This design comes from an exercise in tuning for small area on the open sky130 flow, not from production work.
The RTL was checked by simulation tests, not by an equivalence proof against the original design.
The series may have gaps, and a smaller design here may also do less where the tests do not look. The flow treats the clock pin as an ideal source, which a real chip does not have.

`flow/config.mk`:
```
export PLATFORM = sky130hd
export DESIGN_NAME = mult_mem_top
export DESIGN_NICKNAME = mult_mem_top
export VERILOG_FILES = /design/flow/design.v
export SDC_FILE = /design/flow/constraint.sdc
export NUM_CORES = 4
export LEC_CHECK = 0
export CAP_MARGIN = 20
export CORE_MARGIN = 2
export CORE_UTILIZATION = 40
export SLEW_MARGIN = 20
```
`flow/constraint.sdc`:
```
create_clock -name core_clock -period 4.5 [get_ports {clk}]
set_input_delay 0.9000 -clock core_clock [delete_from_list [all_inputs] [get_ports {clk}]]
set_output_delay 0.9000 -clock core_clock [all_outputs]
set_load 0.01 [all_outputs]
```
`flow/design.v`:
```
typedef enum logic [2:0] {
    IDLE  = 3'b000,
    WRITE = 3'b001,
    FULL =  3'b010,
    READ = 3'b011,
    DELAY = 3'b100
} state_t;
module multiplier #(    
    parameter LOGDEPTH = 6,
    parameter WIDTH = 32
) (
    input  logic                    clk, 
    input  logic                    rst,      
    input  logic                    EN_mult,  
    output logic                    EN_writeMem,  
    output logic [LOGDEPTH-1:0]     writeMem_addr,  
    input  logic [16-1:0]           mult_input0,
    input  logic [16-1:0]           mult_input1,
    (* dont_touch = "true" *) output reg [WIDTH-1:0]        writeMem_val,  
    output logic                    RDY_mult,  
    input  logic                    EN_blockRead,  
    output logic                    VALID_memVal,  
    output logic [WIDTH-1:0]        memVal_data,  
    output logic                    EN_readMem,  
    output logic [LOGDEPTH-1:0]     readMem_addr,  
    input  logic [WIDTH-1:0]        readMem_val  
);
    (* dont_touch = "true" *) state_t state, next_state;
    logic first_write;
    logic first_read;
    logic first_VALID_memVal;
    (* dont_touch = "true" *) reg [WIDTH-1: 0] product;
    logic [3:0] delay;
    logic [15:0] a_s0, b_s0;
    logic [15:0] a_s1, b_s1;   
    always_ff @(posedge clk) begin
        a_s0 <= mult_input0;
        b_s0 <= mult_input1;
    end
    logic [7:0] p00_s1, p01_s1, p02_s1, p03_s1;
    logic [7:0] p10_s1, p11_s1, p12_s1, p13_s1;
    always_ff @(posedge clk) begin
        a_s1 <= a_s0;
        b_s1 <= b_s0;
        p00_s1 <= a_s0[ 3: 0] * b_s0[ 3: 0];  
        p01_s1 <= a_s0[ 3: 0] * b_s0[ 7: 4];  
        p02_s1 <= a_s0[ 3: 0] * b_s0[11: 8];  
        p03_s1 <= a_s0[ 3: 0] * b_s0[15:12];  
        p10_s1 <= a_s0[ 7: 4] * b_s0[ 3: 0];  
        p11_s1 <= a_s0[ 7: 4] * b_s0[ 7: 4];  
        p12_s1 <= a_s0[ 7: 4] * b_s0[11: 8];  
        p13_s1 <= a_s0[ 7: 4] * b_s0[15:12];  
    end
    logic [7:0] p00, p01, p02, p03;
    logic [7:0] p10, p11, p12, p13;
    logic [7:0] p20, p21, p22, p23;
    logic [7:0] p30, p31, p32, p33;
    always_ff @(posedge clk) begin
        p00 <= p00_s1;
        p01 <= p01_s1;
        p02 <= p02_s1;
        p03 <= p03_s1;
        p10 <= p10_s1;
        p11 <= p11_s1;
        p12 <= p12_s1;
        p13 <= p13_s1;
        p20 <= a_s1[11: 8] * b_s1[ 3: 0];  
        p21 <= a_s1[11: 8] * b_s1[ 7: 4];  
        p22 <= a_s1[11: 8] * b_s1[11: 8];  
        p23 <= a_s1[11: 8] * b_s1[15:12];  
        p30 <= a_s1[15:12] * b_s1[ 3: 0];  
        p31 <= a_s1[15:12] * b_s1[ 7: 4];  
        p32 <= a_s1[15:12] * b_s1[11: 8];  
        p33 <= a_s1[15:12] * b_s1[15:12];  
    end
    logic [31:0] spp0,  spp1,  spp2,  spp3;
    logic [31:0] spp4,  spp5,  spp6,  spp7;
    logic [31:0] spp8,  spp9,  spp10, spp11;
    logic [31:0] spp12, spp13, spp14, spp15;
    logic [31:0] lvl1_0, lvl1_1, lvl1_2, lvl1_3;
    logic [31:0] lvl1_4, lvl1_5, lvl1_6, lvl1_7;
    logic [31:0] lvl2_0, lvl2_1, lvl2_2, lvl2_3;
    logic [31:0] lvl3_0, lvl3_1;
    logic [31:0] sum_comb;
    always_ff @(posedge clk) begin
        spp0  <= p00 << 0;    
        spp1  <= p01 << 4;    
        spp2  <= p02 << 8;    
        spp3  <= p03 << 12;   
        spp4  <= p10 << 4;    
        spp5  <= p11 << 8;    
        spp6  <= p12 << 12;   
        spp7  <= p13 << 16;   
        spp8  <= p20 << 8;    
        spp9  <= p21 << 12;   
        spp10 <= p22 << 16;   
        spp11 <= p23 << 20;   
        spp12 <= p30 << 12;   
        spp13 <= p31 << 16;   
        spp14 <= p32 << 20;   
        spp15 <= p33 << 24;   
    end
    always_ff @(posedge clk) begin
        lvl1_0 <= spp0  + spp1;
        lvl1_1 <= spp2  + spp3;
        lvl1_2 <= spp4  + spp5;
        lvl1_3 <= spp6  + spp7;
        lvl1_4 <= spp8  + spp9;
        lvl1_5 <= spp10 + spp11;
        lvl1_6 <= spp12 + spp13;
        lvl1_7 <= spp14 + spp15;
        lvl2_0 <= lvl1_0 + lvl1_1;
        lvl2_1 <= lvl1_2 + lvl1_3;
        lvl2_2 <= lvl1_4 + lvl1_5;
        lvl2_3 <= lvl1_6 + lvl1_7;
        lvl3_0 <= lvl2_0 + lvl2_1;
        lvl3_1 <= lvl2_2 + lvl2_3;
        sum_comb <= lvl3_0 + lvl3_1;
    end
    always_ff @(posedge clk) begin
        product <= sum_comb;
    end
    always_ff @(posedge clk) begin
        writeMem_val <= product;
    end
    always_comb begin
        memVal_data = readMem_val;   
    end
    logic                rdy_v, en_r_v, en_w_v, valid_v;
    logic [LOGDEPTH-1:0] wa_v, ra_v;
    always_ff @(posedge clk) begin
        if (rst) begin
            state = IDLE;
            next_state = IDLE;
        end
        else
            state = next_state;
        unique case (state)
            IDLE: begin
                first_write = 1'b0;  
                rdy_v = 1'b1;
                en_r_v = 1'b0;
                wa_v = 1'b0;
                en_w_v = 1'b0;
                valid_v = 1'b0; 
                delay = 4'b0;
                if (EN_mult == 1'b1) begin
                    next_state = DELAY;
                end
                else begin
                    next_state = IDLE;
                end
            end
            DELAY: begin
                if (delay > 7)
                    next_state = WRITE;
                delay = delay + 1;
            end
            WRITE: begin
                en_w_v = 1'b1;
                ra_v = 1'b0;
                valid_v = 1'b0; 
                if (wa_v < 6'd61)
                    rdy_v = 1'b1;
                else
                    rdy_v = 1'b0;
                if (wa_v <= 6'd62) begin
                    next_state = WRITE;
                    wa_v = !first_write ?  6'b0 : wa_v + 1;
                    first_write = 1'b1;
                end
                else begin
                    next_state = FULL;
                    en_w_v = 1'b0;
                    wa_v = 6'b0;
                end
            end
            FULL: begin
                rdy_v = 1'b0;
                en_w_v = 1'b0;
                wa_v = 6'b0;
                en_r_v = 1'b0;
                ra_v = 1'b0;
                first_read = 1'b0; 
                if (EN_blockRead == 1'b1) begin
                    next_state = READ;
                    en_r_v = 1'b1;
                    ra_v = 6'b0;
                end
                else 
                    next_state = FULL;
            end
            READ: begin
                if (ra_v < 6'd63) begin
                    next_state = READ;
                    en_r_v = 1'b1;
                    ra_v = ra_v + 1;
                    valid_v = 1'b1;
                    first_read = 1'b1;
                end
                else begin
                    next_state = IDLE;
                    rdy_v = 1'b1;
                    en_r_v = 1'b0;
                end
            end
            default: next_state = IDLE;
        endcase
        RDY_mult      <= rdy_v;
        EN_readMem    <= en_r_v;
        writeMem_addr <= wa_v;
        EN_writeMem   <= en_w_v;
        VALID_memVal  <= valid_v;
        readMem_addr  <= ra_v;
    end
endmodule
module registerArray #(
    parameter DEPTH = 64,
    parameter LOGDEPTH = 6,
    parameter WORDWIDTH = 16
    ) ( 
    clkA, aA, cenA, q,
    clkB, aB, cenB, d
    );
input clkA;
input clkB;
input [LOGDEPTH -1:0] aA;
input [LOGDEPTH -1:0] aB;
input cenA;
input cenB;
input [WORDWIDTH -1:0] d;
output [WORDWIDTH -1:0] q;
localparam [WORDWIDTH -1:0] ZERO_DATA = {WORDWIDTH{1'b0}};
localparam [LOGDEPTH -1:0] ZERO_ADDR = {LOGDEPTH{1'b0}};
localparam [LOGDEPTH -1:0] MAX_ADDR = {LOGDEPTH{1'b1}};
reg [WORDWIDTH -1:0] regArray [DEPTH -1:0];
reg [WORDWIDTH -1:0] rowBuffer;
always @(posedge clkA) begin
    if (~cenA) begin
        rowBuffer <= regArray[aA];
    end
end
always @(posedge clkB) begin
    if (~cenB) begin
        regArray[aB] <= d;
    end
end
assign q = rowBuffer;
endmodule: registerArray
module memory_wrapper_2port #(
    parameter DEPTH = 64,
    parameter LOGDEPTH = 6,
    parameter WIDTH = 16,
    parameter MEMTYPE = 0,
    parameter TECHNODE = 0, 
    parameter COL_MUX = 1
    ) ( 
    clkA, aA, cenA, q,
    clkB, aB, cenB, d
    );
input clkA;
input clkB;
input [LOGDEPTH -1:0] aA;
input [LOGDEPTH -1:0] aB;
input cenA;
input cenB;
input [WIDTH -1:0] d;
output [WIDTH -1:0] q;
generate
    if (MEMTYPE == 0) begin : gen_RegArr
        registerArray #( .DEPTH(DEPTH), .LOGDEPTH(LOGDEPTH), .WORDWIDTH(WIDTH)) 
            memInst ( 
                .clkA(clkA), .aA(aA), .cenA(cenA), .q(q), 
                .clkB(clkB), .aB(aB), .cenB(cenB), .d(d)
                    );
    end 
    else begin: genMemModule_Error
        $fatal("ERROR: Invalid value for parameter MEMTYPE (%d), DEPTH (%d), WIDTH (%d)", MEMTYPE, DEPTH, WIDTH);
    end
endgenerate
endmodule: memory_wrapper_2port
module mult_mem_top (
    input  logic        clk,
    input  logic        rst,
    input  logic        EN_mult,
    input  logic        EN_blockRead,
    input  logic [15:0] mult_input0,
    input  logic [15:0] mult_input1,
    output logic        RDY_mult,
    output logic        VALID_memVal,
    output logic [31:0] memVal_data
);
    logic        EN_writeMem;
    logic [5:0]  writeMem_addr;
    logic [31:0] writeMem_val;
    logic        EN_readMem;
    logic [5:0]  readMem_addr;
    logic [31:0] q;
    multiplier #(
        .WIDTH(32)
    ) multiplier_dut (
        .clk(clk),
        .rst(rst),
        .EN_mult(EN_mult),
        .EN_writeMem(EN_writeMem),
        .writeMem_addr(writeMem_addr),
        .mult_input0(mult_input0),
        .mult_input1(mult_input1),
        .writeMem_val(writeMem_val),
        .RDY_mult(RDY_mult),
        .EN_blockRead(EN_blockRead),
        .VALID_memVal(VALID_memVal),
        .memVal_data(memVal_data),
        .EN_readMem(EN_readMem),
        .readMem_addr(readMem_addr),
        .readMem_val(q)
    );
    memory_wrapper_2port #(
        .WIDTH(32)
    ) mw2p_dut (
        .clkA(clk),
        .clkB(clk),
        .aA(readMem_addr),
        .aB(writeMem_addr),
        .cenA(~EN_readMem),
        .cenB(~EN_writeMem),
        .d(writeMem_val),
        .q(q)
    );
endmodule
```
`flow/run.sh`:
```
#!/bin/bash
# synth_recipe.tcl (not shown) runs the flow's synth.tcl, then flattens the netlist and writes it again
# the make line also repeats each setting of config.mk as NAME=value (left out here)
make -C /OpenROAD-flow-scripts/flow DESIGN_CONFIG=/design/flow/config.mk WORK_HOME=/design/flow/orfs CLKGATE_MAP_FILE= SYNTH_SCRIPT=/design/flow/synth_recipe.tcl finish
```
**Run 1: wires after detailed routing**

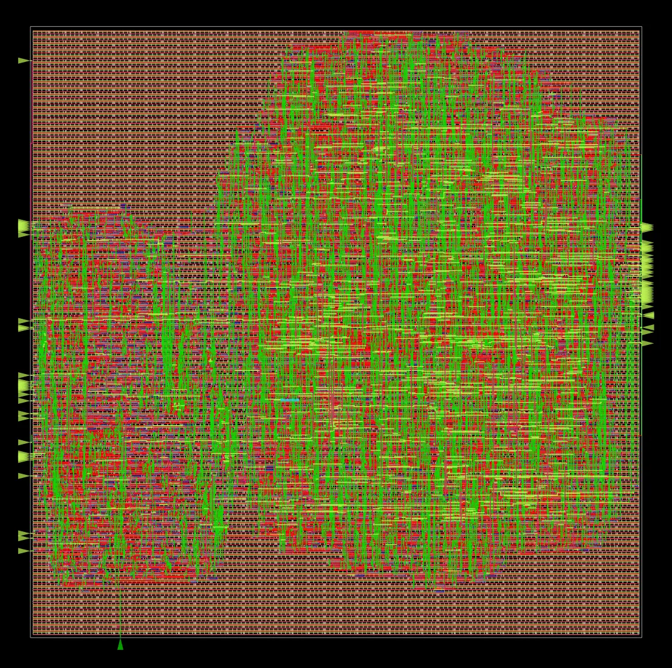
DR vias: 51300
met2 WL: 118000 um
DR WL met3: 16900 um

**Run 1: supply network**

Pins as bars on the die edge. Tap cells in grey.
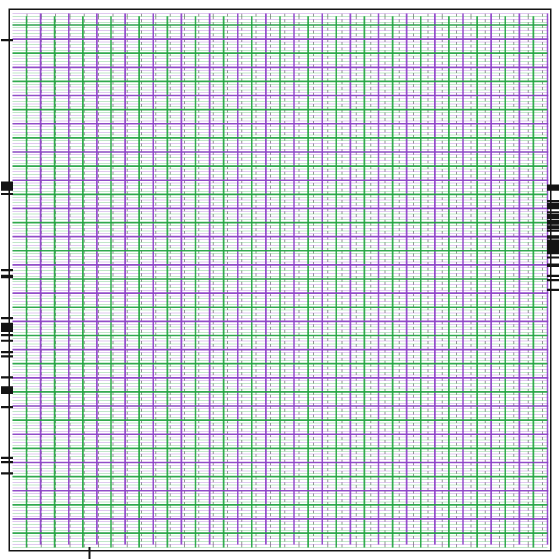
- VDD: purple
- VSS: green
- rows: 189
- met4 straps: 38
- met5 straps: 37
- signal pins: 70
- tap cells: 3533

**Run 1: cell classes on the final placement**

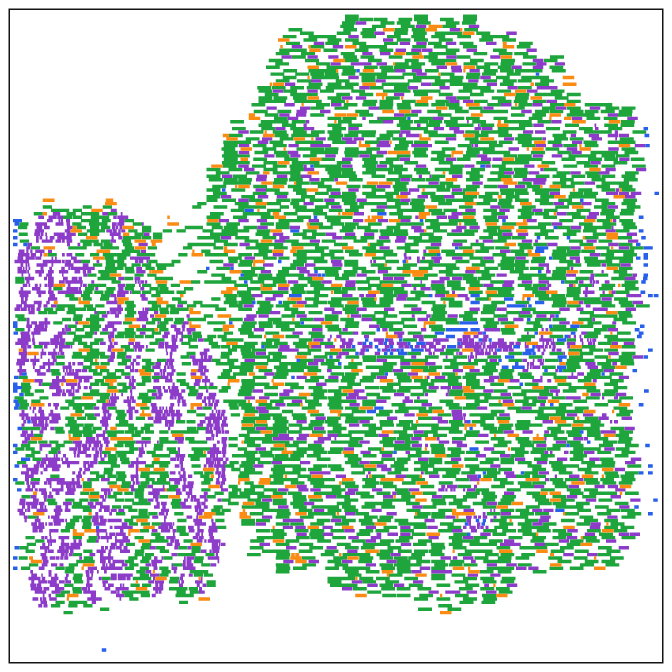
- other buffers and delay cells: blue (cells 209; share of their area 1.8%)
- all other logic: purple (cells 2504; share of their area 24%)
- flip-flops: green (cells 2816; share of their area 66%)
- clock drivers and dummy loads: orange (cells 527; share of their area 8.1%)

**Run 1: routed clock nets over the placement**

The bar under the picture is 200 um long.
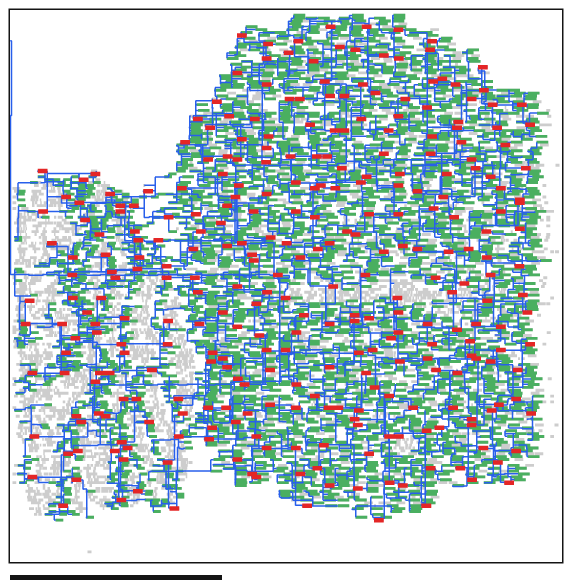
- clock wires: blue (length 31.5 mm)
- flip-flops: green (count 2816)
- cells driving clock nets: red (count 306)
- routed clock nets: 307

==> summary.txt, run 1 <==
hold_buf cts 0; CTS clk-pin slew, worst paths 0.06 ns; die height 520 um; multiplexer share of the synthesized area 13.3%; Area Overhead vs Synth 14.9%; sequential cell area 0.0775 mm^2; TritonRoute pass-1 iters 5; antenna cells 1; Cells after Synth 5516; drc violations 0; Synth Register Bits 2816; first-pass GRT wire length 354000 um; Synth top cells by count 2101 x edfxtp_1, 715 x dfxtp_1, 616 x mux4_2; # Post-CTS Setup Buffers 0; Signal inverters 140; fmax 0.285 GHz; Final GP Congestion 0.795; Buffers on Ports 69; initial antenna violation count 10; clk tree area frac 7.82%; Slew Limit Fails 0; critical path launch point type flip-flop; complex-gate fraction of the synthesized area 2.73%; Seq cells 2816; sequential area share after synthesis 72.6%; Die ar. 0.271 mm^2; period utilization 77.9%; Worst setup EP type flip-flop; final setup vio count 0; TritonCTS Buffers 306; CP Class reg2reg; RSZ-0062 raised after global routing false; final instance area 0.123 mm^2; fraction of area in multi-input gates 23.1%; All-Layer GR Usage 17.7%; Synth Area in XOR/XNOR 1.76%; largest family of logic cells by synthesized area multiplexers; Core Region 0.265 mm^2; worst setup margin 0.995 ns; area leader, netlist edfxtp_1; Tapcell Cnt 3533; Nets 6256; layout cell share with drive strength beyond 1 21.4%; remaining global-route overflow 0; synth unique cells 58; Starting DRT DRC Count 4603; status no timing/DRC/antenna violations; io pins 70; dominant kind of cell registers; Initial Util 40.2%; Syn. warnings 2; Worst-Margin Slew 1.10 ns; Non-clk bufs 209; Worst slew margin 26.7%; Synth area leaders edfxtp_1 59%, dfxtp_1 13%, mux4_2 13%; sequential portion of the cell area 63.3%; DP Area 0.113 mm^2; Netlist Area Pre-Place 0.107 mm^2; Clock Buffer Count 389; CP required 5.14 ns; largest net degree at the start of global routing 127; Non-Clock Buffer Area Fraction 1.78%; Vias/cell 5.35; Bufs on Longest Clock Path 4; Worst-Skew Late Latency 0.93 ns; Setup Skew 0.0715 ns; Multi-Input Combinational 2364; Die X 520 um; WL/cell 25.2 um; vias in the first global route 52100; Top FF cell, synth edfxtp_1; share of the synthesized area in the top cell type 59.2%; Synth Area in Simple Gates 3.22%; clock sink count 2816; Synth Area in Adders 5.05%; setup_tns 0 ns; type of the most critical hold path reg2reg; Max Cap Violations 0; CTS resizes 0; CTS root buf clkbuf_16; area of the multi-input gates 0.0283 mm^2; CTS tree done; H-tree levels 5; Post-Route WL 242000 um; most frequent cells in the layout 2101 x edfxtp_1, 683 x dfxtp_1, 616 x mux4_2; FILL cells 22000; dpl hpwl 146000 um; min Tclk post-route 3.51 ns; number of synthesized flops with an enable pin 2101; ys async rst share 0%; dominant cell by count in the synthesized netlist edfxtp_1; Post-Syn Area per Cell 19.3 um^2; Final Hold Vio Count 0; arrival time at the worst endpoint 4.15 ns; most common cell after layout, fill and taps aside edfxtp_1; row cnt 189; Syn Nets 5935
run 1: logic make-up after synthesis:
family / Yosys count
AO/OA/AOI/OAI: 452
buffers and inverters: 336
multiplexers: 647
AND/OR/NAND/NOR: 668
flip-flops: 2816
XOR/XNOR: 214
adder cells (fa/ha/maj): 383
run 1: routing by layer:
layer  GRT usage, %  routed length [um]  vias to the layer above
met4           4.35                5200                        2
met5              0                  13                        -
met1           24.2              102000                    26800
met2           29.3              118000                     1728
met3           3.46               16900                      391
li1               -                   -                    22400
run 1: metrics by stage:
| step | utilization [%] | hold slack (ns) | instances |
|---|---|---|---|
| 2_1_floorplan | - | 0.310 | 5516 |
| 5_1_grt | 46.2 | 0.316 | 9590 |
| 6_report | 46.2 | 0.294 | 9590 |
| 3_3_place_gp | 42.6 | 0.310 | 9060 |
| 3_5_place_dp | 42.6 | 0.312 | 9062 |
| 4_1_cts | 46.2 | 0.305 | 9589 |
run 1: final timing paths:
check	startpoint	end	slack, ns	cells after the start
min	multiplier_dut.product[12]	multiplier_dut.writeMem_val[12]	0.29	0
max reg2reg	multiplier_dut.readMem_addr[0]	mw2p_dut.gen_RegArr.memInst.rowBuffer[8]	0.99	7
max	multiplier_dut.readMem_addr[0]	mw2p_dut.gen_RegArr.memInst.rowBuffer[8]	0.99	7
min reg2reg	multiplier_dut.product[12]	multiplier_dut.writeMem_val[12]	0.29	0
run 1: flip-flops by register name, summed over array words and instances (netlist names), 16 cells and up:
signal / cells
mw2p_dut.gen_RegArr.memInst.regArray: 2048
multiplier_dut.product: 32
multiplier_dut.sum_comb: 32
multiplier_dut.writeMem_val: 32
mw2p_dut.gen_RegArr.memInst.rowBuffer: 32
multiplier_dut.lvl3_0: 27
multiplier_dut.lvl3_1: 24
multiplier_dut.lvl2_0: 22
multiplier_dut.lvl2_1: 22
multiplier_dut.lvl2_2: 22
multiplier_dut.lvl2_3: 20
multiplier_dut.a_s0: 16
multiplier_dut.b_s0: 16
multiplier_dut.b_s1: 16
run 1: worst max-delay path, cell delays in order (launching register included):
cell	delay, ns
edfxtp_1	0.35
buf_4	0.20
buf_12	0.39
buf_12	0.38
mux4_2	0.56
mux4_2	0.52
a22oi_1	0.55
nand2_1	0.13
**Run 1: clock tree branches**

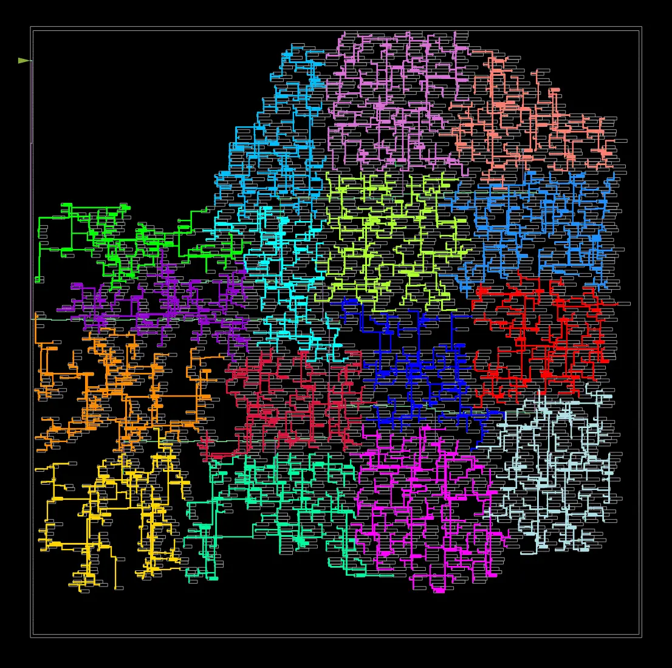

==> run 1 -> run 2 <==
==> flow/design.v (replaced) <==
module mult_mem_top (
    input  logic        clk,
    input  logic        rst,
    input  logic        EN_mult,
    input  logic        EN_blockRead,
    input  logic [15:0] mult_input0,
    input  logic [15:0] mult_input1,
    output logic        RDY_mult,
    output logic        VALID_memVal,
    output logic [31:0] memVal_data
);
    localparam logic [1:0] S_IDLE = 2'd0, S_CAP = 2'd1, S_FULL = 2'd2, S_READ = 2'd3;
    logic [1:0]  st;
    logic [6:0]  cnt;      
    logic [2:0]  rot;      
    logic [2:0]  tsel;     
    logic [31:0] prod;
    assign prod = mult_input0 * mult_input1;
    logic idle, start, push, chain;
    assign idle  = rst || (st == S_IDLE);
    assign start = idle && EN_mult;
    assign push  = !idle && (st == S_CAP) && !cnt[6];
    assign chain = push || ((st == S_READ) && (cnt != 7'd0) && (rot == 3'd0));
    always_ff @(posedge clk) begin
        if (idle) begin
            RDY_mult     <= 1'b1;
            VALID_memVal <= 1'b0;
            cnt          <= 7'd0;
            st           <= EN_mult ? S_CAP : S_IDLE;
        end else begin
            case (st)
                S_CAP: begin
                    cnt <= cnt + 7'd1;
                    if (cnt == 7'd71) RDY_mult <= 1'b0;
                    if (cnt == 7'd73) st <= S_FULL;
                end
                S_FULL: begin
                    cnt <= 7'd0;
                    if (EN_blockRead) begin
                        st   <= S_READ;
                        tsel <= rot + 3'd1;
                    end
                end
                default: begin  
                    VALID_memVal <= 1'b1;
                    cnt <= cnt + 7'd1;
                    if (cnt == 7'd63) begin
                        RDY_mult <= 1'b1;
                        st       <= S_IDLE;
                    end
                end
            endcase
        end
    end
    always_ff @(posedge clk) begin
        if (start)      rot <= 3'd0;
        else if (!chain) rot <= rot + 3'd1;
    end
    logic [63:0][31:0] m;
    always_ff @(posedge clk) begin
        for (int g = 0; g < 8; g++) begin
            for (int j = 1; j < 8; j++)
                m[8*g+j] <= m[8*g+j-1];
        end
        m[0] <= push ? prod : m[7];
        for (int g = 1; g < 8; g++)
            m[8*g] <= chain ? m[8*g-1] : m[8*g+7];
    end
    assign memVal_data = m[{3'd7, tsel}];
endmodule
**Run 2: clock tree branches**

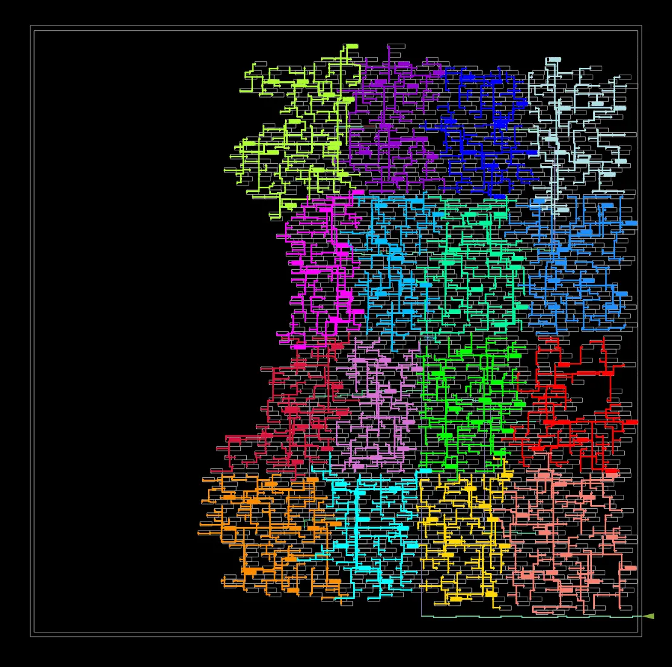
Seq cells: 2065
H-tree levels: 4
CTS root buf: clkbuf_16

==> summary.txt, run 2 <==
status complete, but fails checks; Failing Checks setup timing; Worst R2R End m[1804]; remaining global-route overflow 0 (unchanged); Post-DRT Antenna Nets 0; Worst-Skew Late Latency 0.74 ns (-0.19 ns); Initial Util 40.3% (+0.062 points); ys async rst share 0% (unchanged); critical path launch point type input port; complex-gate fraction of the synthesized area 1.52% (-1.2 points); Largest regs m: 2048 flops, cnt: 7 flops; Netlist Area Pre-Place 0.0553 mm^2 (-48%); Core Region 0.137 mm^2 (-48%); Bufs on Longest Clock Path 3 (-1); Crit Path Max Fanout 5; dpl hpwl 53800 um (-63%); Synth Area in XOR/XNOR 0.507% (-1.3 points); Crit path max-delay family adder cells; area of the multi-input gates 0.0135 mm^2 (-52%); number of synthesized flops with an enable pin 5 (-99.8%); critical path's most frequent cell fa_1; FILL cells 11700 (-47%); Post-Syn Area per Cell 15.5 um^2 (-20%); Top reg by flops m; fmax 0.179 GHz (-37%); row cnt 136 (-28%); Setup Skew 0.0194 ns (-0.0521 ns); Slew Limit Fails 0 (unchanged); CP required 5.12 ns (-0.02 ns); multiplexer share of the synthesized area 7.88% (-5.4 points); Final GP Congestion 0.826 (+3.9%); initial antenna violation count 1 (-9); final setup vio count 24 (+24); Synth Area in Adders 9.57% (+4.5 points); CTS tree done; Bufs and invs on worst path 7 (+4); CP Class in2reg; Nets 4326 (-31%); All-Layer GR Usage 11.9% (-5.8 points); min Tclk post-route 5.57 ns (+2.07 ns); CP max stage cell fa_1; Synth top cells by count 2060 x dfxtp_1, 256 x mux2_2, 233 x inv_1; most frequent cells in the layout 2060 x dfxtp_1, 256 x mux2_2, 200 x inv_1; Synth area leaders dfxtp_1 75%, fa_1 7.0%, mux2_2 5.2%; synth unique cells 67 (+16%); Syn Nets 3908 (-34%); worst setup margin -1.07 ns (-2.07 ns); Starting DRT DRC Count 967 (-79%); drc violations 0 (unchanged); Die ar. 0.141 mm^2 (-48%); WL/cell 14.0 um (-45%); R2R depth 6 (-1); clock sink count 2065 (-27%); max reg flops 2048 (unchanged); Synth Register Bits 2065 (-27%); largest net degree at the start of global routing 61 (-52%); TritonCTS Buffers 173 (-43%); RSZ-0062 raised after global routing true; arrival time at the worst endpoint 6.19 ns (+2.04 ns); vias in the first global route 25700 (-51%); largest family of logic cells by synthesized area adder cells; Buffers on Ports 69 (unchanged); setup_tns -20.43 ns (-20.43 ns); sequential area share after synthesis 74.8% (+2.2 points); Top FF cell, synth dfxtp_1; layout cell share with drive strength beyond 1 26.3% (+4.9 points); die height 376 um (-28%); DR vias 24800 (-52%); most common cell after layout, fill and taps aside dfxtp_1; area leader, netlist dfxtp_1; type of the most critical hold path reg2reg; Worst setup EP type flip-flop; Worst-Margin Slew 0.778 ns (-0.318 ns); Worst slew margin 47.9% (+21 points); Max Cap Violations 0 (unchanged); Die X 376 um (-28%); io pins 70 (unchanged); period utilization 124% (+46 points); Area Overhead vs Synth 21.2%; Vias/cell 4.20 (-22%); Synth Area in Simple Gates 3.39% (+0.17 points); first-pass GRT wire length 136000 um (-62%); critical-path cell list buf_12 -> buf_12 -> buf_6 -> and2_4 -> fa_1 -> fa_1 -> fa_1 -> fa_1 -> fa_1 -> inv_2 -> fa_1 -> inv_2 -> ha_4 -> buf_6 -> buf_4 -> a21o_2 -> a21oi_2 -> o22a_1 -> o31ai_4 -> mux2_4; DP Area 0.0597 mm^2 (-47%); Worst Hold Launch m[33]; Critical Path Start mult_input0[6]; CP max stage delay 0.58 ns (+0.02 ns); FF-to-FF Start st[0]; final instance area 0.0670 mm^2 (-45%); Levels on crit path 20 (+13); dominant cell by count in the synthesized netlist dfxtp_1; CP Capture Point m[29]; share of the synthesized area in the top cell type 74.5% (+15 points); setup slack, reg-to-reg 2.07 ns (+1.08 ns); Post-Route WL 82800 um (-66%); CTS clk-pin slew, worst paths 0.06 ns (about the same); Final Hold Vio Count 0 (unchanged); Cells after Synth 3565 (-35%); Syn. warnings 1 (-1); sequential cell area 0.0414 mm^2 (-47%); TritonRoute pass-1 iters 7 (+2)
**Run 2: wiring by layer**

Two of the layers only.
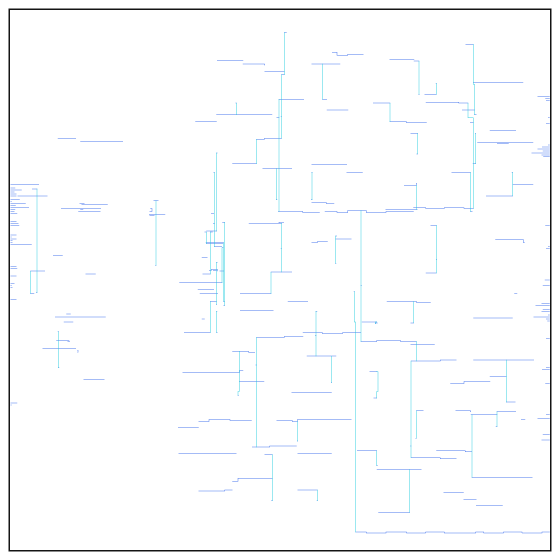
- met4: cyan (wire length 1830 um)
- met3: blue (wire length 2740 um)

## run 2: cell types whose count changed after synthesis, moves of 43 or more
cell	previous run	this run
inv_1	140	233
a21oi_1	138	31
fa_1	79	194
nor2_1	148	20
and2_1	207	118
edfxtp_1	2101	5
mux4_2	616	64
nand2_1	135	205
xnor2_1	164	17
o22ai_1	44	1
dfxtp_1	715	2060
ha_1	304	113
mux2_2	0	256
## run 2: timing repair
action | CTS | global route
setup buffers | 49 | 21
cloned | 6 | 0
pin swaps | 116 | 104
endpoints found under the setup margin | 26 | 24
gates resized for setup | 284 | 111
hold buffers | 0 | 0
## run 2: layout make-up
cell class | count | area share, %
diodes | 1 | 0.00373
clock buffers | 257 | 7.58
clock inverters | 58 | 1.14
inverters | 233 | 1.30
multi-input cells | 1177 | 20.1
flip-flops and latches | 2065 | 61.7
well taps | 1794 | 3.35
repair buffers | 333 | 4.75
## run 2: cells by family after synthesis
group                      after synthesis
DFF                                   2065
and+or+nand+nor                        387
buffers and inverters                  323
muxes                                  323
adders and majority gates              307
AOI/OAI and AO/OA                      128
xor gates and xnor gates                32
## run 2: how the worst min path moves through the flow
stage / end / slack [ns] / cells after the start
after floorplan: m[1000] / 0.31 / 0
after global placement: m[1574] / 0.31 / 0
after detailed placement: m[107] / 0.31 / 0
after CTS: m[975] / 0.31 / 0
after global routing: m[1510] / 0.31 / 0
final: m[65] / 0.31 / 0
## run 2: routing by layer
| layer | up-vias | wire length, um | GRT usage (%) |
|---|---|---|---|
| li1 | 12300 | - | - |
| met5 | - | 0 | 0 |
| met4 | 0 | 1830 | 4.26 |
| met1 | 12100 | 41500 | 16.7 |
| met3 | 133 | 2740 | 2.30 |
| met2 | 362 | 36700 | 18.5 |
## run 2: metrics by stage
stage,setup WS [ns],utilization (%),hold WS (ns),cells
floorplan,-1.41,-,0.310,3565
global placement,-2.27,43.5,0.310,5538
detailed placement,-2.31,43.5,0.312,5538
CTS,-0.996,48.6,0.309,5902
global route,-1.18,48.8,0.314,5918
finish,-1.07,48.8,0.311,5918
**Run 2: routed clock nets over the placement**

The bar under the picture is 100 um long.
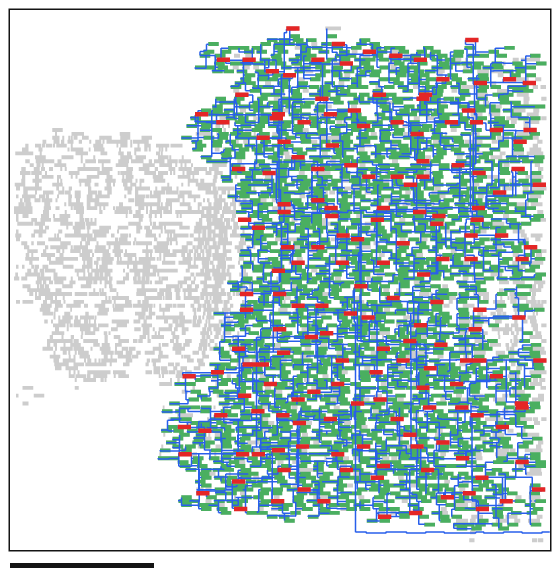

--- run 3 (changed files replaced; the others as in run 2) ---
==> flow/design.v <==
module mul_s0 (input logic [15:0] a, input logic [5:0] b, output logic [21:0] p);
    logic s1;
    logic c2;
    assign s1 = (a[4] & b[0]) ^ (a[3] & b[1]);
    assign c2 = (a[4] & b[0]) & (a[3] & b[1]);
    logic s3;
    logic c4;
    assign s3 = (a[5] & b[0]) ^ (a[4] & b[1]) ^ (a[3] & b[2]);
    assign c4 = ((a[5] & b[0]) & (a[4] & b[1])) | ((a[5] & b[0]) & (a[3] & b[2])) | ((a[4] & b[1]) & (a[3] & b[2]));
    logic s5;
    logic c6;
    assign s5 = (a[2] & b[3]) ^ (a[1] & b[4]);
    assign c6 = (a[2] & b[3]) & (a[1] & b[4]);
    logic s7;
    logic c8;
    assign s7 = (a[6] & b[0]) ^ (a[5] & b[1]) ^ (a[4] & b[2]);
    assign c8 = ((a[6] & b[0]) & (a[5] & b[1])) | ((a[6] & b[0]) & (a[4] & b[2])) | ((a[5] & b[1]) & (a[4] & b[2]));
    logic s9;
    logic c10;
    assign s9 = (a[3] & b[3]) ^ (a[2] & b[4]) ^ (a[1] & b[5]);
    assign c10 = ((a[3] & b[3]) & (a[2] & b[4])) | ((a[3] & b[3]) & (a[1] & b[5])) | ((a[2] & b[4]) & (a[1] & b[5]));
    logic s11;
    logic c12;
    assign s11 = (a[7] & b[0]) ^ (a[6] & b[1]) ^ (a[5] & b[2]);
    assign c12 = ((a[7] & b[0]) & (a[6] & b[1])) | ((a[7] & b[0]) & (a[5] & b[2])) | ((a[6] & b[1]) & (a[5] & b[2]));
    logic s13;
    logic c14;
    assign s13 = (a[4] & b[3]) ^ (a[3] & b[4]) ^ (a[2] & b[5]);
    assign c14 = ((a[4] & b[3]) & (a[3] & b[4])) | ((a[4] & b[3]) & (a[2] & b[5])) | ((a[3] & b[4]) & (a[2] & b[5]));
    logic s15;
    logic c16;
    assign s15 = (a[8] & b[0]) ^ (a[7] & b[1]) ^ (a[6] & b[2]);
    assign c16 = ((a[8] & b[0]) & (a[7] & b[1])) | ((a[8] & b[0]) & (a[6] & b[2])) | ((a[7] & b[1]) & (a[6] & b[2]));
    logic s17;
    logic c18;
    assign s17 = (a[5] & b[3]) ^ (a[4] & b[4]) ^ (a[3] & b[5]);
    assign c18 = ((a[5] & b[3]) & (a[4] & b[4])) | ((a[5] & b[3]) & (a[3] & b[5])) | ((a[4] & b[4]) & (a[3] & b[5]));
    logic s19;
    logic c20;
    assign s19 = (a[9] & b[0]) ^ (a[8] & b[1]) ^ (a[7] & b[2]);
    assign c20 = ((a[9] & b[0]) & (a[8] & b[1])) | ((a[9] & b[0]) & (a[7] & b[2])) | ((a[8] & b[1]) & (a[7] & b[2]));
    logic s21;
    logic c22;
    assign s21 = (a[6] & b[3]) ^ (a[5] & b[4]) ^ (a[4] & b[5]);
    assign c22 = ((a[6] & b[3]) & (a[5] & b[4])) | ((a[6] & b[3]) & (a[4] & b[5])) | ((a[5] & b[4]) & (a[4] & b[5]));
    logic s23;
    logic c24;
    assign s23 = (a[10] & b[0]) ^ (a[9] & b[1]) ^ (a[8] & b[2]);
    assign c24 = ((a[10] & b[0]) & (a[9] & b[1])) | ((a[10] & b[0]) & (a[8] & b[2])) | ((a[9] & b[1]) & (a[8] & b[2]));
    logic s25;
    logic c26;
    assign s25 = (a[7] & b[3]) ^ (a[6] & b[4]) ^ (a[5] & b[5]);
    assign c26 = ((a[7] & b[3]) & (a[6] & b[4])) | ((a[7] & b[3]) & (a[5] & b[5])) | ((a[6] & b[4]) & (a[5] & b[5]));
    logic s27;
    logic c28;
    assign s27 = (a[11] & b[0]) ^ (a[10] & b[1]) ^ (a[9] & b[2]);
    assign c28 = ((a[11] & b[0]) & (a[10] & b[1])) | ((a[11] & b[0]) & (a[9] & b[2])) | ((a[10] & b[1]) & (a[9] & b[2]));
    logic s29;
    logic c30;
    assign s29 = (a[8] & b[3]) ^ (a[7] & b[4]) ^ (a[6] & b[5]);
    assign c30 = ((a[8] & b[3]) & (a[7] & b[4])) | ((a[8] & b[3]) & (a[6] & b[5])) | ((a[7] & b[4]) & (a[6] & b[5]));
    logic s31;
    logic c32;
    assign s31 = (a[12] & b[0]) ^ (a[11] & b[1]) ^ (a[10] & b[2]);
    assign c32 = ((a[12] & b[0]) & (a[11] & b[1])) | ((a[12] & b[0]) & (a[10] & b[2])) | ((a[11] & b[1]) & (a[10] & b[2]));
    logic s33;
    logic c34;
    assign s33 = (a[9] & b[3]) ^ (a[8] & b[4]) ^ (a[7] & b[5]);
    assign c34 = ((a[9] & b[3]) & (a[8] & b[4])) | ((a[9] & b[3]) & (a[7] & b[5])) | ((a[8] & b[4]) & (a[7] & b[5]));
    logic s35;
    logic c36;
    assign s35 = (a[13] & b[0]) ^ (a[12] & b[1]) ^ (a[11] & b[2]);
    assign c36 = ((a[13] & b[0]) & (a[12] & b[1])) | ((a[13] & b[0]) & (a[11] & b[2])) | ((a[12] & b[1]) & (a[11] & b[2]));
    logic s37;
    logic c38;
    assign s37 = (a[10] & b[3]) ^ (a[9] & b[4]) ^ (a[8] & b[5]);
    assign c38 = ((a[10] & b[3]) & (a[9] & b[4])) | ((a[10] & b[3]) & (a[8] & b[5])) | ((a[9] & b[4]) & (a[8] & b[5]));
    logic s39;
    logic c40;
    assign s39 = (a[14] & b[0]) ^ (a[13] & b[1]) ^ (a[12] & b[2]);
    assign c40 = ((a[14] & b[0]) & (a[13] & b[1])) | ((a[14] & b[0]) & (a[12] & b[2])) | ((a[13] & b[1]) & (a[12] & b[2]));
    logic s41;
    logic c42;
    assign s41 = (a[11] & b[3]) ^ (a[10] & b[4]) ^ (a[9] & b[5]);
    assign c42 = ((a[11] & b[3]) & (a[10] & b[4])) | ((a[11] & b[3]) & (a[9] & b[5])) | ((a[10] & b[4]) & (a[9] & b[5]));
    logic s43;
    logic c44;
    assign s43 = (a[15] & b[0]) ^ (a[14] & b[1]) ^ (a[13] & b[2]);
    assign c44 = ((a[15] & b[0]) & (a[14] & b[1])) | ((a[15] & b[0]) & (a[13] & b[2])) | ((a[14] & b[1]) & (a[13] & b[2]));
    logic s45;
    logic c46;
    assign s45 = (a[12] & b[3]) ^ (a[11] & b[4]) ^ (a[10] & b[5]);
    assign c46 = ((a[12] & b[3]) & (a[11] & b[4])) | ((a[12] & b[3]) & (a[10] & b[5])) | ((a[11] & b[4]) & (a[10] & b[5]));
    logic s47;
    logic c48;
    assign s47 = (a[15] & b[1]) ^ (a[14] & b[2]) ^ (a[13] & b[3]);
    assign c48 = ((a[15] & b[1]) & (a[14] & b[2])) | ((a[15] & b[1]) & (a[13] & b[3])) | ((a[14] & b[2]) & (a[13] & b[3]));
    logic s49;
    logic c50;
    assign s49 = (a[12] & b[4]) ^ (a[11] & b[5]);
    assign c50 = (a[12] & b[4]) & (a[11] & b[5]);
    logic s51;
    logic c52;
    assign s51 = (a[15] & b[2]) ^ (a[14] & b[3]) ^ (a[13] & b[4]);
    assign c52 = ((a[15] & b[2]) & (a[14] & b[3])) | ((a[15] & b[2]) & (a[13] & b[4])) | ((a[14] & b[3]) & (a[13] & b[4]));
    logic s53;
    logic c54;
    assign s53 = (a[3] & b[0]) ^ (a[2] & b[1]);
    assign c54 = (a[3] & b[0]) & (a[2] & b[1]);
    logic s55;
    logic c56;
    assign s55 = (a[2] & b[2]) ^ (a[1] & b[3]) ^ (a[0] & b[4]);
    assign c56 = ((a[2] & b[2]) & (a[1] & b[3])) | ((a[2] & b[2]) & (a[0] & b[4])) | ((a[1] & b[3]) & (a[0] & b[4]));
    logic s57;
    logic c58;
    assign s57 = (a[0] & b[5]) ^ s3 ^ s5;
    assign c58 = ((a[0] & b[5]) & s3) | ((a[0] & b[5]) & s5) | (s3 & s5);
    logic s59;
    logic c60;
    assign s59 = s7 ^ s9 ^ c4;
    assign c60 = (s7 & s9) | (s7 & c4) | (s9 & c4);
    logic s61;
    logic c62;
    assign s61 = s11 ^ s13 ^ c8;
    assign c62 = (s11 & s13) | (s11 & c8) | (s13 & c8);
    logic s63;
    logic c64;
    assign s63 = s15 ^ s17 ^ c12;
    assign c64 = (s15 & s17) | (s15 & c12) | (s17 & c12);
    logic s65;
    logic c66;
    assign s65 = s19 ^ s21 ^ c16;
    assign c66 = (s19 & s21) | (s19 & c16) | (s21 & c16);
    logic s67;
    logic c68;
    assign s67 = s23 ^ s25 ^ c20;
    assign c68 = (s23 & s25) | (s23 & c20) | (s25 & c20);
    logic s69;
    logic c70;
    assign s69 = s27 ^ s29 ^ c24;
    assign c70 = (s27 & s29) | (s27 & c24) | (s29 & c24);
    logic s71;
    logic c72;
    assign s71 = s31 ^ s33 ^ c28;
    assign c72 = (s31 & s33) | (s31 & c28) | (s33 & c28);
    logic s73;
    logic c74;
    assign s73 = s35 ^ s37 ^ c32;
    assign c74 = (s35 & s37) | (s35 & c32) | (s37 & c32);
    logic s75;
    logic c76;
    assign s75 = s39 ^ s41 ^ c36;
    assign c76 = (s39 & s41) | (s39 & c36) | (s41 & c36);
    logic s77;
    logic c78;
    assign s77 = s43 ^ s45 ^ c40;
    assign c78 = (s43 & s45) | (s43 & c40) | (s45 & c40);
    logic s79;
    logic c80;
    assign s79 = s47 ^ s49 ^ c44;
    assign c80 = (s47 & s49) | (s47 & c44) | (s49 & c44);
    logic s81;
    logic c82;
    assign s81 = (a[12] & b[5]) ^ s51 ^ c48;
    assign c82 = ((a[12] & b[5]) & s51) | ((a[12] & b[5]) & c48) | (s51 & c48);
    logic s83;
    logic c84;
    assign s83 = (a[15] & b[3]) ^ (a[14] & b[4]) ^ (a[13] & b[5]);
    assign c84 = ((a[15] & b[3]) & (a[14] & b[4])) | ((a[15] & b[3]) & (a[13] & b[5])) | ((a[14] & b[4]) & (a[13] & b[5]));
    logic s85;
    logic c86;
    assign s85 = (a[2] & b[0]) ^ (a[1] & b[1]);
    assign c86 = (a[2] & b[0]) & (a[1] & b[1]);
    logic s87;
    logic c88;
    assign s87 = (a[1] & b[2]) ^ (a[0] & b[3]) ^ s53;
    assign c88 = ((a[1] & b[2]) & (a[0] & b[3])) | ((a[1] & b[2]) & s53) | ((a[0] & b[3]) & s53);
    logic s89;
    logic c90;
    assign s89 = s1 ^ s55 ^ c54;
    assign c90 = (s1 & s55) | (s1 & c54) | (s55 & c54);
    logic s91;
    logic c92;
    assign s91 = c2 ^ s57 ^ c56;
    assign c92 = (c2 & s57) | (c2 & c56) | (s57 & c56);
    logic s93;
    logic c94;
    assign s93 = c6 ^ s59 ^ c58;
    assign c94 = (c6 & s59) | (c6 & c58) | (s59 & c58);
    logic s95;
    logic c96;
    assign s95 = c10 ^ s61 ^ c60;
    assign c96 = (c10 & s61) | (c10 & c60) | (s61 & c60);
    logic s97;
    logic c98;
    assign s97 = c14 ^ s63 ^ c62;
    assign c98 = (c14 & s63) | (c14 & c62) | (s63 & c62);
    logic s99;
    logic c100;
    assign s99 = c18 ^ s65 ^ c64;
    assign c100 = (c18 & s65) | (c18 & c64) | (s65 & c64);
    logic s101;
    logic c102;
    assign s101 = c22 ^ s67 ^ c66;
    assign c102 = (c22 & s67) | (c22 & c66) | (s67 & c66);
    logic s103;
    logic c104;
    assign s103 = c26 ^ s69 ^ c68;
    assign c104 = (c26 & s69) | (c26 & c68) | (s69 & c68);
    logic s105;
    logic c106;
    assign s105 = c30 ^ s71 ^ c70;
    assign c106 = (c30 & s71) | (c30 & c70) | (s71 & c70);
    logic s107;
    logic c108;
    assign s107 = c34 ^ s73 ^ c72;
    assign c108 = (c34 & s73) | (c34 & c72) | (s73 & c72);
    logic s109;
    logic c110;
    assign s109 = c38 ^ s75 ^ c74;
    assign c110 = (c38 & s75) | (c38 & c74) | (s75 & c74);
    logic s111;
    logic c112;
    assign s111 = c42 ^ s77 ^ c76;
    assign c112 = (c42 & s77) | (c42 & c76) | (s77 & c76);
    logic s113;
    logic c114;
    assign s113 = c46 ^ s79 ^ c78;
    assign c114 = (c46 & s79) | (c46 & c78) | (s79 & c78);
    logic s115;
    logic c116;
    assign s115 = c50 ^ s81 ^ c80;
    assign c116 = (c50 & s81) | (c50 & c80) | (s81 & c80);
    logic s117;
    logic c118;
    assign s117 = c52 ^ s83 ^ c82;
    assign c118 = (c52 & s83) | (c52 & c82) | (s83 & c82);
    logic s119;
    logic c120;
    assign s119 = (a[15] & b[4]) ^ (a[14] & b[5]) ^ c84;
    assign c120 = ((a[15] & b[4]) & (a[14] & b[5])) | ((a[15] & b[4]) & c84) | ((a[14] & b[5]) & c84);
    assign p = {1'b0, (a[15] & b[5]), s119, s117, s115, s113, s111, s109, s107, s105, s103, s101, s99, s97, s95, s93, s91, s89, s87, (a[0] & b[2]), (a[1] & b[0]), (a[0] & b[0])}
        + {1'b0, c120, c118, c116, c114, c112, c110, c108, c106, c104, c102, c100, c98, c96, c94, c92, c90, c88, c86, s85, (a[0] & b[1]), 1'b0};
endmodule
module mul_s1 (input logic [15:0] a, input logic [4:0] b, input logic [21:0] l, output logic [26:0] p);
    logic s1;
    logic c2;
    assign s1 = l[9] ^ (a[3] & b[0]);
    assign c2 = l[9] & (a[3] & b[0]);
    logic s3;
    logic c4;
    assign s3 = l[10] ^ (a[4] & b[0]) ^ (a[3] & b[1]);
    assign c4 = (l[10] & (a[4] & b[0])) | (l[10] & (a[3] & b[1])) | ((a[4] & b[0]) & (a[3] & b[1]));
    logic s5;
    logic c6;
    assign s5 = (a[2] & b[2]) ^ (a[1] & b[3]);
    assign c6 = (a[2] & b[2]) & (a[1] & b[3]);
    logic s7;
    logic c8;
    assign s7 = l[11] ^ (a[5] & b[0]) ^ (a[4] & b[1]);
    assign c8 = (l[11] & (a[5] & b[0])) | (l[11] & (a[4] & b[1])) | ((a[5] & b[0]) & (a[4] & b[1]));
    logic s9;
    logic c10;
    assign s9 = (a[3] & b[2]) ^ (a[2] & b[3]) ^ (a[1] & b[4]);
    assign c10 = ((a[3] & b[2]) & (a[2] & b[3])) | ((a[3] & b[2]) & (a[1] & b[4])) | ((a[2] & b[3]) & (a[1] & b[4]));
    logic s11;
    logic c12;
    assign s11 = l[12] ^ (a[6] & b[0]) ^ (a[5] & b[1]);
    assign c12 = (l[12] & (a[6] & b[0])) | (l[12] & (a[5] & b[1])) | ((a[6] & b[0]) & (a[5] & b[1]));
    logic s13;
    logic c14;
    assign s13 = (a[4] & b[2]) ^ (a[3] & b[3]) ^ (a[2] & b[4]);
    assign c14 = ((a[4] & b[2]) & (a[3] & b[3])) | ((a[4] & b[2]) & (a[2] & b[4])) | ((a[3] & b[3]) & (a[2] & b[4]));
    logic s15;
    logic c16;
    assign s15 = l[13] ^ (a[7] & b[0]) ^ (a[6] & b[1]);
    assign c16 = (l[13] & (a[7] & b[0])) | (l[13] & (a[6] & b[1])) | ((a[7] & b[0]) & (a[6] & b[1]));
    logic s17;
    logic c18;
    assign s17 = (a[5] & b[2]) ^ (a[4] & b[3]) ^ (a[3] & b[4]);
    assign c18 = ((a[5] & b[2]) & (a[4] & b[3])) | ((a[5] & b[2]) & (a[3] & b[4])) | ((a[4] & b[3]) & (a[3] & b[4]));
    logic s19;
    logic c20;
    assign s19 = l[14] ^ (a[8] & b[0]) ^ (a[7] & b[1]);
    assign c20 = (l[14] & (a[8] & b[0])) | (l[14] & (a[7] & b[1])) | ((a[8] & b[0]) & (a[7] & b[1]));
    logic s21;
    logic c22;
    assign s21 = (a[6] & b[2]) ^ (a[5] & b[3]) ^ (a[4] & b[4]);
    assign c22 = ((a[6] & b[2]) & (a[5] & b[3])) | ((a[6] & b[2]) & (a[4] & b[4])) | ((a[5] & b[3]) & (a[4] & b[4]));
    logic s23;
    logic c24;
    assign s23 = l[15] ^ (a[9] & b[0]) ^ (a[8] & b[1]);
    assign c24 = (l[15] & (a[9] & b[0])) | (l[15] & (a[8] & b[1])) | ((a[9] & b[0]) & (a[8] & b[1]));
    logic s25;
    logic c26;
    assign s25 = (a[7] & b[2]) ^ (a[6] & b[3]) ^ (a[5] & b[4]);
    assign c26 = ((a[7] & b[2]) & (a[6] & b[3])) | ((a[7] & b[2]) & (a[5] & b[4])) | ((a[6] & b[3]) & (a[5] & b[4]));
    logic s27;
    logic c28;
    assign s27 = l[16] ^ (a[10] & b[0]) ^ (a[9] & b[1]);
    assign c28 = (l[16] & (a[10] & b[0])) | (l[16] & (a[9] & b[1])) | ((a[10] & b[0]) & (a[9] & b[1]));
    logic s29;
    logic c30;
    assign s29 = (a[8] & b[2]) ^ (a[7] & b[3]) ^ (a[6] & b[4]);
    assign c30 = ((a[8] & b[2]) & (a[7] & b[3])) | ((a[8] & b[2]) & (a[6] & b[4])) | ((a[7] & b[3]) & (a[6] & b[4]));
    logic s31;
    logic c32;
    assign s31 = l[17] ^ (a[11] & b[0]) ^ (a[10] & b[1]);
    assign c32 = (l[17] & (a[11] & b[0])) | (l[17] & (a[10] & b[1])) | ((a[11] & b[0]) & (a[10] & b[1]));
    logic s33;
    logic c34;
    assign s33 = (a[9] & b[2]) ^ (a[8] & b[3]) ^ (a[7] & b[4]);
    assign c34 = ((a[9] & b[2]) & (a[8] & b[3])) | ((a[9] & b[2]) & (a[7] & b[4])) | ((a[8] & b[3]) & (a[7] & b[4]));
    logic s35;
    logic c36;
    assign s35 = l[18] ^ (a[12] & b[0]) ^ (a[11] & b[1]);
    assign c36 = (l[18] & (a[12] & b[0])) | (l[18] & (a[11] & b[1])) | ((a[12] & b[0]) & (a[11] & b[1]));
    logic s37;
    logic c38;
    assign s37 = (a[10] & b[2]) ^ (a[9] & b[3]) ^ (a[8] & b[4]);
    assign c38 = ((a[10] & b[2]) & (a[9] & b[3])) | ((a[10] & b[2]) & (a[8] & b[4])) | ((a[9] & b[3]) & (a[8] & b[4]));
    logic s39;
    logic c40;
    assign s39 = l[19] ^ (a[13] & b[0]) ^ (a[12] & b[1]);
    assign c40 = (l[19] & (a[13] & b[0])) | (l[19] & (a[12] & b[1])) | ((a[13] & b[0]) & (a[12] & b[1]));
    logic s41;
    logic c42;
    assign s41 = (a[11] & b[2]) ^ (a[10] & b[3]) ^ (a[9] & b[4]);
    assign c42 = ((a[11] & b[2]) & (a[10] & b[3])) | ((a[11] & b[2]) & (a[9] & b[4])) | ((a[10] & b[3]) & (a[9] & b[4]));
    logic s43;
    logic c44;
    assign s43 = l[20] ^ (a[14] & b[0]) ^ (a[13] & b[1]);
    assign c44 = (l[20] & (a[14] & b[0])) | (l[20] & (a[13] & b[1])) | ((a[14] & b[0]) & (a[13] & b[1]));
    logic s45;
    logic c46;
    assign s45 = (a[12] & b[2]) ^ (a[11] & b[3]) ^ (a[10] & b[4]);
    assign c46 = ((a[12] & b[2]) & (a[11] & b[3])) | ((a[12] & b[2]) & (a[10] & b[4])) | ((a[11] & b[3]) & (a[10] & b[4]));
    logic s47;
    logic c48;
    assign s47 = l[21] ^ (a[15] & b[0]) ^ (a[14] & b[1]);
    assign c48 = (l[21] & (a[15] & b[0])) | (l[21] & (a[14] & b[1])) | ((a[15] & b[0]) & (a[14] & b[1]));
    logic s49;
    logic c50;
    assign s49 = (a[13] & b[2]) ^ (a[12] & b[3]) ^ (a[11] & b[4]);
    assign c50 = ((a[13] & b[2]) & (a[12] & b[3])) | ((a[13] & b[2]) & (a[11] & b[4])) | ((a[12] & b[3]) & (a[11] & b[4]));
    logic s51;
    logic c52;
    assign s51 = (a[15] & b[1]) ^ (a[14] & b[2]) ^ (a[13] & b[3]);
    assign c52 = ((a[15] & b[1]) & (a[14] & b[2])) | ((a[15] & b[1]) & (a[13] & b[3])) | ((a[14] & b[2]) & (a[13] & b[3]));
    logic s53;
    logic c54;
    assign s53 = l[8] ^ (a[2] & b[0]);
    assign c54 = l[8] & (a[2] & b[0]);
    logic s55;
    logic c56;
    assign s55 = (a[2] & b[1]) ^ (a[1] & b[2]) ^ (a[0] & b[3]);
    assign c56 = ((a[2] & b[1]) & (a[1] & b[2])) | ((a[2] & b[1]) & (a[0] & b[3])) | ((a[1] & b[2]) & (a[0] & b[3]));
    logic s57;
    logic c58;
    assign s57 = (a[0] & b[4]) ^ s3 ^ s5;
    assign c58 = ((a[0] & b[4]) & s3) | ((a[0] & b[4]) & s5) | (s3 & s5);
    logic s59;
    logic c60;
    assign s59 = s7 ^ s9 ^ c4;
    assign c60 = (s7 & s9) | (s7 & c4) | (s9 & c4);
    logic s61;
    logic c62;
    assign s61 = s11 ^ s13 ^ c8;
    assign c62 = (s11 & s13) | (s11 & c8) | (s13 & c8);
    logic s63;
    logic c64;
    assign s63 = s15 ^ s17 ^ c12;
    assign c64 = (s15 & s17) | (s15 & c12) | (s17 & c12);
    logic s65;
    logic c66;
    assign s65 = s19 ^ s21 ^ c16;
    assign c66 = (s19 & s21) | (s19 & c16) | (s21 & c16);
    logic s67;
    logic c68;
    assign s67 = s23 ^ s25 ^ c20;
    assign c68 = (s23 & s25) | (s23 & c20) | (s25 & c20);
    logic s69;
    logic c70;
    assign s69 = s27 ^ s29 ^ c24;
    assign c70 = (s27 & s29) | (s27 & c24) | (s29 & c24);
    logic s71;
    logic c72;
    assign s71 = s31 ^ s33 ^ c28;
    assign c72 = (s31 & s33) | (s31 & c28) | (s33 & c28);
    logic s73;
    logic c74;
    assign s73 = s35 ^ s37 ^ c32;
    assign c74 = (s35 & s37) | (s35 & c32) | (s37 & c32);
    logic s75;
    logic c76;
    assign s75 = s39 ^ s41 ^ c36;
    assign c76 = (s39 & s41) | (s39 & c36) | (s41 & c36);
    logic s77;
    logic c78;
    assign s77 = s43 ^ s45 ^ c40;
    assign c78 = (s43 & s45) | (s43 & c40) | (s45 & c40);
    logic s79;
    logic c80;
    assign s79 = s47 ^ s49 ^ c44;
    assign c80 = (s47 & s49) | (s47 & c44) | (s49 & c44);
    logic s81;
    logic c82;
    assign s81 = (a[12] & b[4]) ^ s51 ^ c48;
    assign c82 = ((a[12] & b[4]) & s51) | ((a[12] & b[4]) & c48) | (s51 & c48);
    logic s83;
    logic c84;
    assign s83 = (a[15] & b[2]) ^ (a[14] & b[3]) ^ (a[13] & b[4]);
    assign c84 = ((a[15] & b[2]) & (a[14] & b[3])) | ((a[15] & b[2]) & (a[13] & b[4])) | ((a[14] & b[3]) & (a[13] & b[4]));
    logic s85;
    logic c86;
    assign s85 = l[7] ^ (a[1] & b[0]);
    assign c86 = l[7] & (a[1] & b[0]);
    logic s87;
    logic c88;
    assign s87 = (a[1] & b[1]) ^ (a[0] & b[2]) ^ s53;
    assign c88 = ((a[1] & b[1]) & (a[0] & b[2])) | ((a[1] & b[1]) & s53) | ((a[0] & b[2]) & s53);
    logic s89;
    logic c90;
    assign s89 = s1 ^ s55 ^ c54;
    assign c90 = (s1 & s55) | (s1 & c54) | (s55 & c54);
    logic s91;
    logic c92;
    assign s91 = c2 ^ s57 ^ c56;
    assign c92 = (c2 & s57) | (c2 & c56) | (s57 & c56);
    logic s93;
    logic c94;
    assign s93 = c6 ^ s59 ^ c58;
    assign c94 = (c6 & s59) | (c6 & c58) | (s59 & c58);
    logic s95;
    logic c96;
    assign s95 = c10 ^ s61 ^ c60;
    assign c96 = (c10 & s61) | (c10 & c60) | (s61 & c60);
    logic s97;
    logic c98;
    assign s97 = c14 ^ s63 ^ c62;
    assign c98 = (c14 & s63) | (c14 & c62) | (s63 & c62);
    logic s99;
    logic c100;
    assign s99 = c18 ^ s65 ^ c64;
    assign c100 = (c18 & s65) | (c18 & c64) | (s65 & c64);
    logic s101;
    logic c102;
    assign s101 = c22 ^ s67 ^ c66;
    assign c102 = (c22 & s67) | (c22 & c66) | (s67 & c66);
    logic s103;
    logic c104;
    assign s103 = c26 ^ s69 ^ c68;
    assign c104 = (c26 & s69) | (c26 & c68) | (s69 & c68);
    logic s105;
    logic c106;
    assign s105 = c30 ^ s71 ^ c70;
    assign c106 = (c30 & s71) | (c30 & c70) | (s71 & c70);
    logic s107;
    logic c108;
    assign s107 = c34 ^ s73 ^ c72;
    assign c108 = (c34 & s73) | (c34 & c72) | (s73 & c72);
    logic s109;
    logic c110;
    assign s109 = c38 ^ s75 ^ c74;
    assign c110 = (c38 & s75) | (c38 & c74) | (s75 & c74);
    logic s111;
    logic c112;
    assign s111 = c42 ^ s77 ^ c76;
    assign c112 = (c42 & s77) | (c42 & c76) | (s77 & c76);
    logic s113;
    logic c114;
    assign s113 = c46 ^ s79 ^ c78;
    assign c114 = (c46 & s79) | (c46 & c78) | (s79 & c78);
    logic s115;
    logic c116;
    assign s115 = c50 ^ s81 ^ c80;
    assign c116 = (c50 & s81) | (c50 & c80) | (s81 & c80);
    logic s117;
    logic c118;
    assign s117 = c52 ^ s83 ^ c82;
    assign c118 = (c52 & s83) | (c52 & c82) | (s83 & c82);
    logic s119;
    logic c120;
    assign s119 = (a[15] & b[3]) ^ (a[14] & b[4]) ^ c84;
    assign c120 = ((a[15] & b[3]) & (a[14] & b[4])) | ((a[15] & b[3]) & c84) | ((a[14] & b[4]) & c84);
    assign p = {1'b0, (a[15] & b[4]), s119, s117, s115, s113, s111, s109, s107, s105, s103, s101, s99, s97, s95, s93, s91, s89, s87, (a[0] & b[1]), l[6], l[5], l[4], l[3], l[2], l[1], l[0]}
        + {1'b0, c120, c118, c116, c114, c112, c110, c108, c106, c104, c102, c100, c98, c96, c94, c92, c90, c88, c86, s85, (a[0] & b[0]), 1'b0, 1'b0, 1'b0, 1'b0, 1'b0, 1'b0};
endmodule
module mul_s2 (input logic [15:0] a, input logic [4:0] b, input logic [26:0] l, output logic [31:0] p);
    logic s1;
    logic c2;
    assign s1 = l[14] ^ (a[3] & b[0]);
    assign c2 = l[14] & (a[3] & b[0]);
    logic s3;
    logic c4;
    assign s3 = l[15] ^ (a[4] & b[0]) ^ (a[3] & b[1]);
    assign c4 = (l[15] & (a[4] & b[0])) | (l[15] & (a[3] & b[1])) | ((a[4] & b[0]) & (a[3] & b[1]));
    logic s5;
    logic c6;
    assign s5 = (a[2] & b[2]) ^ (a[1] & b[3]);
    assign c6 = (a[2] & b[2]) & (a[1] & b[3]);
    logic s7;
    logic c8;
    assign s7 = l[16] ^ (a[5] & b[0]) ^ (a[4] & b[1]);
    assign c8 = (l[16] & (a[5] & b[0])) | (l[16] & (a[4] & b[1])) | ((a[5] & b[0]) & (a[4] & b[1]));
    logic s9;
    logic c10;
    assign s9 = (a[3] & b[2]) ^ (a[2] & b[3]) ^ (a[1] & b[4]);
    assign c10 = ((a[3] & b[2]) & (a[2] & b[3])) | ((a[3] & b[2]) & (a[1] & b[4])) | ((a[2] & b[3]) & (a[1] & b[4]));
    logic s11;
    logic c12;
    assign s11 = l[17] ^ (a[6] & b[0]) ^ (a[5] & b[1]);
    assign c12 = (l[17] & (a[6] & b[0])) | (l[17] & (a[5] & b[1])) | ((a[6] & b[0]) & (a[5] & b[1]));
    logic s13;
    logic c14;
    assign s13 = (a[4] & b[2]) ^ (a[3] & b[3]) ^ (a[2] & b[4]);
    assign c14 = ((a[4] & b[2]) & (a[3] & b[3])) | ((a[4] & b[2]) & (a[2] & b[4])) | ((a[3] & b[3]) & (a[2] & b[4]));
    logic s15;
    logic c16;
    assign s15 = l[18] ^ (a[7] & b[0]) ^ (a[6] & b[1]);
    assign c16 = (l[18] & (a[7] & b[0])) | (l[18] & (a[6] & b[1])) | ((a[7] & b[0]) & (a[6] & b[1]));
    logic s17;
    logic c18;
    assign s17 = (a[5] & b[2]) ^ (a[4] & b[3]) ^ (a[3] & b[4]);
    assign c18 = ((a[5] & b[2]) & (a[4] & b[3])) | ((a[5] & b[2]) & (a[3] & b[4])) | ((a[4] & b[3]) & (a[3] & b[4]));
    logic s19;
    logic c20;
    assign s19 = l[19] ^ (a[8] & b[0]) ^ (a[7] & b[1]);
    assign c20 = (l[19] & (a[8] & b[0])) | (l[19] & (a[7] & b[1])) | ((a[8] & b[0]) & (a[7] & b[1]));
    logic s21;
    logic c22;
    assign s21 = (a[6] & b[2]) ^ (a[5] & b[3]) ^ (a[4] & b[4]);
    assign c22 = ((a[6] & b[2]) & (a[5] & b[3])) | ((a[6] & b[2]) & (a[4] & b[4])) | ((a[5] & b[3]) & (a[4] & b[4]));
    logic s23;
    logic c24;
    assign s23 = l[20] ^ (a[9] & b[0]) ^ (a[8] & b[1]);
    assign c24 = (l[20] & (a[9] & b[0])) | (l[20] & (a[8] & b[1])) | ((a[9] & b[0]) & (a[8] & b[1]));
    logic s25;
    logic c26;
    assign s25 = (a[7] & b[2]) ^ (a[6] & b[3]) ^ (a[5] & b[4]);
    assign c26 = ((a[7] & b[2]) & (a[6] & b[3])) | ((a[7] & b[2]) & (a[5] & b[4])) | ((a[6] & b[3]) & (a[5] & b[4]));
    logic s27;
    logic c28;
    assign s27 = l[21] ^ (a[10] & b[0]) ^ (a[9] & b[1]);
    assign c28 = (l[21] & (a[10] & b[0])) | (l[21] & (a[9] & b[1])) | ((a[10] & b[0]) & (a[9] & b[1]));
    logic s29;
    logic c30;
    assign s29 = (a[8] & b[2]) ^ (a[7] & b[3]) ^ (a[6] & b[4]);
    assign c30 = ((a[8] & b[2]) & (a[7] & b[3])) | ((a[8] & b[2]) & (a[6] & b[4])) | ((a[7] & b[3]) & (a[6] & b[4]));
    logic s31;
    logic c32;
    assign s31 = l[22] ^ (a[11] & b[0]) ^ (a[10] & b[1]);
    assign c32 = (l[22] & (a[11] & b[0])) | (l[22] & (a[10] & b[1])) | ((a[11] & b[0]) & (a[10] & b[1]));
    logic s33;
    logic c34;
    assign s33 = (a[9] & b[2]) ^ (a[8] & b[3]) ^ (a[7] & b[4]);
    assign c34 = ((a[9] & b[2]) & (a[8] & b[3])) | ((a[9] & b[2]) & (a[7] & b[4])) | ((a[8] & b[3]) & (a[7] & b[4]));
    logic s35;
    logic c36;
    assign s35 = l[23] ^ (a[12] & b[0]) ^ (a[11] & b[1]);
    assign c36 = (l[23] & (a[12] & b[0])) | (l[23] & (a[11] & b[1])) | ((a[12] & b[0]) & (a[11] & b[1]));
    logic s37;
    logic c38;
    assign s37 = (a[10] & b[2]) ^ (a[9] & b[3]) ^ (a[8] & b[4]);
    assign c38 = ((a[10] & b[2]) & (a[9] & b[3])) | ((a[10] & b[2]) & (a[8] & b[4])) | ((a[9] & b[3]) & (a[8] & b[4]));
    logic s39;
    logic c40;
    assign s39 = l[24] ^ (a[13] & b[0]) ^ (a[12] & b[1]);
    assign c40 = (l[24] & (a[13] & b[0])) | (l[24] & (a[12] & b[1])) | ((a[13] & b[0]) & (a[12] & b[1]));
    logic s41;
    logic c42;
    assign s41 = (a[11] & b[2]) ^ (a[10] & b[3]) ^ (a[9] & b[4]);
    assign c42 = ((a[11] & b[2]) & (a[10] & b[3])) | ((a[11] & b[2]) & (a[9] & b[4])) | ((a[10] & b[3]) & (a[9] & b[4]));
    logic s43;
    logic c44;
    assign s43 = l[25] ^ (a[14] & b[0]) ^ (a[13] & b[1]);
    assign c44 = (l[25] & (a[14] & b[0])) | (l[25] & (a[13] & b[1])) | ((a[14] & b[0]) & (a[13] & b[1]));
    logic s45;
    logic c46;
    assign s45 = (a[12] & b[2]) ^ (a[11] & b[3]) ^ (a[10] & b[4]);
    assign c46 = ((a[12] & b[2]) & (a[11] & b[3])) | ((a[12] & b[2]) & (a[10] & b[4])) | ((a[11] & b[3]) & (a[10] & b[4]));
    logic s47;
    logic c48;
    assign s47 = l[26] ^ (a[15] & b[0]) ^ (a[14] & b[1]);
    assign c48 = (l[26] & (a[15] & b[0])) | (l[26] & (a[14] & b[1])) | ((a[15] & b[0]) & (a[14] & b[1]));
    logic s49;
    logic c50;
    assign s49 = (a[13] & b[2]) ^ (a[12] & b[3]) ^ (a[11] & b[4]);
    assign c50 = ((a[13] & b[2]) & (a[12] & b[3])) | ((a[13] & b[2]) & (a[11] & b[4])) | ((a[12] & b[3]) & (a[11] & b[4]));
    logic s51;
    logic c52;
    assign s51 = (a[15] & b[1]) ^ (a[14] & b[2]) ^ (a[13] & b[3]);
    assign c52 = ((a[15] & b[1]) & (a[14] & b[2])) | ((a[15] & b[1]) & (a[13] & b[3])) | ((a[14] & b[2]) & (a[13] & b[3]));
    logic s53;
    logic c54;
    assign s53 = l[13] ^ (a[2] & b[0]);
    assign c54 = l[13] & (a[2] & b[0]);
    logic s55;
    logic c56;
    assign s55 = (a[2] & b[1]) ^ (a[1] & b[2]) ^ (a[0] & b[3]);
    assign c56 = ((a[2] & b[1]) & (a[1] & b[2])) | ((a[2] & b[1]) & (a[0] & b[3])) | ((a[1] & b[2]) & (a[0] & b[3]));
    logic s57;
    logic c58;
    assign s57 = (a[0] & b[4]) ^ s3 ^ s5;
    assign c58 = ((a[0] & b[4]) & s3) | ((a[0] & b[4]) & s5) | (s3 & s5);
    logic s59;
    logic c60;
    assign s59 = s7 ^ s9 ^ c4;
    assign c60 = (s7 & s9) | (s7 & c4) | (s9 & c4);
    logic s61;
    logic c62;
    assign s61 = s11 ^ s13 ^ c8;
    assign c62 = (s11 & s13) | (s11 & c8) | (s13 & c8);
    logic s63;
    logic c64;
    assign s63 = s15 ^ s17 ^ c12;
    assign c64 = (s15 & s17) | (s15 & c12) | (s17 & c12);
    logic s65;
    logic c66;
    assign s65 = s19 ^ s21 ^ c16;
    assign c66 = (s19 & s21) | (s19 & c16) | (s21 & c16);
    logic s67;
    logic c68;
    assign s67 = s23 ^ s25 ^ c20;
    assign c68 = (s23 & s25) | (s23 & c20) | (s25 & c20);
    logic s69;
    logic c70;
    assign s69 = s27 ^ s29 ^ c24;
    assign c70 = (s27 & s29) | (s27 & c24) | (s29 & c24);
    logic s71;
    logic c72;
    assign s71 = s31 ^ s33 ^ c28;
    assign c72 = (s31 & s33) | (s31 & c28) | (s33 & c28);
    logic s73;
    logic c74;
    assign s73 = s35 ^ s37 ^ c32;
    assign c74 = (s35 & s37) | (s35 & c32) | (s37 & c32);
    logic s75;
    logic c76;
    assign s75 = s39 ^ s41 ^ c36;
    assign c76 = (s39 & s41) | (s39 & c36) | (s41 & c36);
    logic s77;
    logic c78;
    assign s77 = s43 ^ s45 ^ c40;
    assign c78 = (s43 & s45) | (s43 & c40) | (s45 & c40);
    logic s79;
    logic c80;
    assign s79 = s47 ^ s49 ^ c44;
    assign c80 = (s47 & s49) | (s47 & c44) | (s49 & c44);
    logic s81;
    logic c82;
    assign s81 = (a[12] & b[4]) ^ s51 ^ c48;
    assign c82 = ((a[12] & b[4]) & s51) | ((a[12] & b[4]) & c48) | (s51 & c48);
    logic s83;
    logic c84;
    assign s83 = (a[15] & b[2]) ^ (a[14] & b[3]) ^ (a[13] & b[4]);
    assign c84 = ((a[15] & b[2]) & (a[14] & b[3])) | ((a[15] & b[2]) & (a[13] & b[4])) | ((a[14] & b[3]) & (a[13] & b[4]));
    logic s85;
    logic c86;
    assign s85 = l[12] ^ (a[1] & b[0]);
    assign c86 = l[12] & (a[1] & b[0]);
    logic s87;
    logic c88;
    assign s87 = (a[1] & b[1]) ^ (a[0] & b[2]) ^ s53;
    assign c88 = ((a[1] & b[1]) & (a[0] & b[2])) | ((a[1] & b[1]) & s53) | ((a[0] & b[2]) & s53);
    logic s89;
    logic c90;
    assign s89 = s1 ^ s55 ^ c54;
    assign c90 = (s1 & s55) | (s1 & c54) | (s55 & c54);
    logic s91;
    logic c92;
    assign s91 = c2 ^ s57 ^ c56;
    assign c92 = (c2 & s57) | (c2 & c56) | (s57 & c56);
    logic s93;
    logic c94;
    assign s93 = c6 ^ s59 ^ c58;
    assign c94 = (c6 & s59) | (c6 & c58) | (s59 & c58);
    logic s95;
    logic c96;
    assign s95 = c10 ^ s61 ^ c60;
    assign c96 = (c10 & s61) | (c10 & c60) | (s61 & c60);
    logic s97;
    logic c98;
    assign s97 = c14 ^ s63 ^ c62;
    assign c98 = (c14 & s63) | (c14 & c62) | (s63 & c62);
    logic s99;
    logic c100;
    assign s99 = c18 ^ s65 ^ c64;
    assign c100 = (c18 & s65) | (c18 & c64) | (s65 & c64);
    logic s101;
    logic c102;
    assign s101 = c22 ^ s67 ^ c66;
    assign c102 = (c22 & s67) | (c22 & c66) | (s67 & c66);
    logic s103;
    logic c104;
    assign s103 = c26 ^ s69 ^ c68;
    assign c104 = (c26 & s69) | (c26 & c68) | (s69 & c68);
    logic s105;
    logic c106;
    assign s105 = c30 ^ s71 ^ c70;
    assign c106 = (c30 & s71) | (c30 & c70) | (s71 & c70);
    logic s107;
    logic c108;
    assign s107 = c34 ^ s73 ^ c72;
    assign c108 = (c34 & s73) | (c34 & c72) | (s73 & c72);
    logic s109;
    logic c110;
    assign s109 = c38 ^ s75 ^ c74;
    assign c110 = (c38 & s75) | (c38 & c74) | (s75 & c74);
    logic s111;
    logic c112;
    assign s111 = c42 ^ s77 ^ c76;
    assign c112 = (c42 & s77) | (c42 & c76) | (s77 & c76);
    logic s113;
    logic c114;
    assign s113 = c46 ^ s79 ^ c78;
    assign c114 = (c46 & s79) | (c46 & c78) | (s79 & c78);
    logic s115;
    logic c116;
    assign s115 = c50 ^ s81 ^ c80;
    assign c116 = (c50 & s81) | (c50 & c80) | (s81 & c80);
    logic s117;
    logic c118;
    assign s117 = c52 ^ s83 ^ c82;
    assign c118 = (c52 & s83) | (c52 & c82) | (s83 & c82);
    logic s119;
    logic c120;
    assign s119 = (a[15] & b[3]) ^ (a[14] & b[4]) ^ c84;
    assign c120 = ((a[15] & b[3]) & (a[14] & b[4])) | ((a[15] & b[3]) & c84) | ((a[14] & b[4]) & c84);
    assign p = {1'b0, (a[15] & b[4]), s119, s117, s115, s113, s111, s109, s107, s105, s103, s101, s99, s97, s95, s93, s91, s89, s87, (a[0] & b[1]), l[11], l[10], l[9], l[8], l[7], l[6], l[5], l[4], l[3], l[2], l[1], l[0]}
        + {1'b0, c120, c118, c116, c114, c112, c110, c108, c106, c104, c102, c100, c98, c96, c94, c92, c90, c88, c86, s85, (a[0] & b[0]), 1'b0, 1'b0, 1'b0, 1'b0, 1'b0, 1'b0, 1'b0, 1'b0, 1'b0, 1'b0, 1'b0};
endmodule
module mult_mem_top (
    input  logic        clk,
    input  logic        rst,
    input  logic        EN_mult,
    input  logic        EN_blockRead,
    input  logic [15:0] mult_input0,
    input  logic [15:0] mult_input1,
    output logic        RDY_mult,
    output logic        VALID_memVal,
    output logic [31:0] memVal_data
);
    localparam logic [1:0] S_IDLE = 2'd0, S_CAP = 2'd1, S_FULL = 2'd2, S_READ = 2'd3;
    logic [1:0]  st;
    logic [6:0]  cnt;      
    logic [2:0]  rot;      
    logic [7:0]  tsel;     
    logic [63:0][31:0] m;  
    logic [21:0] l0;
    logic [26:0] l1;
    logic [31:0] prod;
    logic [15:0] a0, a1;
    logic        conv1, conv2;
    mul_s0 u_s0 (.a(mult_input0), .b(mult_input1[5:0]), .p(l0));
    mul_s1 u_s1 (.a(a0), .b(m[0][26:22]), .l(m[0][21:0]), .p(l1));
    mul_s2 u_s2 (.a(a1), .b(m[1][31:27]), .l(m[1][26:0]), .p(prod));
    logic idle, start, push, chain;
    assign idle  = rst || (st == S_IDLE);
    assign start = idle && EN_mult;
    assign push  = !idle && (st == S_CAP) && !cnt[6];
    assign chain = push || ((st == S_READ) && (cnt != 7'd0) && (rot == 3'd0));
    always_ff @(posedge clk) begin
        if (idle) begin
            RDY_mult     <= 1'b1;
            VALID_memVal <= 1'b0;
            cnt          <= 7'd0;
            st           <= EN_mult ? S_CAP : S_IDLE;
        end else begin
            case (st)
                S_CAP: begin
                    cnt <= cnt + 7'd1;
                    if (cnt == 7'd71) RDY_mult <= 1'b0;
                    if (cnt == 7'd73) st <= S_FULL;
                end
                S_FULL: begin
                    cnt <= 7'd0;
                    if (EN_blockRead) begin
                        st   <= S_READ;
                        tsel <= 8'd1 << (rot + 3'd1);
                    end
                end
                default: begin  
                    VALID_memVal <= 1'b1;
                    cnt <= cnt + 7'd1;
                    if (cnt == 7'd63) begin
                        RDY_mult <= 1'b1;
                        st       <= S_IDLE;
                    end
                end
            endcase
        end
    end
    always_ff @(posedge clk) begin
        if (start)      rot <= 3'd0;
        else if (!chain) rot <= rot + 3'd1;
    end
    always_ff @(posedge clk) begin
        a0    <= mult_input0;
        a1    <= a0;
        conv1 <= push;
        conv2 <= conv1;
        for (int g = 0; g < 8; g++) begin
            for (int j = (g == 0) ? 3 : 1; j < 8; j++)
                m[8*g+j] <= m[8*g+j-1];
        end
        m[0] <= push ? {mult_input1[15:6], l0} : m[7];
        m[1] <= conv1 ? {m[0][31:27], l1} : m[0];
        m[2] <= conv2 ? prod : m[1];
        for (int g = 1; g < 8; g++)
            m[8*g] <= chain ? m[8*g-1] : m[8*g+7];
    end
    always_comb begin
        memVal_data = '0;
        for (int i = 0; i < 8; i++)
            memVal_data = memVal_data | (m[56+i] & {32{tsel[i]}});
    end
endmodule
==> flow/config.mk <==
export PLATFORM = sky130hd
export DESIGN_NAME = mult_mem_top
export DESIGN_NICKNAME = mult_mem_top
export VERILOG_FILES = /design/flow/design.v
export SDC_FILE = /design/flow/constraint.sdc
export NUM_CORES = 4
export LEC_CHECK = 0
export CAP_MARGIN = 0
export CORE_MARGIN = 2
export CORE_UTILIZATION = 65
export CTS_CLUSTER_DIAMETER = 100
export CTS_CLUSTER_SIZE = 30
export SLEW_MARGIN = 0
**Run 3: routed clock nets over the placement**

The bar under the picture is 100 um long.
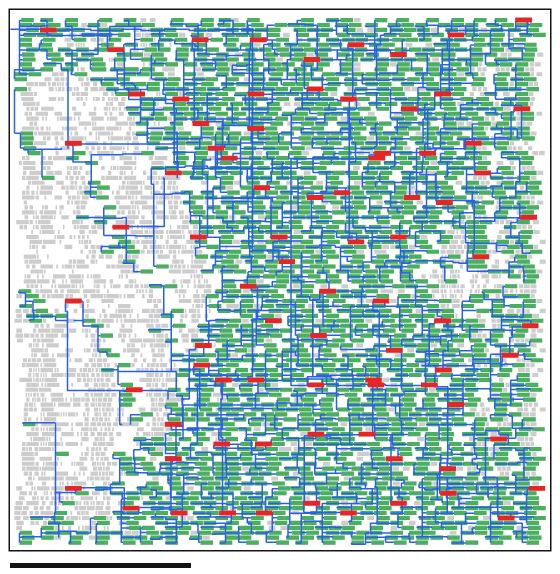
- clock wires: blue (length 16800 um)
- flip-flops: green (count 2104)
- cells driving clock nets: red (count 82)
- routed clock nets: 83
- flops lie: widely spread

**Run 3: wires after detailed routing**

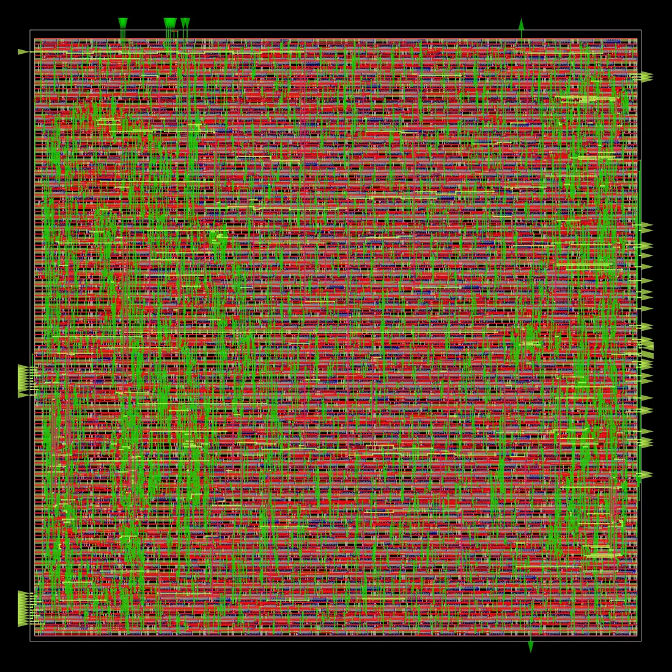
DR WL met3: 3000 um
All-Layer GR Usage: 19.5%
Post-Route WL: 85000 um
DR vias: 25700

==> summary.txt, run 3 <==
status no timing/DRC/antenna violations; Die ar. 0.0888 mm^2 (-37%); synth unique cells 65 (-3.0%); remaining global-route overflow 0 (unchanged); fmax 0.229 GHz (+28%); Largest regs m: 2048 flops, a0: 16 flops, a1: 16 flops; Vias/cell 4.98 (+19%); layout cell share with drive strength beyond 1 6.65% (-20 points); period utilization 96.8% (-27 points); die height 298 um (-21%); Max Cap Violations 0 (unchanged); dominant cell by count in the synthesized netlist dfxtp_1; final setup vio count 0 (-100%); arrival time at the worst endpoint 4.88 ns (-1.31 ns); CTS tree done; area leader, netlist dfxtp_1; TritonCTS Buffers 82 (-53%); number of synthesized flops with an enable pin 10 (+5); Syn Nets 4107 (+5.1%); share of the synthesized area in the top cell type 74.6% (+0.099 points); Initial Util 65.8% (+25 points); TritonRoute pass-1 iters 5 (-2); Crit Path Max Fanout 8 (+3); dpl hpwl 58100 um (+8.0%); Worst-Margin Slew 0.884 ns (+0.106 ns); row cnt 107 (-21%); dpl ws -0.635 ns (+1.68 ns); min Tclk post-route 4.36 ns (-1.21 ns); CP Class in2reg; setup slack, reg-to-reg 0.16 ns (-1.91 ns); CTS root buf clkbuf_16; Setup Skew 0.0401 ns (+0.0207 ns); Nets 4295 (-0.72%); Final Hold Vio Count 0 (unchanged); Die X 298 um (-21%); Top FF cell, synth dfxtp_1; Netlist Area Pre-Place 0.0562 mm^2 (+1.5%); worst setup margin 0.142 ns (+1.21 ns); CTS clk-pin slew, worst paths 0.11 ns (+0.05 ns); Starting DRT DRC Count 1359 (+41%); drc violations 0 (unchanged); Post-DRT Antenna Nets 0 (unchanged); Core Region 0.0854 mm^2 (-38%); non-filler instance count after layout 5163 (-13%); Final GP Congestion 0.864 (+4.6%); H-tree levels 3 (-1); sequential area share after synthesis 75.2% (+0.36 points); first-pass GRT wire length 140000 um (+2.9%); Worst-Skew Late Latency 0.68 ns (-0.06 ns); vias in the first global route 27200 (+6.1%); most common cell after layout, fill and taps aside dfxtp_1; Worst setup EP type flip-flop; Syn. warnings 1 (unchanged); Slew Limit Fails 0 (unchanged); Cells after Synth 3816 (+7.0%); Post-Syn Area per Cell 14.7 um^2 (-5.2%); Top reg by flops m; WL/cell 16.5 um (+18%); Area Overhead vs Synth 9.26%; Synth area leaders dfxtp_1 75%, fa_1 6.1%, mux2_1 4.5%; clock sink count 2104 (+1.9%); type of the most critical hold path reg2reg; CP required 5.02 ns (-0.10 ns); Synth Register Bits 2104 (+1.9%); initial antenna violation count 1 (unchanged); critical path launch point type input port; most frequent cells in the layout 2087 x dfxtp_1, 244 x inv_1, 224 x mux2_1, 224 x and2_1, 170 x fa_1; Bufs on Longest Clock Path 3 (unchanged); Buffers on Ports 69 (unchanged); max reg flops 2048 (unchanged); Synth top cells by count 2094 x dfxtp_1, 244 x inv_1, 224 x and2_1, 224 x mux2_1, 170 x fa_1; placed cells 5064 (-8.6%); largest net degree at the start of global routing 64 (+4.9%); ys async rst share 0% (unchanged); FILL cells 5689 (-51%); io pins 70 (unchanged)
==> run 3: layer usage <==
metal	routed length, um	vias up	GRT usage (%)
met4	2300	0	6.10
met2	39800	440	33.0
met1	39800	12500	25.9
li1	-	12600	-
met3	3000	160	3.03
met5	0	-	0
==> run 3: timing repair <==
action,in CTS,in global routing
setup buffers,0,0
resized for setup,5,19
setup endpoints to repair,13,17
hold buffers,0,0
==> run 3: per-stage QoR <==
stage	hold slack, ns	util (%)	instance area, um^2	TNS, ns
2_1_floorplan	0.310	-	56200	0
3_3_place_gp	0.309	69.1	59000	-5.75
3_5_place_dp	0.312	69.1	59000	-7.38
4_1_cts	0.312	71.8	61300	0
5_1_grt	0.319	71.8	61400	-0.00249
6_report	0.305	71.8	61400	0
==> run 3: kinds of logic after synthesis <==
| family | after synthesis | synth area share [%] |
|---|---|---|
| simple gates | 502 | 4.79 |
| compound gates | 320 | 3.94 |
| flops | 2104 | 75.2 |
| buf+inv | 330 | 2.26 |
| mux | 256 | 5.13 |
| xor+xnor | 49 | 0.764 |
| fa+ha+maj | 255 | 7.95 |
==> run 3: layout make-up <==
type	count	area, um^2	area share, %
sequential	2104	42200	68.8
inverter	246	923	1.50
tap	1144	1430	2.33
clock buffer	87	2090	3.41
clock inverter	11	218	0.355
timing repair buffer	188	1740	2.83
antenna	1	2.50	0.00408
multi-input combinational	1382	12700	20.7
==> run 3: critical path, cell delays in order <==
cell and delay, ns:
clkdlybuf4s50_1 0.53, buf_4 0.19, nand2_1 0.08, fa_1 0.53, fa_1 0.51, fa_1 0.52
inv_1 0.04, ha_1 0.34, nand4_1 0.11, or3_1 0.37, a31oi_2 0.25, o21ai_1 0.12
o21ai_1 0.18, xnor2_1 0.14, o21ai_1 0.07
==> run 3: final timing paths <==
kind	from	endpoint	depth (start not counted)
worst max-delay path	mult_input1[0]	m[16]	15
worst min-delay path	m[1489]	m[1521]	0
worst max register to register	a0[2]	m[54]	14
worst min register to register	m[1489]	m[1521]	0
==> run 3 -> run 4 <==
==> flow/flow/run.sh (new file) <==
#!/bin/bash
# The standard layout, with clock tree synthesis told not to add dummy loads.
# All tool output goes to standard.log in the work folder (ORFS also keeps
# each step's log under orfs/logs/).
set -euo pipefail
export CTS_ARGS="-sink_clustering_enable -repair_clock_nets -dont_use_dummy_load -sink_clustering_size 30 -sink_clustering_max_diameter 100"
bash standard.sh finish > standard.log 2>&1
==> flow/standard.sh (new file) <==
#!/bin/bash
# synth_recipe.tcl (not shown) runs the flow's synth.tcl, then flattens the netlist and writes it again
# the make line also repeats each setting of config.mk as NAME=value (left out here)
make -C /OpenROAD-flow-scripts/flow DESIGN_CONFIG=/design/flow/config.mk WORK_HOME=/design/flow/orfs CLKGATE_MAP_FILE= SYNTH_SCRIPT=/design/flow/synth_recipe.tcl "${@:-finish}"
removed: flow/run.sh
==> summary.txt, run 4 <==
Setup Skew 0.104 ns (+0.0638 ns); Post-DRT Antenna Nets 0 (unchanged); Top reg by flops m; Largest regs m: 2048 flops, a0: 16 flops, a1: 16 flops; type of the most critical hold path reg2reg; Vias/cell 4.98 (about the same); setup_tns 0 ns (unchanged); CP max stage cell dfxtp_1; clock sink count 2104 (unchanged); Die X 298 um (unchanged); RSZ-0062 raised after global routing false; Worst slew margin 39.7%; CTS root buf clkbuf_16; H-tree levels 3 (unchanged); most frequent cells in the layout 2087 x dfxtp_1, 244 x inv_1, 224 x mux2_1, 224 x and2_1, 170 x fa_1; Max Cap Violations 0 (unchanged); TritonCTS Buffers 82 (unchanged); critical path launch point type flip-flop; Worst-Skew Late Latency 0.66 ns (-0.02 ns); FILL cells 5720 (+0.54%); Top FF cell, synth dfxtp_1; CTS tree done; Cells after Synth 3816 (unchanged); drc violations 0 (unchanged); fmax 0.230 GHz (+0.15%); dominant cell by count in the synthesized netlist dfxtp_1; final setup vio count 0 (unchanged); max reg flops 2048 (unchanged); Post-Route WL 84900 um (-0.14%); Final GP Congestion 0.864 (unchanged); dpl hpwl 58100 um (unchanged); Crit Path Max Fanout 6 (-2); layout cell share with drive strength beyond 1 6.40% (-0.25 points); Netlist Area Pre-Place 0.0562 mm^2 (unchanged); Synth Register Bits 2104 (unchanged); Bufs on Longest Clock Path 3 (unchanged); ys async rst share 0% (unchanged); hold_buf cts 0 (unchanged); DP Area 0.0590 mm^2 (unchanged); Post-Syn Area per Cell 14.7 um^2 (unchanged); CP max stage delay 0.58 ns (+0.05 ns); sequential area share after synthesis 75.2% (unchanged); period utilization 96.7% (-0.14 points); Die ar. 0.0888 mm^2 (unchanged); Starting DRT DRC Count 1327 (-2.4%); critical path's most frequent cell fa_1; CP Class reg2reg; min Tclk post-route 4.35 ns (-0.00648 ns); Initial Util 65.8% (unchanged); number of synthesized flops with an enable pin 10 (unchanged); initial antenna violation count 1 (unchanged); share of the synthesized area in the top cell type 74.6% (unchanged); Buffers on Ports 69 (unchanged); Synth area leaders dfxtp_1 75%, fa_1 6.1%, mux2_1 4.5%; Nets 4295 (unchanged); Slew Limit Fails 0 (unchanged); Syn. warnings 1 (unchanged); vias in the first global route 27200 (-0.20%); TritonRoute pass-1 iters 6 (+1); Syn Nets 4107 (unchanged); first-pass GRT wire length 139000 um (-0.11%); All-Layer GR Usage 19.4% (-0.046 points); arrival time at the worst endpoint 4.84 ns (-0.04 ns); largest net degree at the start of global routing 64 (unchanged); die height 298 um (unchanged); Worst-Margin Slew 0.904 ns (+0.0198 ns); CP required 4.98 ns (-0.04 ns); most common cell after layout, fill and taps aside dfxtp_1; Final Hold Vio Count 0 (unchanged); area leader, netlist dfxtp_1; Area Overhead vs Synth 8.86%; CTS clk-pin slew, worst paths 0.10 ns (about the same); Worst setup EP type flip-flop; # Post-CTS Setup Buffers 0 (unchanged); remaining global-route overflow 0 (unchanged); synth unique cells 65 (unchanged); status no timing/DRC/antenna violations; Synth top cells by count 2094 x dfxtp_1, 244 x inv_1, 224 x and2_1, 224 x mux2_1, 170 x fa_1; io pins 70 (unchanged); critical-path cell list and2_1 -> fa_1 -> inv_1 -> fa_1 -> fa_1 -> inv_1 -> ha_1 -> nor2b_1 -> or4_4 -> a221oi_4 -> buf_4 -> o31ai_2 -> xor2_1 -> mux2_2
run 4: path summary, 6_finish.rpt:
kind / start / end / slack, ns / cells after the start
worst max-delay path: a0[2] / m[54] / 0.15 / 14
worst min-delay path: m[714] / m[746] / 0.28 / 0
worst max register to register: a0[2] / m[54] / 0.15 / 14
worst min register to register: m[714] / m[746] / 0.28 / 0
run 4: per-layer routing:
metal  vias up  global-route usage (%)  wire length [um]
met1     12400                    25.9             39900
met2       443                    32.8             39600
met3       164                    3.03              3050
met5         -                       0                 0
met4         0                    5.92              2370
li1      12600                       -                 -
run 4: cell families (layout without fill, tap and decap cells):
logic type / after synthesis / after routing / synth area share [%]
AND/OR/NAND/NOR: 502 / 502 / 4.79
multiplexers: 256 / 256 / 5.13
XOR/XNOR: 49 / 49 / 0.764
other: 0 / 1 / 0
buffers and inverters: 330 / 516 / 2.26
adder cells (fa/ha/maj): 255 / 255 / 7.95
flip-flops: 2104 / 2104 / 75.2
AO/OA/AOI/OAI: 320 / 320 / 3.94
run 4: through the flow:
| step | cells | setup slack, ns | hold WS, ns |
|---|---|---|---|
| final | 5147 | 0.148 | 0.283 |
| after global routing | 5146 | 0.00587 | 0.289 |
| after CTS | 5146 | 0.00651 | 0.281 |
| after detailed placement | 5064 | -0.635 | 0.312 |
| after global placement | 5064 | -0.529 | 0.309 |
| after floorplan | 3816 | 0.000740 | 0.310 |
run 4: final cells by class:
cell class                      count  area [um^2]  share of cell area [%]
Clock buffer                       82         2050                    3.36
Antenna cell                        1         2.50                 0.00409
Tap cell                         1144         1430                    2.34
Sequential cell                  2104        42200                    69.1
Inverter                          246          923                    1.51
Multi-Input combinational cell   1382        12700                    20.8
Timing Repair Buffer              188         1750                    2.87
run 4: worst max-delay path: cells and delay by family, from the launching register on:
family / cells / cell delay [ns]
flip-flops: 1 / 0.58
multiplexers: 1 / 0.28
AND/OR/NAND/NOR: 3 / 0.92
AO/OA/AOI/OAI: 2 / 0.31
buffers and inverters: 3 / 0.30
XOR/XNOR: 1 / 0.14
adder cells (fa/ha/maj): 4 / 1.69
run 4: what timing repair did:
item | in CTS | in global routing
endpoints found under the hold margin | 0 | 0
setup endpoints to repair | 14 | 21
pin swaps | 0 | 2
resized for setup | 5 | 27
**Run 4: wiring by layer**

Two of the layers only.
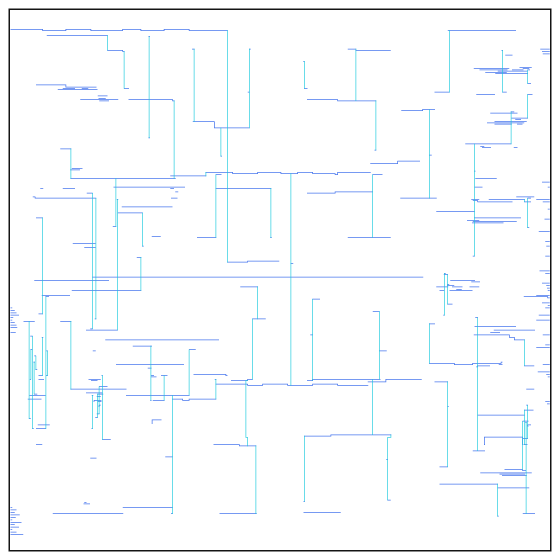
- met4: cyan (wire length 2370 um)
- met3: blue (wire length 3050 um)
DR vias: 25600
WL/cell: 16.5 um

**Run 4: cell classes on the final placement**

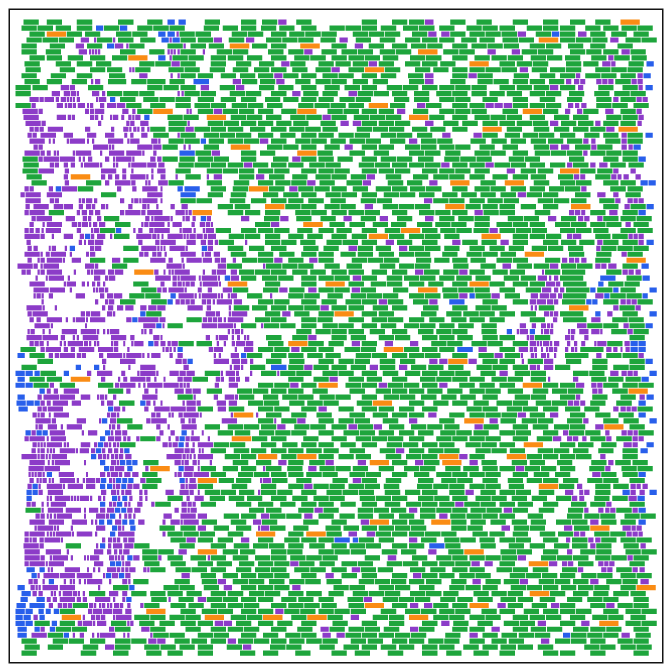
- flip-flops: green (cells 2104; share of their area 71%)
- all other logic: purple (cells 1628; share of their area 23%)
- cells driving clock nets: orange (cells 82; share of their area 3.4%)
- other buffers and delay cells: blue (cells 188; share of their area 2.9%)
row cnt: 107
Core Region: 0.0854 mm^2
sequential portion of the cell area: 69.1%
Core Util, Final: 71.6%
final instance area: 0.0611 mm^2

--- run 5: outline of the changes from run 4 ---
flow/design.v: 818 -> 865 lines; modules unchanged: 0
  mul_lo: new, 364 lines
  mul_hi: new, 424 lines
  mult_mem_top: edited, 86 -> 77 lines
  removed: mul_s0, mul_s1, mul_s2
==> module mult_mem_top as of run 5 <==
module mult_mem_top (
    input  logic        clk,
    input  logic        rst,
    input  logic        EN_mult,
    input  logic        EN_blockRead,
    input  logic [15:0] mult_input0,
    input  logic [15:0] mult_input1,
    output logic        RDY_mult,
    output logic        VALID_memVal,
    output logic [31:0] memVal_data
);
    localparam logic [1:0] S_IDLE = 2'd0, S_CAP = 2'd1, S_FULL = 2'd2, S_READ = 2'd3;
    logic [1:0]  st;
    logic [6:0]  cnt;      
    logic [2:0]  rot;      
    logic [2:0]  tsel;     
    logic [63:0][31:0] m;  
    logic [23:0] lo;
    logic [15:0] a0;
    logic [31:0] prod;
    logic        conv;
    mul_lo u_lo (.a(mult_input0), .b(mult_input1[7:0]), .l(lo));
    mul_hi u_hi (.a(a0), .b(m[0][31:24]), .l(m[0][23:0]), .p(prod));
    logic idle, start, push, chain;
    assign idle  = rst || (st == S_IDLE);
    assign start = idle && EN_mult;
    assign push  = !idle && (st == S_CAP) && !cnt[6];
    assign chain = push || ((st == S_READ) && (cnt != 7'd0) && (rot == 3'd0));
    always_ff @(posedge clk) begin
        if (idle) begin
            RDY_mult     <= 1'b1;
            VALID_memVal <= 1'b0;
            cnt          <= 7'd0;
            st           <= EN_mult ? S_CAP : S_IDLE;
        end else begin
            case (st)
                S_CAP: begin
                    cnt <= cnt + 7'd1;
                    if (cnt == 7'd71) RDY_mult <= 1'b0;
                    if (cnt == 7'd73) st <= S_FULL;
                end
                S_FULL: begin
                    cnt <= 7'd0;
                    if (EN_blockRead) begin
                        st   <= S_READ;
                        tsel <= rot + 3'd1;
                    end
                end
                default: begin  
                    VALID_memVal <= 1'b1;
                    cnt <= cnt + 7'd1;
                    if (cnt == 7'd63) begin
                        RDY_mult <= 1'b1;
                        st       <= S_IDLE;
                    end
                end
            endcase
        end
    end
    always_ff @(posedge clk) begin
        if (start)      rot <= 3'd0;
        else if (!chain) rot <= rot + 3'd1;
    end
    always_ff @(posedge clk) begin
        a0   <= mult_input0;
        conv <= push;
        for (int g = 0; g < 8; g++) begin
            for (int j = (g == 0) ? 2 : 1; j < 8; j++)
                m[8*g+j] <= m[8*g+j-1];
        end
        m[0] <= push ? {mult_input1[15:8], lo} : m[7];
        m[1] <= conv ? prod : m[0];
        for (int g = 1; g < 8; g++)
            m[8*g] <= chain ? m[8*g-1] : m[8*g+7];
    end
    assign memVal_data = m[{3'd7, tsel}];
endmodule
==> flow/run.sh (new file) <==
#!/bin/bash
# synth_recipe.tcl (not shown) runs the flow's synth.tcl, then flattens the netlist and writes it again
# the make line also repeats each setting of config.mk as NAME=value (left out here)
make -C /OpenROAD-flow-scripts/flow DESIGN_CONFIG=/design/flow/config.mk WORK_HOME=/design/flow/orfs CLKGATE_MAP_FILE= SYNTH_SCRIPT=/design/flow/synth_recipe.tcl finish
==> flow/config.mk (replaced) <==
export PLATFORM = sky130hd
export DESIGN_NAME = mult_mem_top
export DESIGN_NICKNAME = mult_mem_top
export VERILOG_FILES = /design/flow/design.v
export SDC_FILE = /design/flow/constraint.sdc
export NUM_CORES = 4
export LEC_CHECK = 0
export CAP_MARGIN = 20
export CORE_MARGIN = 2
export CORE_UTILIZATION = 40
export SLEW_MARGIN = 20
removed: flow/flow/run.sh
removed: flow/standard.sh
**Run 5: wires after detailed routing**

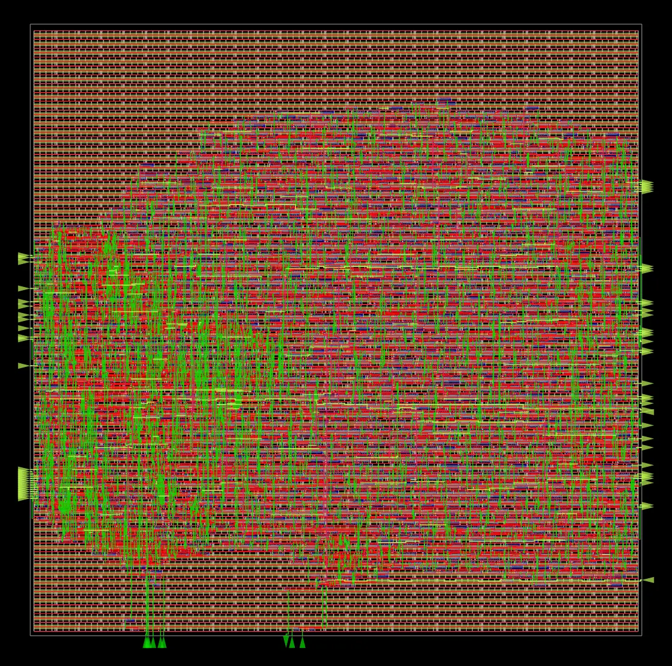
All-Layer GR Usage: 12.3%
M1 WL: 43400 um

==> summary.txt, run 5 <==
status complete, but fails checks; Failing Checks setup timing; Top reg by flops m; remaining global-route overflow 0 (unchanged); vias in the first global route 25900 (-4.5%); Worst setup EP type flip-flop; Post-Syn Area per Cell 15.3 um^2 (+4.2%); ys async rst share 0% (unchanged); met2 Use GR 19.0% (-14 points); Nets 4324 (+0.68%); WHS 0.279 ns (-0.00344 ns); Syn Nets 3910 (-4.8%); most common cell after layout, fill and taps aside dfxtp_1; Buffers on Ports 69 (unchanged); Post-Route WL 86200 um (+1.6%); final setup vio count 5 (+5); max reg flops 2048 (unchanged); Vias/cell 4.24 (-15%); CP max stage delay 0.54 ns (-0.04 ns); arrival time at the worst endpoint 5.24 ns (+0.40 ns); critical-path cell list buf_12 -> buf_4 -> buf_12 -> buf_4 -> nand2_2 -> fa_1 -> inv_1 -> fa_1 -> fa_1 -> inv_1 -> fa_1 -> inv_2 -> ha_4 -> and4_4 -> and3_4 -> a221oi_4 -> o31ai_4 -> xor2_1 -> mux2_4; first-pass GRT wire length 139000 um (-0.57%); fmax 0.218 GHz (-5.3%); share of the synthesized area in the top cell type 74.9% (+0.22 points); io pins 70 (unchanged); DR vias 25300 (-1.1%); dominant cell by count in the synthesized netlist dfxtp_1; CTS tree done; sequential area share after synthesis 75.1% (about the same); Worst slew margin 52.9% (+13 points); Setup Skew 0.0545 ns (-0.0494 ns); number of synthesized flops with an enable pin 5 (-5); Starting DRT DRC Count 1033 (-22%); TritonRoute pass-1 iters 5 (-1); CP max stage cell fa_1; largest net degree at the start of global routing 93 (+45%); Core Region 0.138 mm^2 (+61%); Largest regs m: 2048 flops, a0: 16 flops, cnt: 7 flops; Bufs on Longest Clock Path 3 (unchanged); H-tree levels 4 (+1); row cnt 136 (+27%); Top FF cell, synth dfxtp_1; Worst-Skew Late Latency 0.77 ns (+0.11 ns); RSZ-0062 raised after global routing true; Crit Path Max Fanout 4 (-2); Crit path max-delay family adder cells; Worst-Margin Slew 0.706 ns (-0.198 ns); min Tclk post-route 4.60 ns (+0.245 ns); GRT met1 Usage 17.2% (-8.7 points); layout cell share with drive strength beyond 1 23.7% (+17 points); dpl ws -1.01 ns (-0.371 ns); worst setup margin -0.0965 ns (-0.245 ns); drc violations 0 (unchanged); area leader, netlist dfxtp_1; Final GP Congestion 0.810 (-6.2%); Netlist Area Pre-Place 0.0555 mm^2 (-1.1%); Cells after Synth 3623 (-5.1%); initial antenna violation count 1 (unchanged); CTS root buf clkbuf_16; Max Cap Violations 0 (unchanged); Area Overhead vs Synth 20.9%; Slew Limit Fails 0 (unchanged); hold_buf cts 0 (unchanged); Bufs and invs on worst path 7 (+4); gr busiest metal met2; Final Hold Vio Count 0 (unchanged); critical path's most frequent cell fa_1; DP Area 0.0601 mm^2 (+1.9%)
**Run 5: clock tree branches**

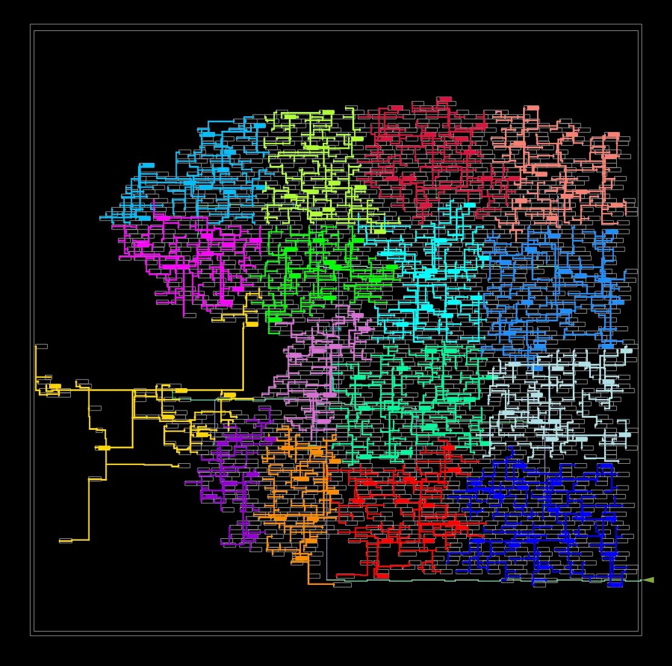
clock sink count: 2082
TritonCTS Buffers: 177
Seq cells: 2082

## run 5: cells by family (layout without fill, tap and decap cells)
group,count (synthesis),in the layout,share of synthesized area (%)
AOI/OAI and AO/OA,178,178,2.14
xor gates and xnor gates,30,30,0.473
adders and majority gates,251,251,8.13
buffers and inverters,281,841,2.03
DFF,2082,2082,75.1
muxes,332,332,8.02
and+or+nand+nor,469,469,4.09
## run 5: worst paths after layout
check / from / end / slack, ns / depth (start not counted)
worst max-delay path: m[24] / m[59] / -0.1 / 19
worst min-delay path: m[424] / m[456] / 0.28 / 0
worst max register to register: m[24] / m[59] / -0.1 / 19
worst min register to register: m[424] / m[456] / 0.28 / 0
## run 5: cell type report
class	instances	area (um^2)
Clock inverter	65	932
Timing Repair Buffer	321	3020
Inverter	195	732
Sequential cell	2082	41800
Multi-Input combinational cell	1260	13400
Clock buffer	260	5070
Fill cell	11700	70500
Tap cell	1794	2240
## run 5: worst register-to-register path: cells and delay by family (launching register included)
kind | cells | cell delay, ns
buffers and inverters | 7 | 0.68
xor gates and xnor gates | 1 | 0.19
AOI/OAI and AO/OA | 2 | 0.49
adders and majority gates | 5 | 2.12
muxes | 1 | 0.26
and+or+nand+nor | 3 | 0.39
DFF | 1 | 0.36
## run 5: routing by layer
| metal | up-vias | routed length (um) | share of wire, % |
|---|---|---|---|
| met3 | 154 | 3150 | 3.7 |
| met2 | 347 | 37600 | 44 |
| li1 | 12600 | - | - |
| met1 | 12200 | 43400 | 50 |
| met5 | - | 0 | 0 |
| met4 | 0 | 2080 | 2.4 |
## run 5: repair_timing
| item | in CTS | in global routing |
|---|---|---|
| setup buffers | 16 | 22 |
| pin swaps | 59 | 50 |
| endpoints found under the setup margin | 28 | 28 |
| cloned | 2 | 2 |
| endpoints found under the hold margin | 0 | 0 |
| gates resized for setup | 83 | 96 |
## run 5: through the flow
step / util [%] / std cells / setup TNS, ns
floorplan: - / 3623 / -0.414
global placement: 43.6 / 5613 / -20.98
detailed placement: 43.6 / 5613 / -22.45
CTS: 48.4 / 5955 / -0.141
global route: 48.8 / 5977 / -1.36
finish: 48.8 / 5977 / -0.298
==> run 5 -> run 6 <==
--- a/flow/design.v
+++ b/flow/design.v
@@ -802,5 +802,5 @@
     logic [6:0]  cnt;      
     logic [2:0]  rot;      
-    logic [2:0]  tsel;     
+    logic [7:0]  tsel;     
     logic [63:0][31:0] m;  
     logic [23:0] lo;
@@ -809,5 +809,6 @@
     logic        conv;
     mul_lo u_lo (.a(mult_input0), .b(mult_input1[7:0]), .l(lo));
-    mul_hi u_hi (.a(a0), .b(m[0][31:24]), .l(m[0][23:0]), .p(prod));
+    logic [7:4]  b0;       
+    mul_hi u_hi (.a(a0), .b({b0[7:4], m[0][27:24]}), .l(m[0][23:0]), .p(prod));
     logic idle, start, push, chain;
     assign idle  = rst || (st == S_IDLE);
@@ -832,5 +833,5 @@
                     if (EN_blockRead) begin
                         st   <= S_READ;
-                        tsel <= rot + 3'd1;
+                        tsel <= 8'd1 << (rot + 3'd1);
                     end
                 end
@@ -852,4 +853,5 @@
     always_ff @(posedge clk) begin
         a0   <= mult_input0;
+        b0   <= mult_input1[15:12];
         conv <= push;
         for (int g = 0; g < 8; g++) begin
@@ -862,4 +864,8 @@
             m[8*g] <= chain ? m[8*g-1] : m[8*g+7];
     end
-    assign memVal_data = m[{3'd7, tsel}];
+    always_comb begin
+        memVal_data = '0;
+        for (int i = 0; i < 8; i++)
+            memVal_data = memVal_data | (m[56+i] & {32{tsel[i]}});
+    end
 endmodule
**Run 6: supply network**

Pins as bars on the die edge. Tap cells in grey.
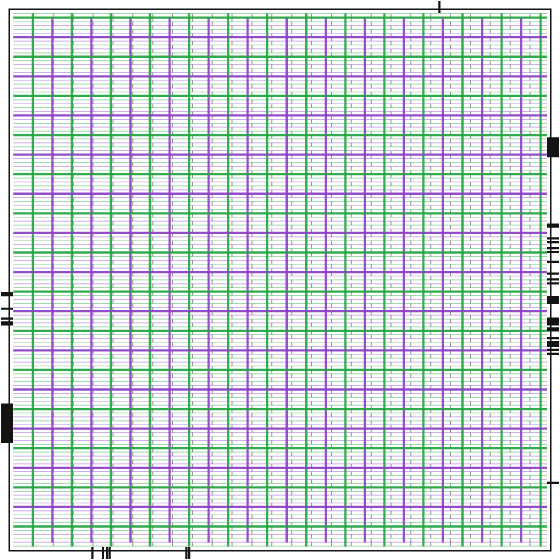
- VSS: green
- VDD: purple
- met1 rails: 137
- rows: 136
- tap cells: 1794
- signal pins: 70
Die X: 375 um

==> summary.txt, run 6 <==
All-Layer GR Usage 12.4% (+0.077 points); Worst setup EP type flip-flop; Cells after Synth 3683 (+1.7%); Slew Limit Fails 0 (unchanged); Setup Skew 0.0390 ns (-0.0155 ns); Netlist Area Pre-Place 0.0551 mm^2 (-0.77%); hold_buf cts 0 (unchanged); Top reg by flops m; TritonCTS Buffers 178 (+0.56%); Syn Nets 3973 (+1.6%); sequential area share after synthesis 76.1% (+1.0 points); final setup vio count 3 (-2); Post-Route WL 86400 um (+0.21%); Synth Register Bits 2091; Buffers on Ports 69 (unchanged); ys async rst share 0% (unchanged); DR vias 25800 (+1.7%); max reg flops 2048 (unchanged); Crit path max-delay family adder cells; arrival time at the worst endpoint 5.17 ns (-0.07 ns); status complete, but fails checks; Max Cap Violations 0 (unchanged); Largest regs m: 2048 flops, a0: 16 flops, tsel: 8 flops; Synth Area in Simple Gates 4.28% (+0.19 points); Worst-Margin Slew 1.00 ns (+0.295 ns); number of synthesized flops with an enable pin 10 (+5); Synth Area in Adders 8.26% (+0.13 points); dpl ws -0.890 ns (+0.115 ns); most common cell after layout, fill and taps aside dfxtp_1; layout cell share with drive strength beyond 1 20.7% (-3.0 points); worst setup margin -0.0204 ns (+0.0761 ns); H-tree levels 4 (unchanged); Starting DRT DRC Count 1296 (+25%); TritonRoute pass-1 iters 5 (unchanged); Die ar. 0.141 mm^2; row cnt 136 (unchanged); share of the synthesized area in the top cell type 75.6% (+0.72 points); CP max stage delay 0.53 ns (about the same); CTS root buf clkbuf_16; critical path's most frequent cell fa_1; Levels on crit path 17 (-2); Worst slew margin 33.3% (-20 points); CTS tree done; Worst-Skew Late Latency 0.76 ns (about the same); complex-gate fraction of the synthesized area 3.81% (+1.7 points); Crit Path Max Fanout 7 (+3); vias in the first global route 26200 (+1.0%); Final GP Congestion 0.814 (+0.49%); remaining global-route overflow 0 (unchanged); largest family of logic cells by synthesized area adder cells; io pins 70 (unchanged); Area Overhead vs Synth 20.5%; multiplexer share of the synthesized area 4.81% (-3.2 points); Bufs on Longest Clock Path 3 (unchanged); CP max stage cell fa_1; Nets 4358 (+0.79%); DP Area 0.0595 mm^2 (-1.0%); Core Region 0.137 mm^2 (-0.37%); R2R depth 17 (-2); Failing Checks setup timing; first-pass GRT wire length 140000 um (+0.87%); Worst Hold Depth 0 (unchanged); setup_tns -0.0508 ns (+0.247 ns); area leader, netlist dfxtp_1; Vias/cell 4.29 (+1.3%); min Tclk post-route 4.52 ns (-0.0761 ns); Synth Area in XOR/XNOR 0.572% (+0.099 points); Bufs and invs on worst path 4 (-3); initial antenna violation count 0 (-1); fmax 0.221 GHz (+1.7%); Top FF cell, synth dfxtp_1; drc violations 0 (unchanged); Post-Syn Area per Cell 15.0 um^2 (-2.4%); dominant cell by count in the synthesized netlist dfxtp_1
**Run 6: clock tree branches**

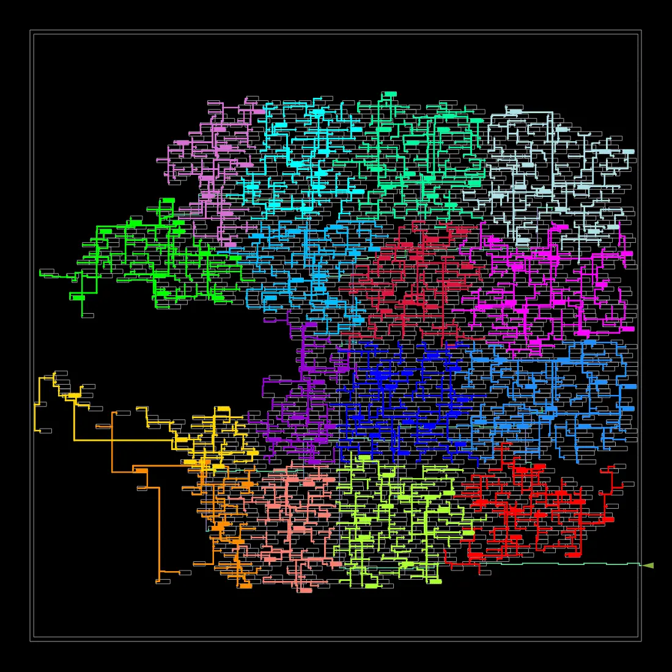
clock sink count: 2091
Seq cells: 2091

[run 6: cell count changes in the layout (fill, tap and decap cells not counted), sizes merged, moves of 6 or more]
cell   change
a21oi      +6
a22oi    +129
and2       +8
buf       -31
mux2      -33
mux4      -64
nand3      -7
nand4     +35
nor2      -12
xnor2      +6
[run 6: worst paths after layout]
check | end | slack, ns | startpoint
setup reg to reg | m[60] | -0.02 | b0[5]
setup / recovery | m[60] | -0.02 | b0[5]
hold reg to reg | m[1317] | 0.31 | m[1285]
hold / removal | m[1317] | 0.31 | m[1285]
[run 6: cell families after synthesis]
kind of cell / after synthesis
flops: 2091
simple gates: 480
compound gates: 302
buf+inv: 284
fa+ha+maj: 254
mux: 236
xor+xnor: 36
[run 6: what timing repair did]
action,CTS,global route
buffers inserted,14,11
hold endpoints to repair,0,0
cloned,0,4
endpoints found under the setup margin,22,29
pin swaps,46,59
resized for setup,70,78
[run 6: per-stage QoR]
| step | util (%) | hold WS (ns) | std cells |
|---|---|---|---|
| 2_1_floorplan | - | 0.310 | 3683 |
| 3_3_place_gp | 43.3 | 0.310 | 5655 |
| 3_5_place_dp | 43.3 | 0.312 | 5655 |
| 4_1_cts | 48.1 | 0.304 | 5991 |
| 5_1_grt | 48.4 | 0.305 | 6004 |
| 6_report | 48.4 | 0.306 | 6004 |
[run 6: per-layer routing]
layer	up-vias	part of all wire (%)	global-route usage [%]
met5	-	0	0
li1	12800	-	-
met3	176	3.8	2.55
met1	12400	50	17.2
met2	432	44	19.2
met4	0	2.8	4.58
[run 6: layout make-up]
| cell class | instances | area (um^2) | area share (%) |
|---|---|---|---|
| flip-flops and latches | 2091 | 42000 | 63.3 |
| multi-input cells | 1308 | 12700 | 19.1 |
| clock buffers | 259 | 5270 | 7.94 |
| repair buffers | 291 | 2560 | 3.85 |
| well taps | 1794 | 2240 | 3.38 |
| clock inverters | 63 | 903 | 1.36 |
| inverters | 198 | 743 | 1.12 |
**Run 6: routed clock nets over the placement**

The bar under the picture is 100 um long.
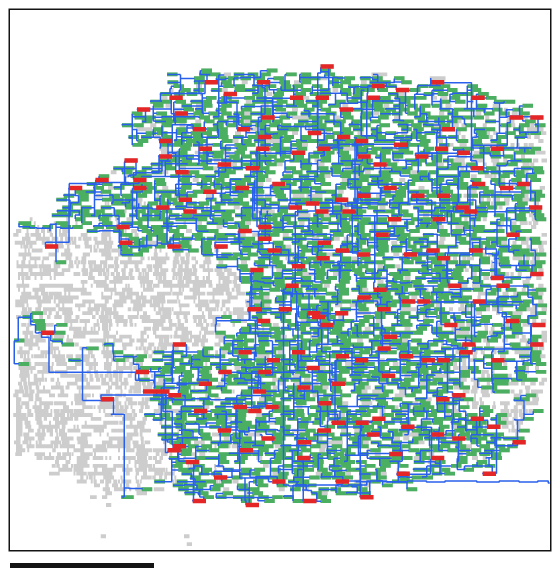

==> run 6 -> run 7 <==
--- a/flow/config.mk
+++ b/flow/config.mk
@@ -8,4 +8,6 @@
 export CAP_MARGIN = 20
 export CORE_MARGIN = 2
-export CORE_UTILIZATION = 40
+export CORE_UTILIZATION = 65
+export CTS_BUF_LIST = sky130_fd_sc_hd__clkbuf_8
+export CTS_CLUSTER_SIZE = 30
 export SLEW_MARGIN = 20
**Run 7: routed clock nets over the placement**

The bar under the picture is 100 um long.
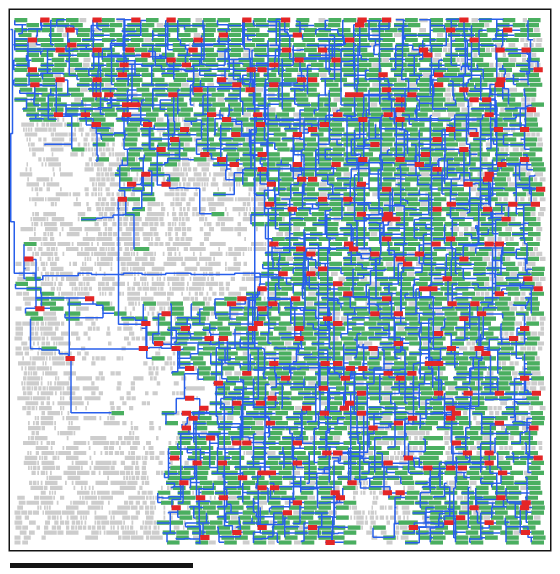
- clock wires: blue (length 21.9 mm)
- flip-flops: green (count 2091)
- cells driving clock nets: red (count 301)
- flops lie: widely spread

==> summary.txt, run 7 <==
Post-Syn Area per Cell 15.0 um^2 (unchanged); FILL cells 4557; remaining global-route overflow 0 (unchanged); type of the most critical hold path reg2reg; row cnt 106 (-22%); Worst setup EP type flip-flop; Crit Path Max Fanout 6 (-1); TritonRoute pass-1 iters 5 (unchanged); DP Area 0.0585 mm^2 (-1.5%); io pins 70 (unchanged); vias in the first global route 30400 (+16%); dpl ws -0.976 ns (-0.0860 ns); Synth top cells by count 2081 x dfxtp_1, 231 x mux2_2, 222 x nand2_1; arrival time at the worst endpoint 5.28 ns (+0.11 ns); Final Hold Vio Count 0; Bufs on Longest Clock Path 4 (+1); CTS clk-pin slew, worst paths 0.07 ns; hold_buf cts 0 (unchanged); Worst-Skew Late Latency 0.93 ns (+0.17 ns); initial antenna violation count 1 (+1); min Tclk post-route 4.50 ns (-0.0192 ns); layout cell share with drive strength beyond 1 22.3% (+1.6 points); worst setup margin -0.00116 ns (+0.0192 ns); Top reg by flops m; synth unique cells 67; Initial Util 65.8%; Die X 295 um (-21%); Post-DRT Antenna Nets 0; Worst slew margin 50.7% (+17 points); Largest regs m: 2048 flops, a0: 16 flops, tsel: 8 flops; Slew Limit Fails 0 (unchanged); fmax 0.222 GHz (+0.43%); most common cell after layout, fill and taps aside dfxtp_1; RSZ-0062 raised after global routing true; critical-path cell list buf_6 -> buf_6 -> nand2_4 -> fa_1 -> inv_2 -> fa_1 -> inv_1 -> fa_1 -> fa_1 -> inv_2 -> ha_4 -> and4_4 -> nand2_4 -> a21oi_4 -> o41ai_4 -> buf_6 -> or4_1 -> a41oi_2; CTS tree done; most frequent cells in the layout 2066 x dfxtp_1, 375 x clkbuf_8, 277 x inv_1; Bufs and invs on worst path 6 (+2); Max Cap Violations 0 (unchanged); largest net degree at the start of global routing 106; critical path's most frequent cell fa_1; ys async rst share 0% (unchanged); clock sink count 2091 (unchanged); Crit path max-delay family adder cells; max reg flops 2048 (unchanged); placed cells 4984 (-12%); non-filler instance count after layout 5505 (-8.3%); Vias/cell 4.92 (+15%); CP max stage cell or4_1; final setup vio count 1 (-2); CP max stage delay 0.53 ns (about the same); Cells after Synth 3683 (unchanged); Synth area leaders dfxtp_1 76%, fa_1 6.6%, mux2_2 4.7%; Top FF cell, synth dfxtp_1; status complete, but fails checks; Synth Register Bits 2091 (unchanged); Syn. warnings 1; die height 295 um; Buffers on Ports 69 (unchanged); Die ar. 0.0871 mm^2 (-38%); final instance area 0.0651 mm^2; share of the synthesized area in the top cell type 75.6% (unchanged); number of synthesized flops with an enable pin 10 (unchanged); dpl hpwl 61500 um; Nets 4464 (+2.4%); Area Overhead vs Synth 18.1%; Netlist Area Pre-Place 0.0551 mm^2 (unchanged); Final GP Congestion 0.836 (+2.7%); drc violations 0 (unchanged); CP Class reg2reg; dominant cell by count in the synthesized netlist dfxtp_1; WHS 0.220 ns (-0.0852 ns); Failing Checks setup timing; H-tree levels 5 (+1); Setup Skew 0.103 ns (+0.0643 ns); critical path launch point type flip-flop; CP required 5.28 ns; CTS root buf clkbuf_8; period utilization 100%; Worst-Margin Slew 0.739 ns (-0.262 ns); Starting DRT DRC Count 1152 (-11%); sequential area share after synthesis 76.1% (unchanged); TritonCTS Buffers 301 (+69%); area leader, netlist dfxtp_1; Syn Nets 3973 (unchanged); first-pass GRT wire length 164000 um (+17%); Core Region 0.0838 mm^2 (-39%)
**Run 7: wiring by layer**

Two of the layers only.
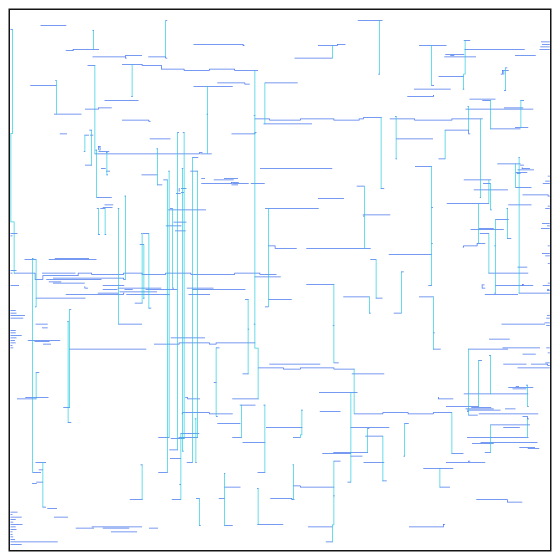
- met3: blue (wire length 3730 um)
- met4: cyan (wire length 3660 um)
Post-Route WL: 102000 um
WL/cell: 18.5 um
DR vias: 27100
All-Layer GR Usage: 24.2%

## run 7: final cells by class
cell class | count | area (um^2) | share of cell area (%)
sequential | 2091 | 42000 | 64.5
multi-input combinational | 1308 | 12700 | 19.5
clock buffer | 375 | 5160 | 7.93
timing repair buffer | 274 | 2410 | 3.70
tap | 1134 | 1420 | 2.18
inverter | 198 | 743 | 1.14
clock inverter | 124 | 682 | 1.05
antenna | 1 | 2.50 | 0.00384
## run 7: worst paths after layout
check | start | end | slack (ns) | cells past startpoint
setup reg to reg | m[24] | m[59] | -0.001 | 18
hold reg to reg | m[294] | m[326] | 0.22 | 0
setup / recovery | m[24] | m[59] | -0.001 | 18
hold / removal | m[294] | m[326] | 0.22 | 0
## run 7: metal layers
layer	track usage, %	part of all wire, %
met4	10.9	3.6
met3	4.55	3.7
met1	29.6	43
met5	0	0
met2	41.9	50
## run 7: metrics by stage
stage                     setup TNS (ns)  utilization, %
final                           -0.00116            77.7
after detailed placement          -17.90            69.8
after global routing               -1.01            77.7
after CTS                       -0.00434            77.2
after global placement            -17.65            69.8
after floorplan                  -0.0804               -
## run 7: cell families after synthesis
group	count (synthesis)	synth area share, %
buf+inv	284	2.14
simple gates	480	4.28
mux	236	4.81
flops	2091	76.1
xor+xnor	36	0.572
fa+ha+maj	254	8.26
compound gates	302	3.81
## run 7: worst reg2reg max path: stages, from the launching register on
cell	delay (ns)
dfxtp_4	0.39
buf_6	0.14
buf_6	0.10
nand2_4	0.04
fa_1	0.48
inv_2	0.04
fa_1	0.47
inv_1	0.05
fa_1	0.45
fa_1	0.51
inv_2	0.05
ha_4	0.28
and4_4	0.24
nand2_4	0.05
a21oi_4	0.15
o41ai_4	0.10
buf_6	0.14
or4_1	0.53
a41oi_2	0.20
## run 7: timing repair
| item | 4_1_cts | 5_1_grt |
|---|---|---|
| pin swaps | 41 | 40 |
| setup buffers | 10 | 11 |
| setup endpoints to repair | 14 | 26 |
| gates resized for setup | 66 | 74 |
| cloned | 0 | 1 |

## static timing again, ports no longer ideal
Ports are ideal in the flow. The routed layouts listed here were re-timed in OpenROAD. Step 1 sets driving cells, clkbuf_16 on the clock port and buf_2 on the other inputs (assumed; they add their load-dependent delay and slew). Step 2 moves the port delays by t, midway between the first and last clock arrival at a register: inputs arrive t later, outputs are due t later. That takes back most of the time a late clock gives input paths. Three values: no drivers, after step 1, after step 2; two values: the first two.
run	t, ns	setup WS [ns]	worst setup path after step 2
run 1	0.987	0.995 / 0.995 / 0.995	register to register
run 2	0.791	-1.072 / -1.054 / -1.845	input to register
run 3	0.722	0.142 / 0.163 / -0.536	input to register
run 4	0.677	0.148 / 0.148 / -0.460	input to register
run 5	0.817	-0.096 / -0.096 / -0.521	input to register
run 6	0.807	-0.020 / -0.020 / -0.645	input to register
run 7	0.934	-0.001 / -0.001 / -0.833	input to register
Met with ideal ports but missed after step 2: setup timing in run 3 and run 4. The setup slack of run 7, which loses most, moves by 0.000 ns with the drivers and by -0.832 ns with both steps.
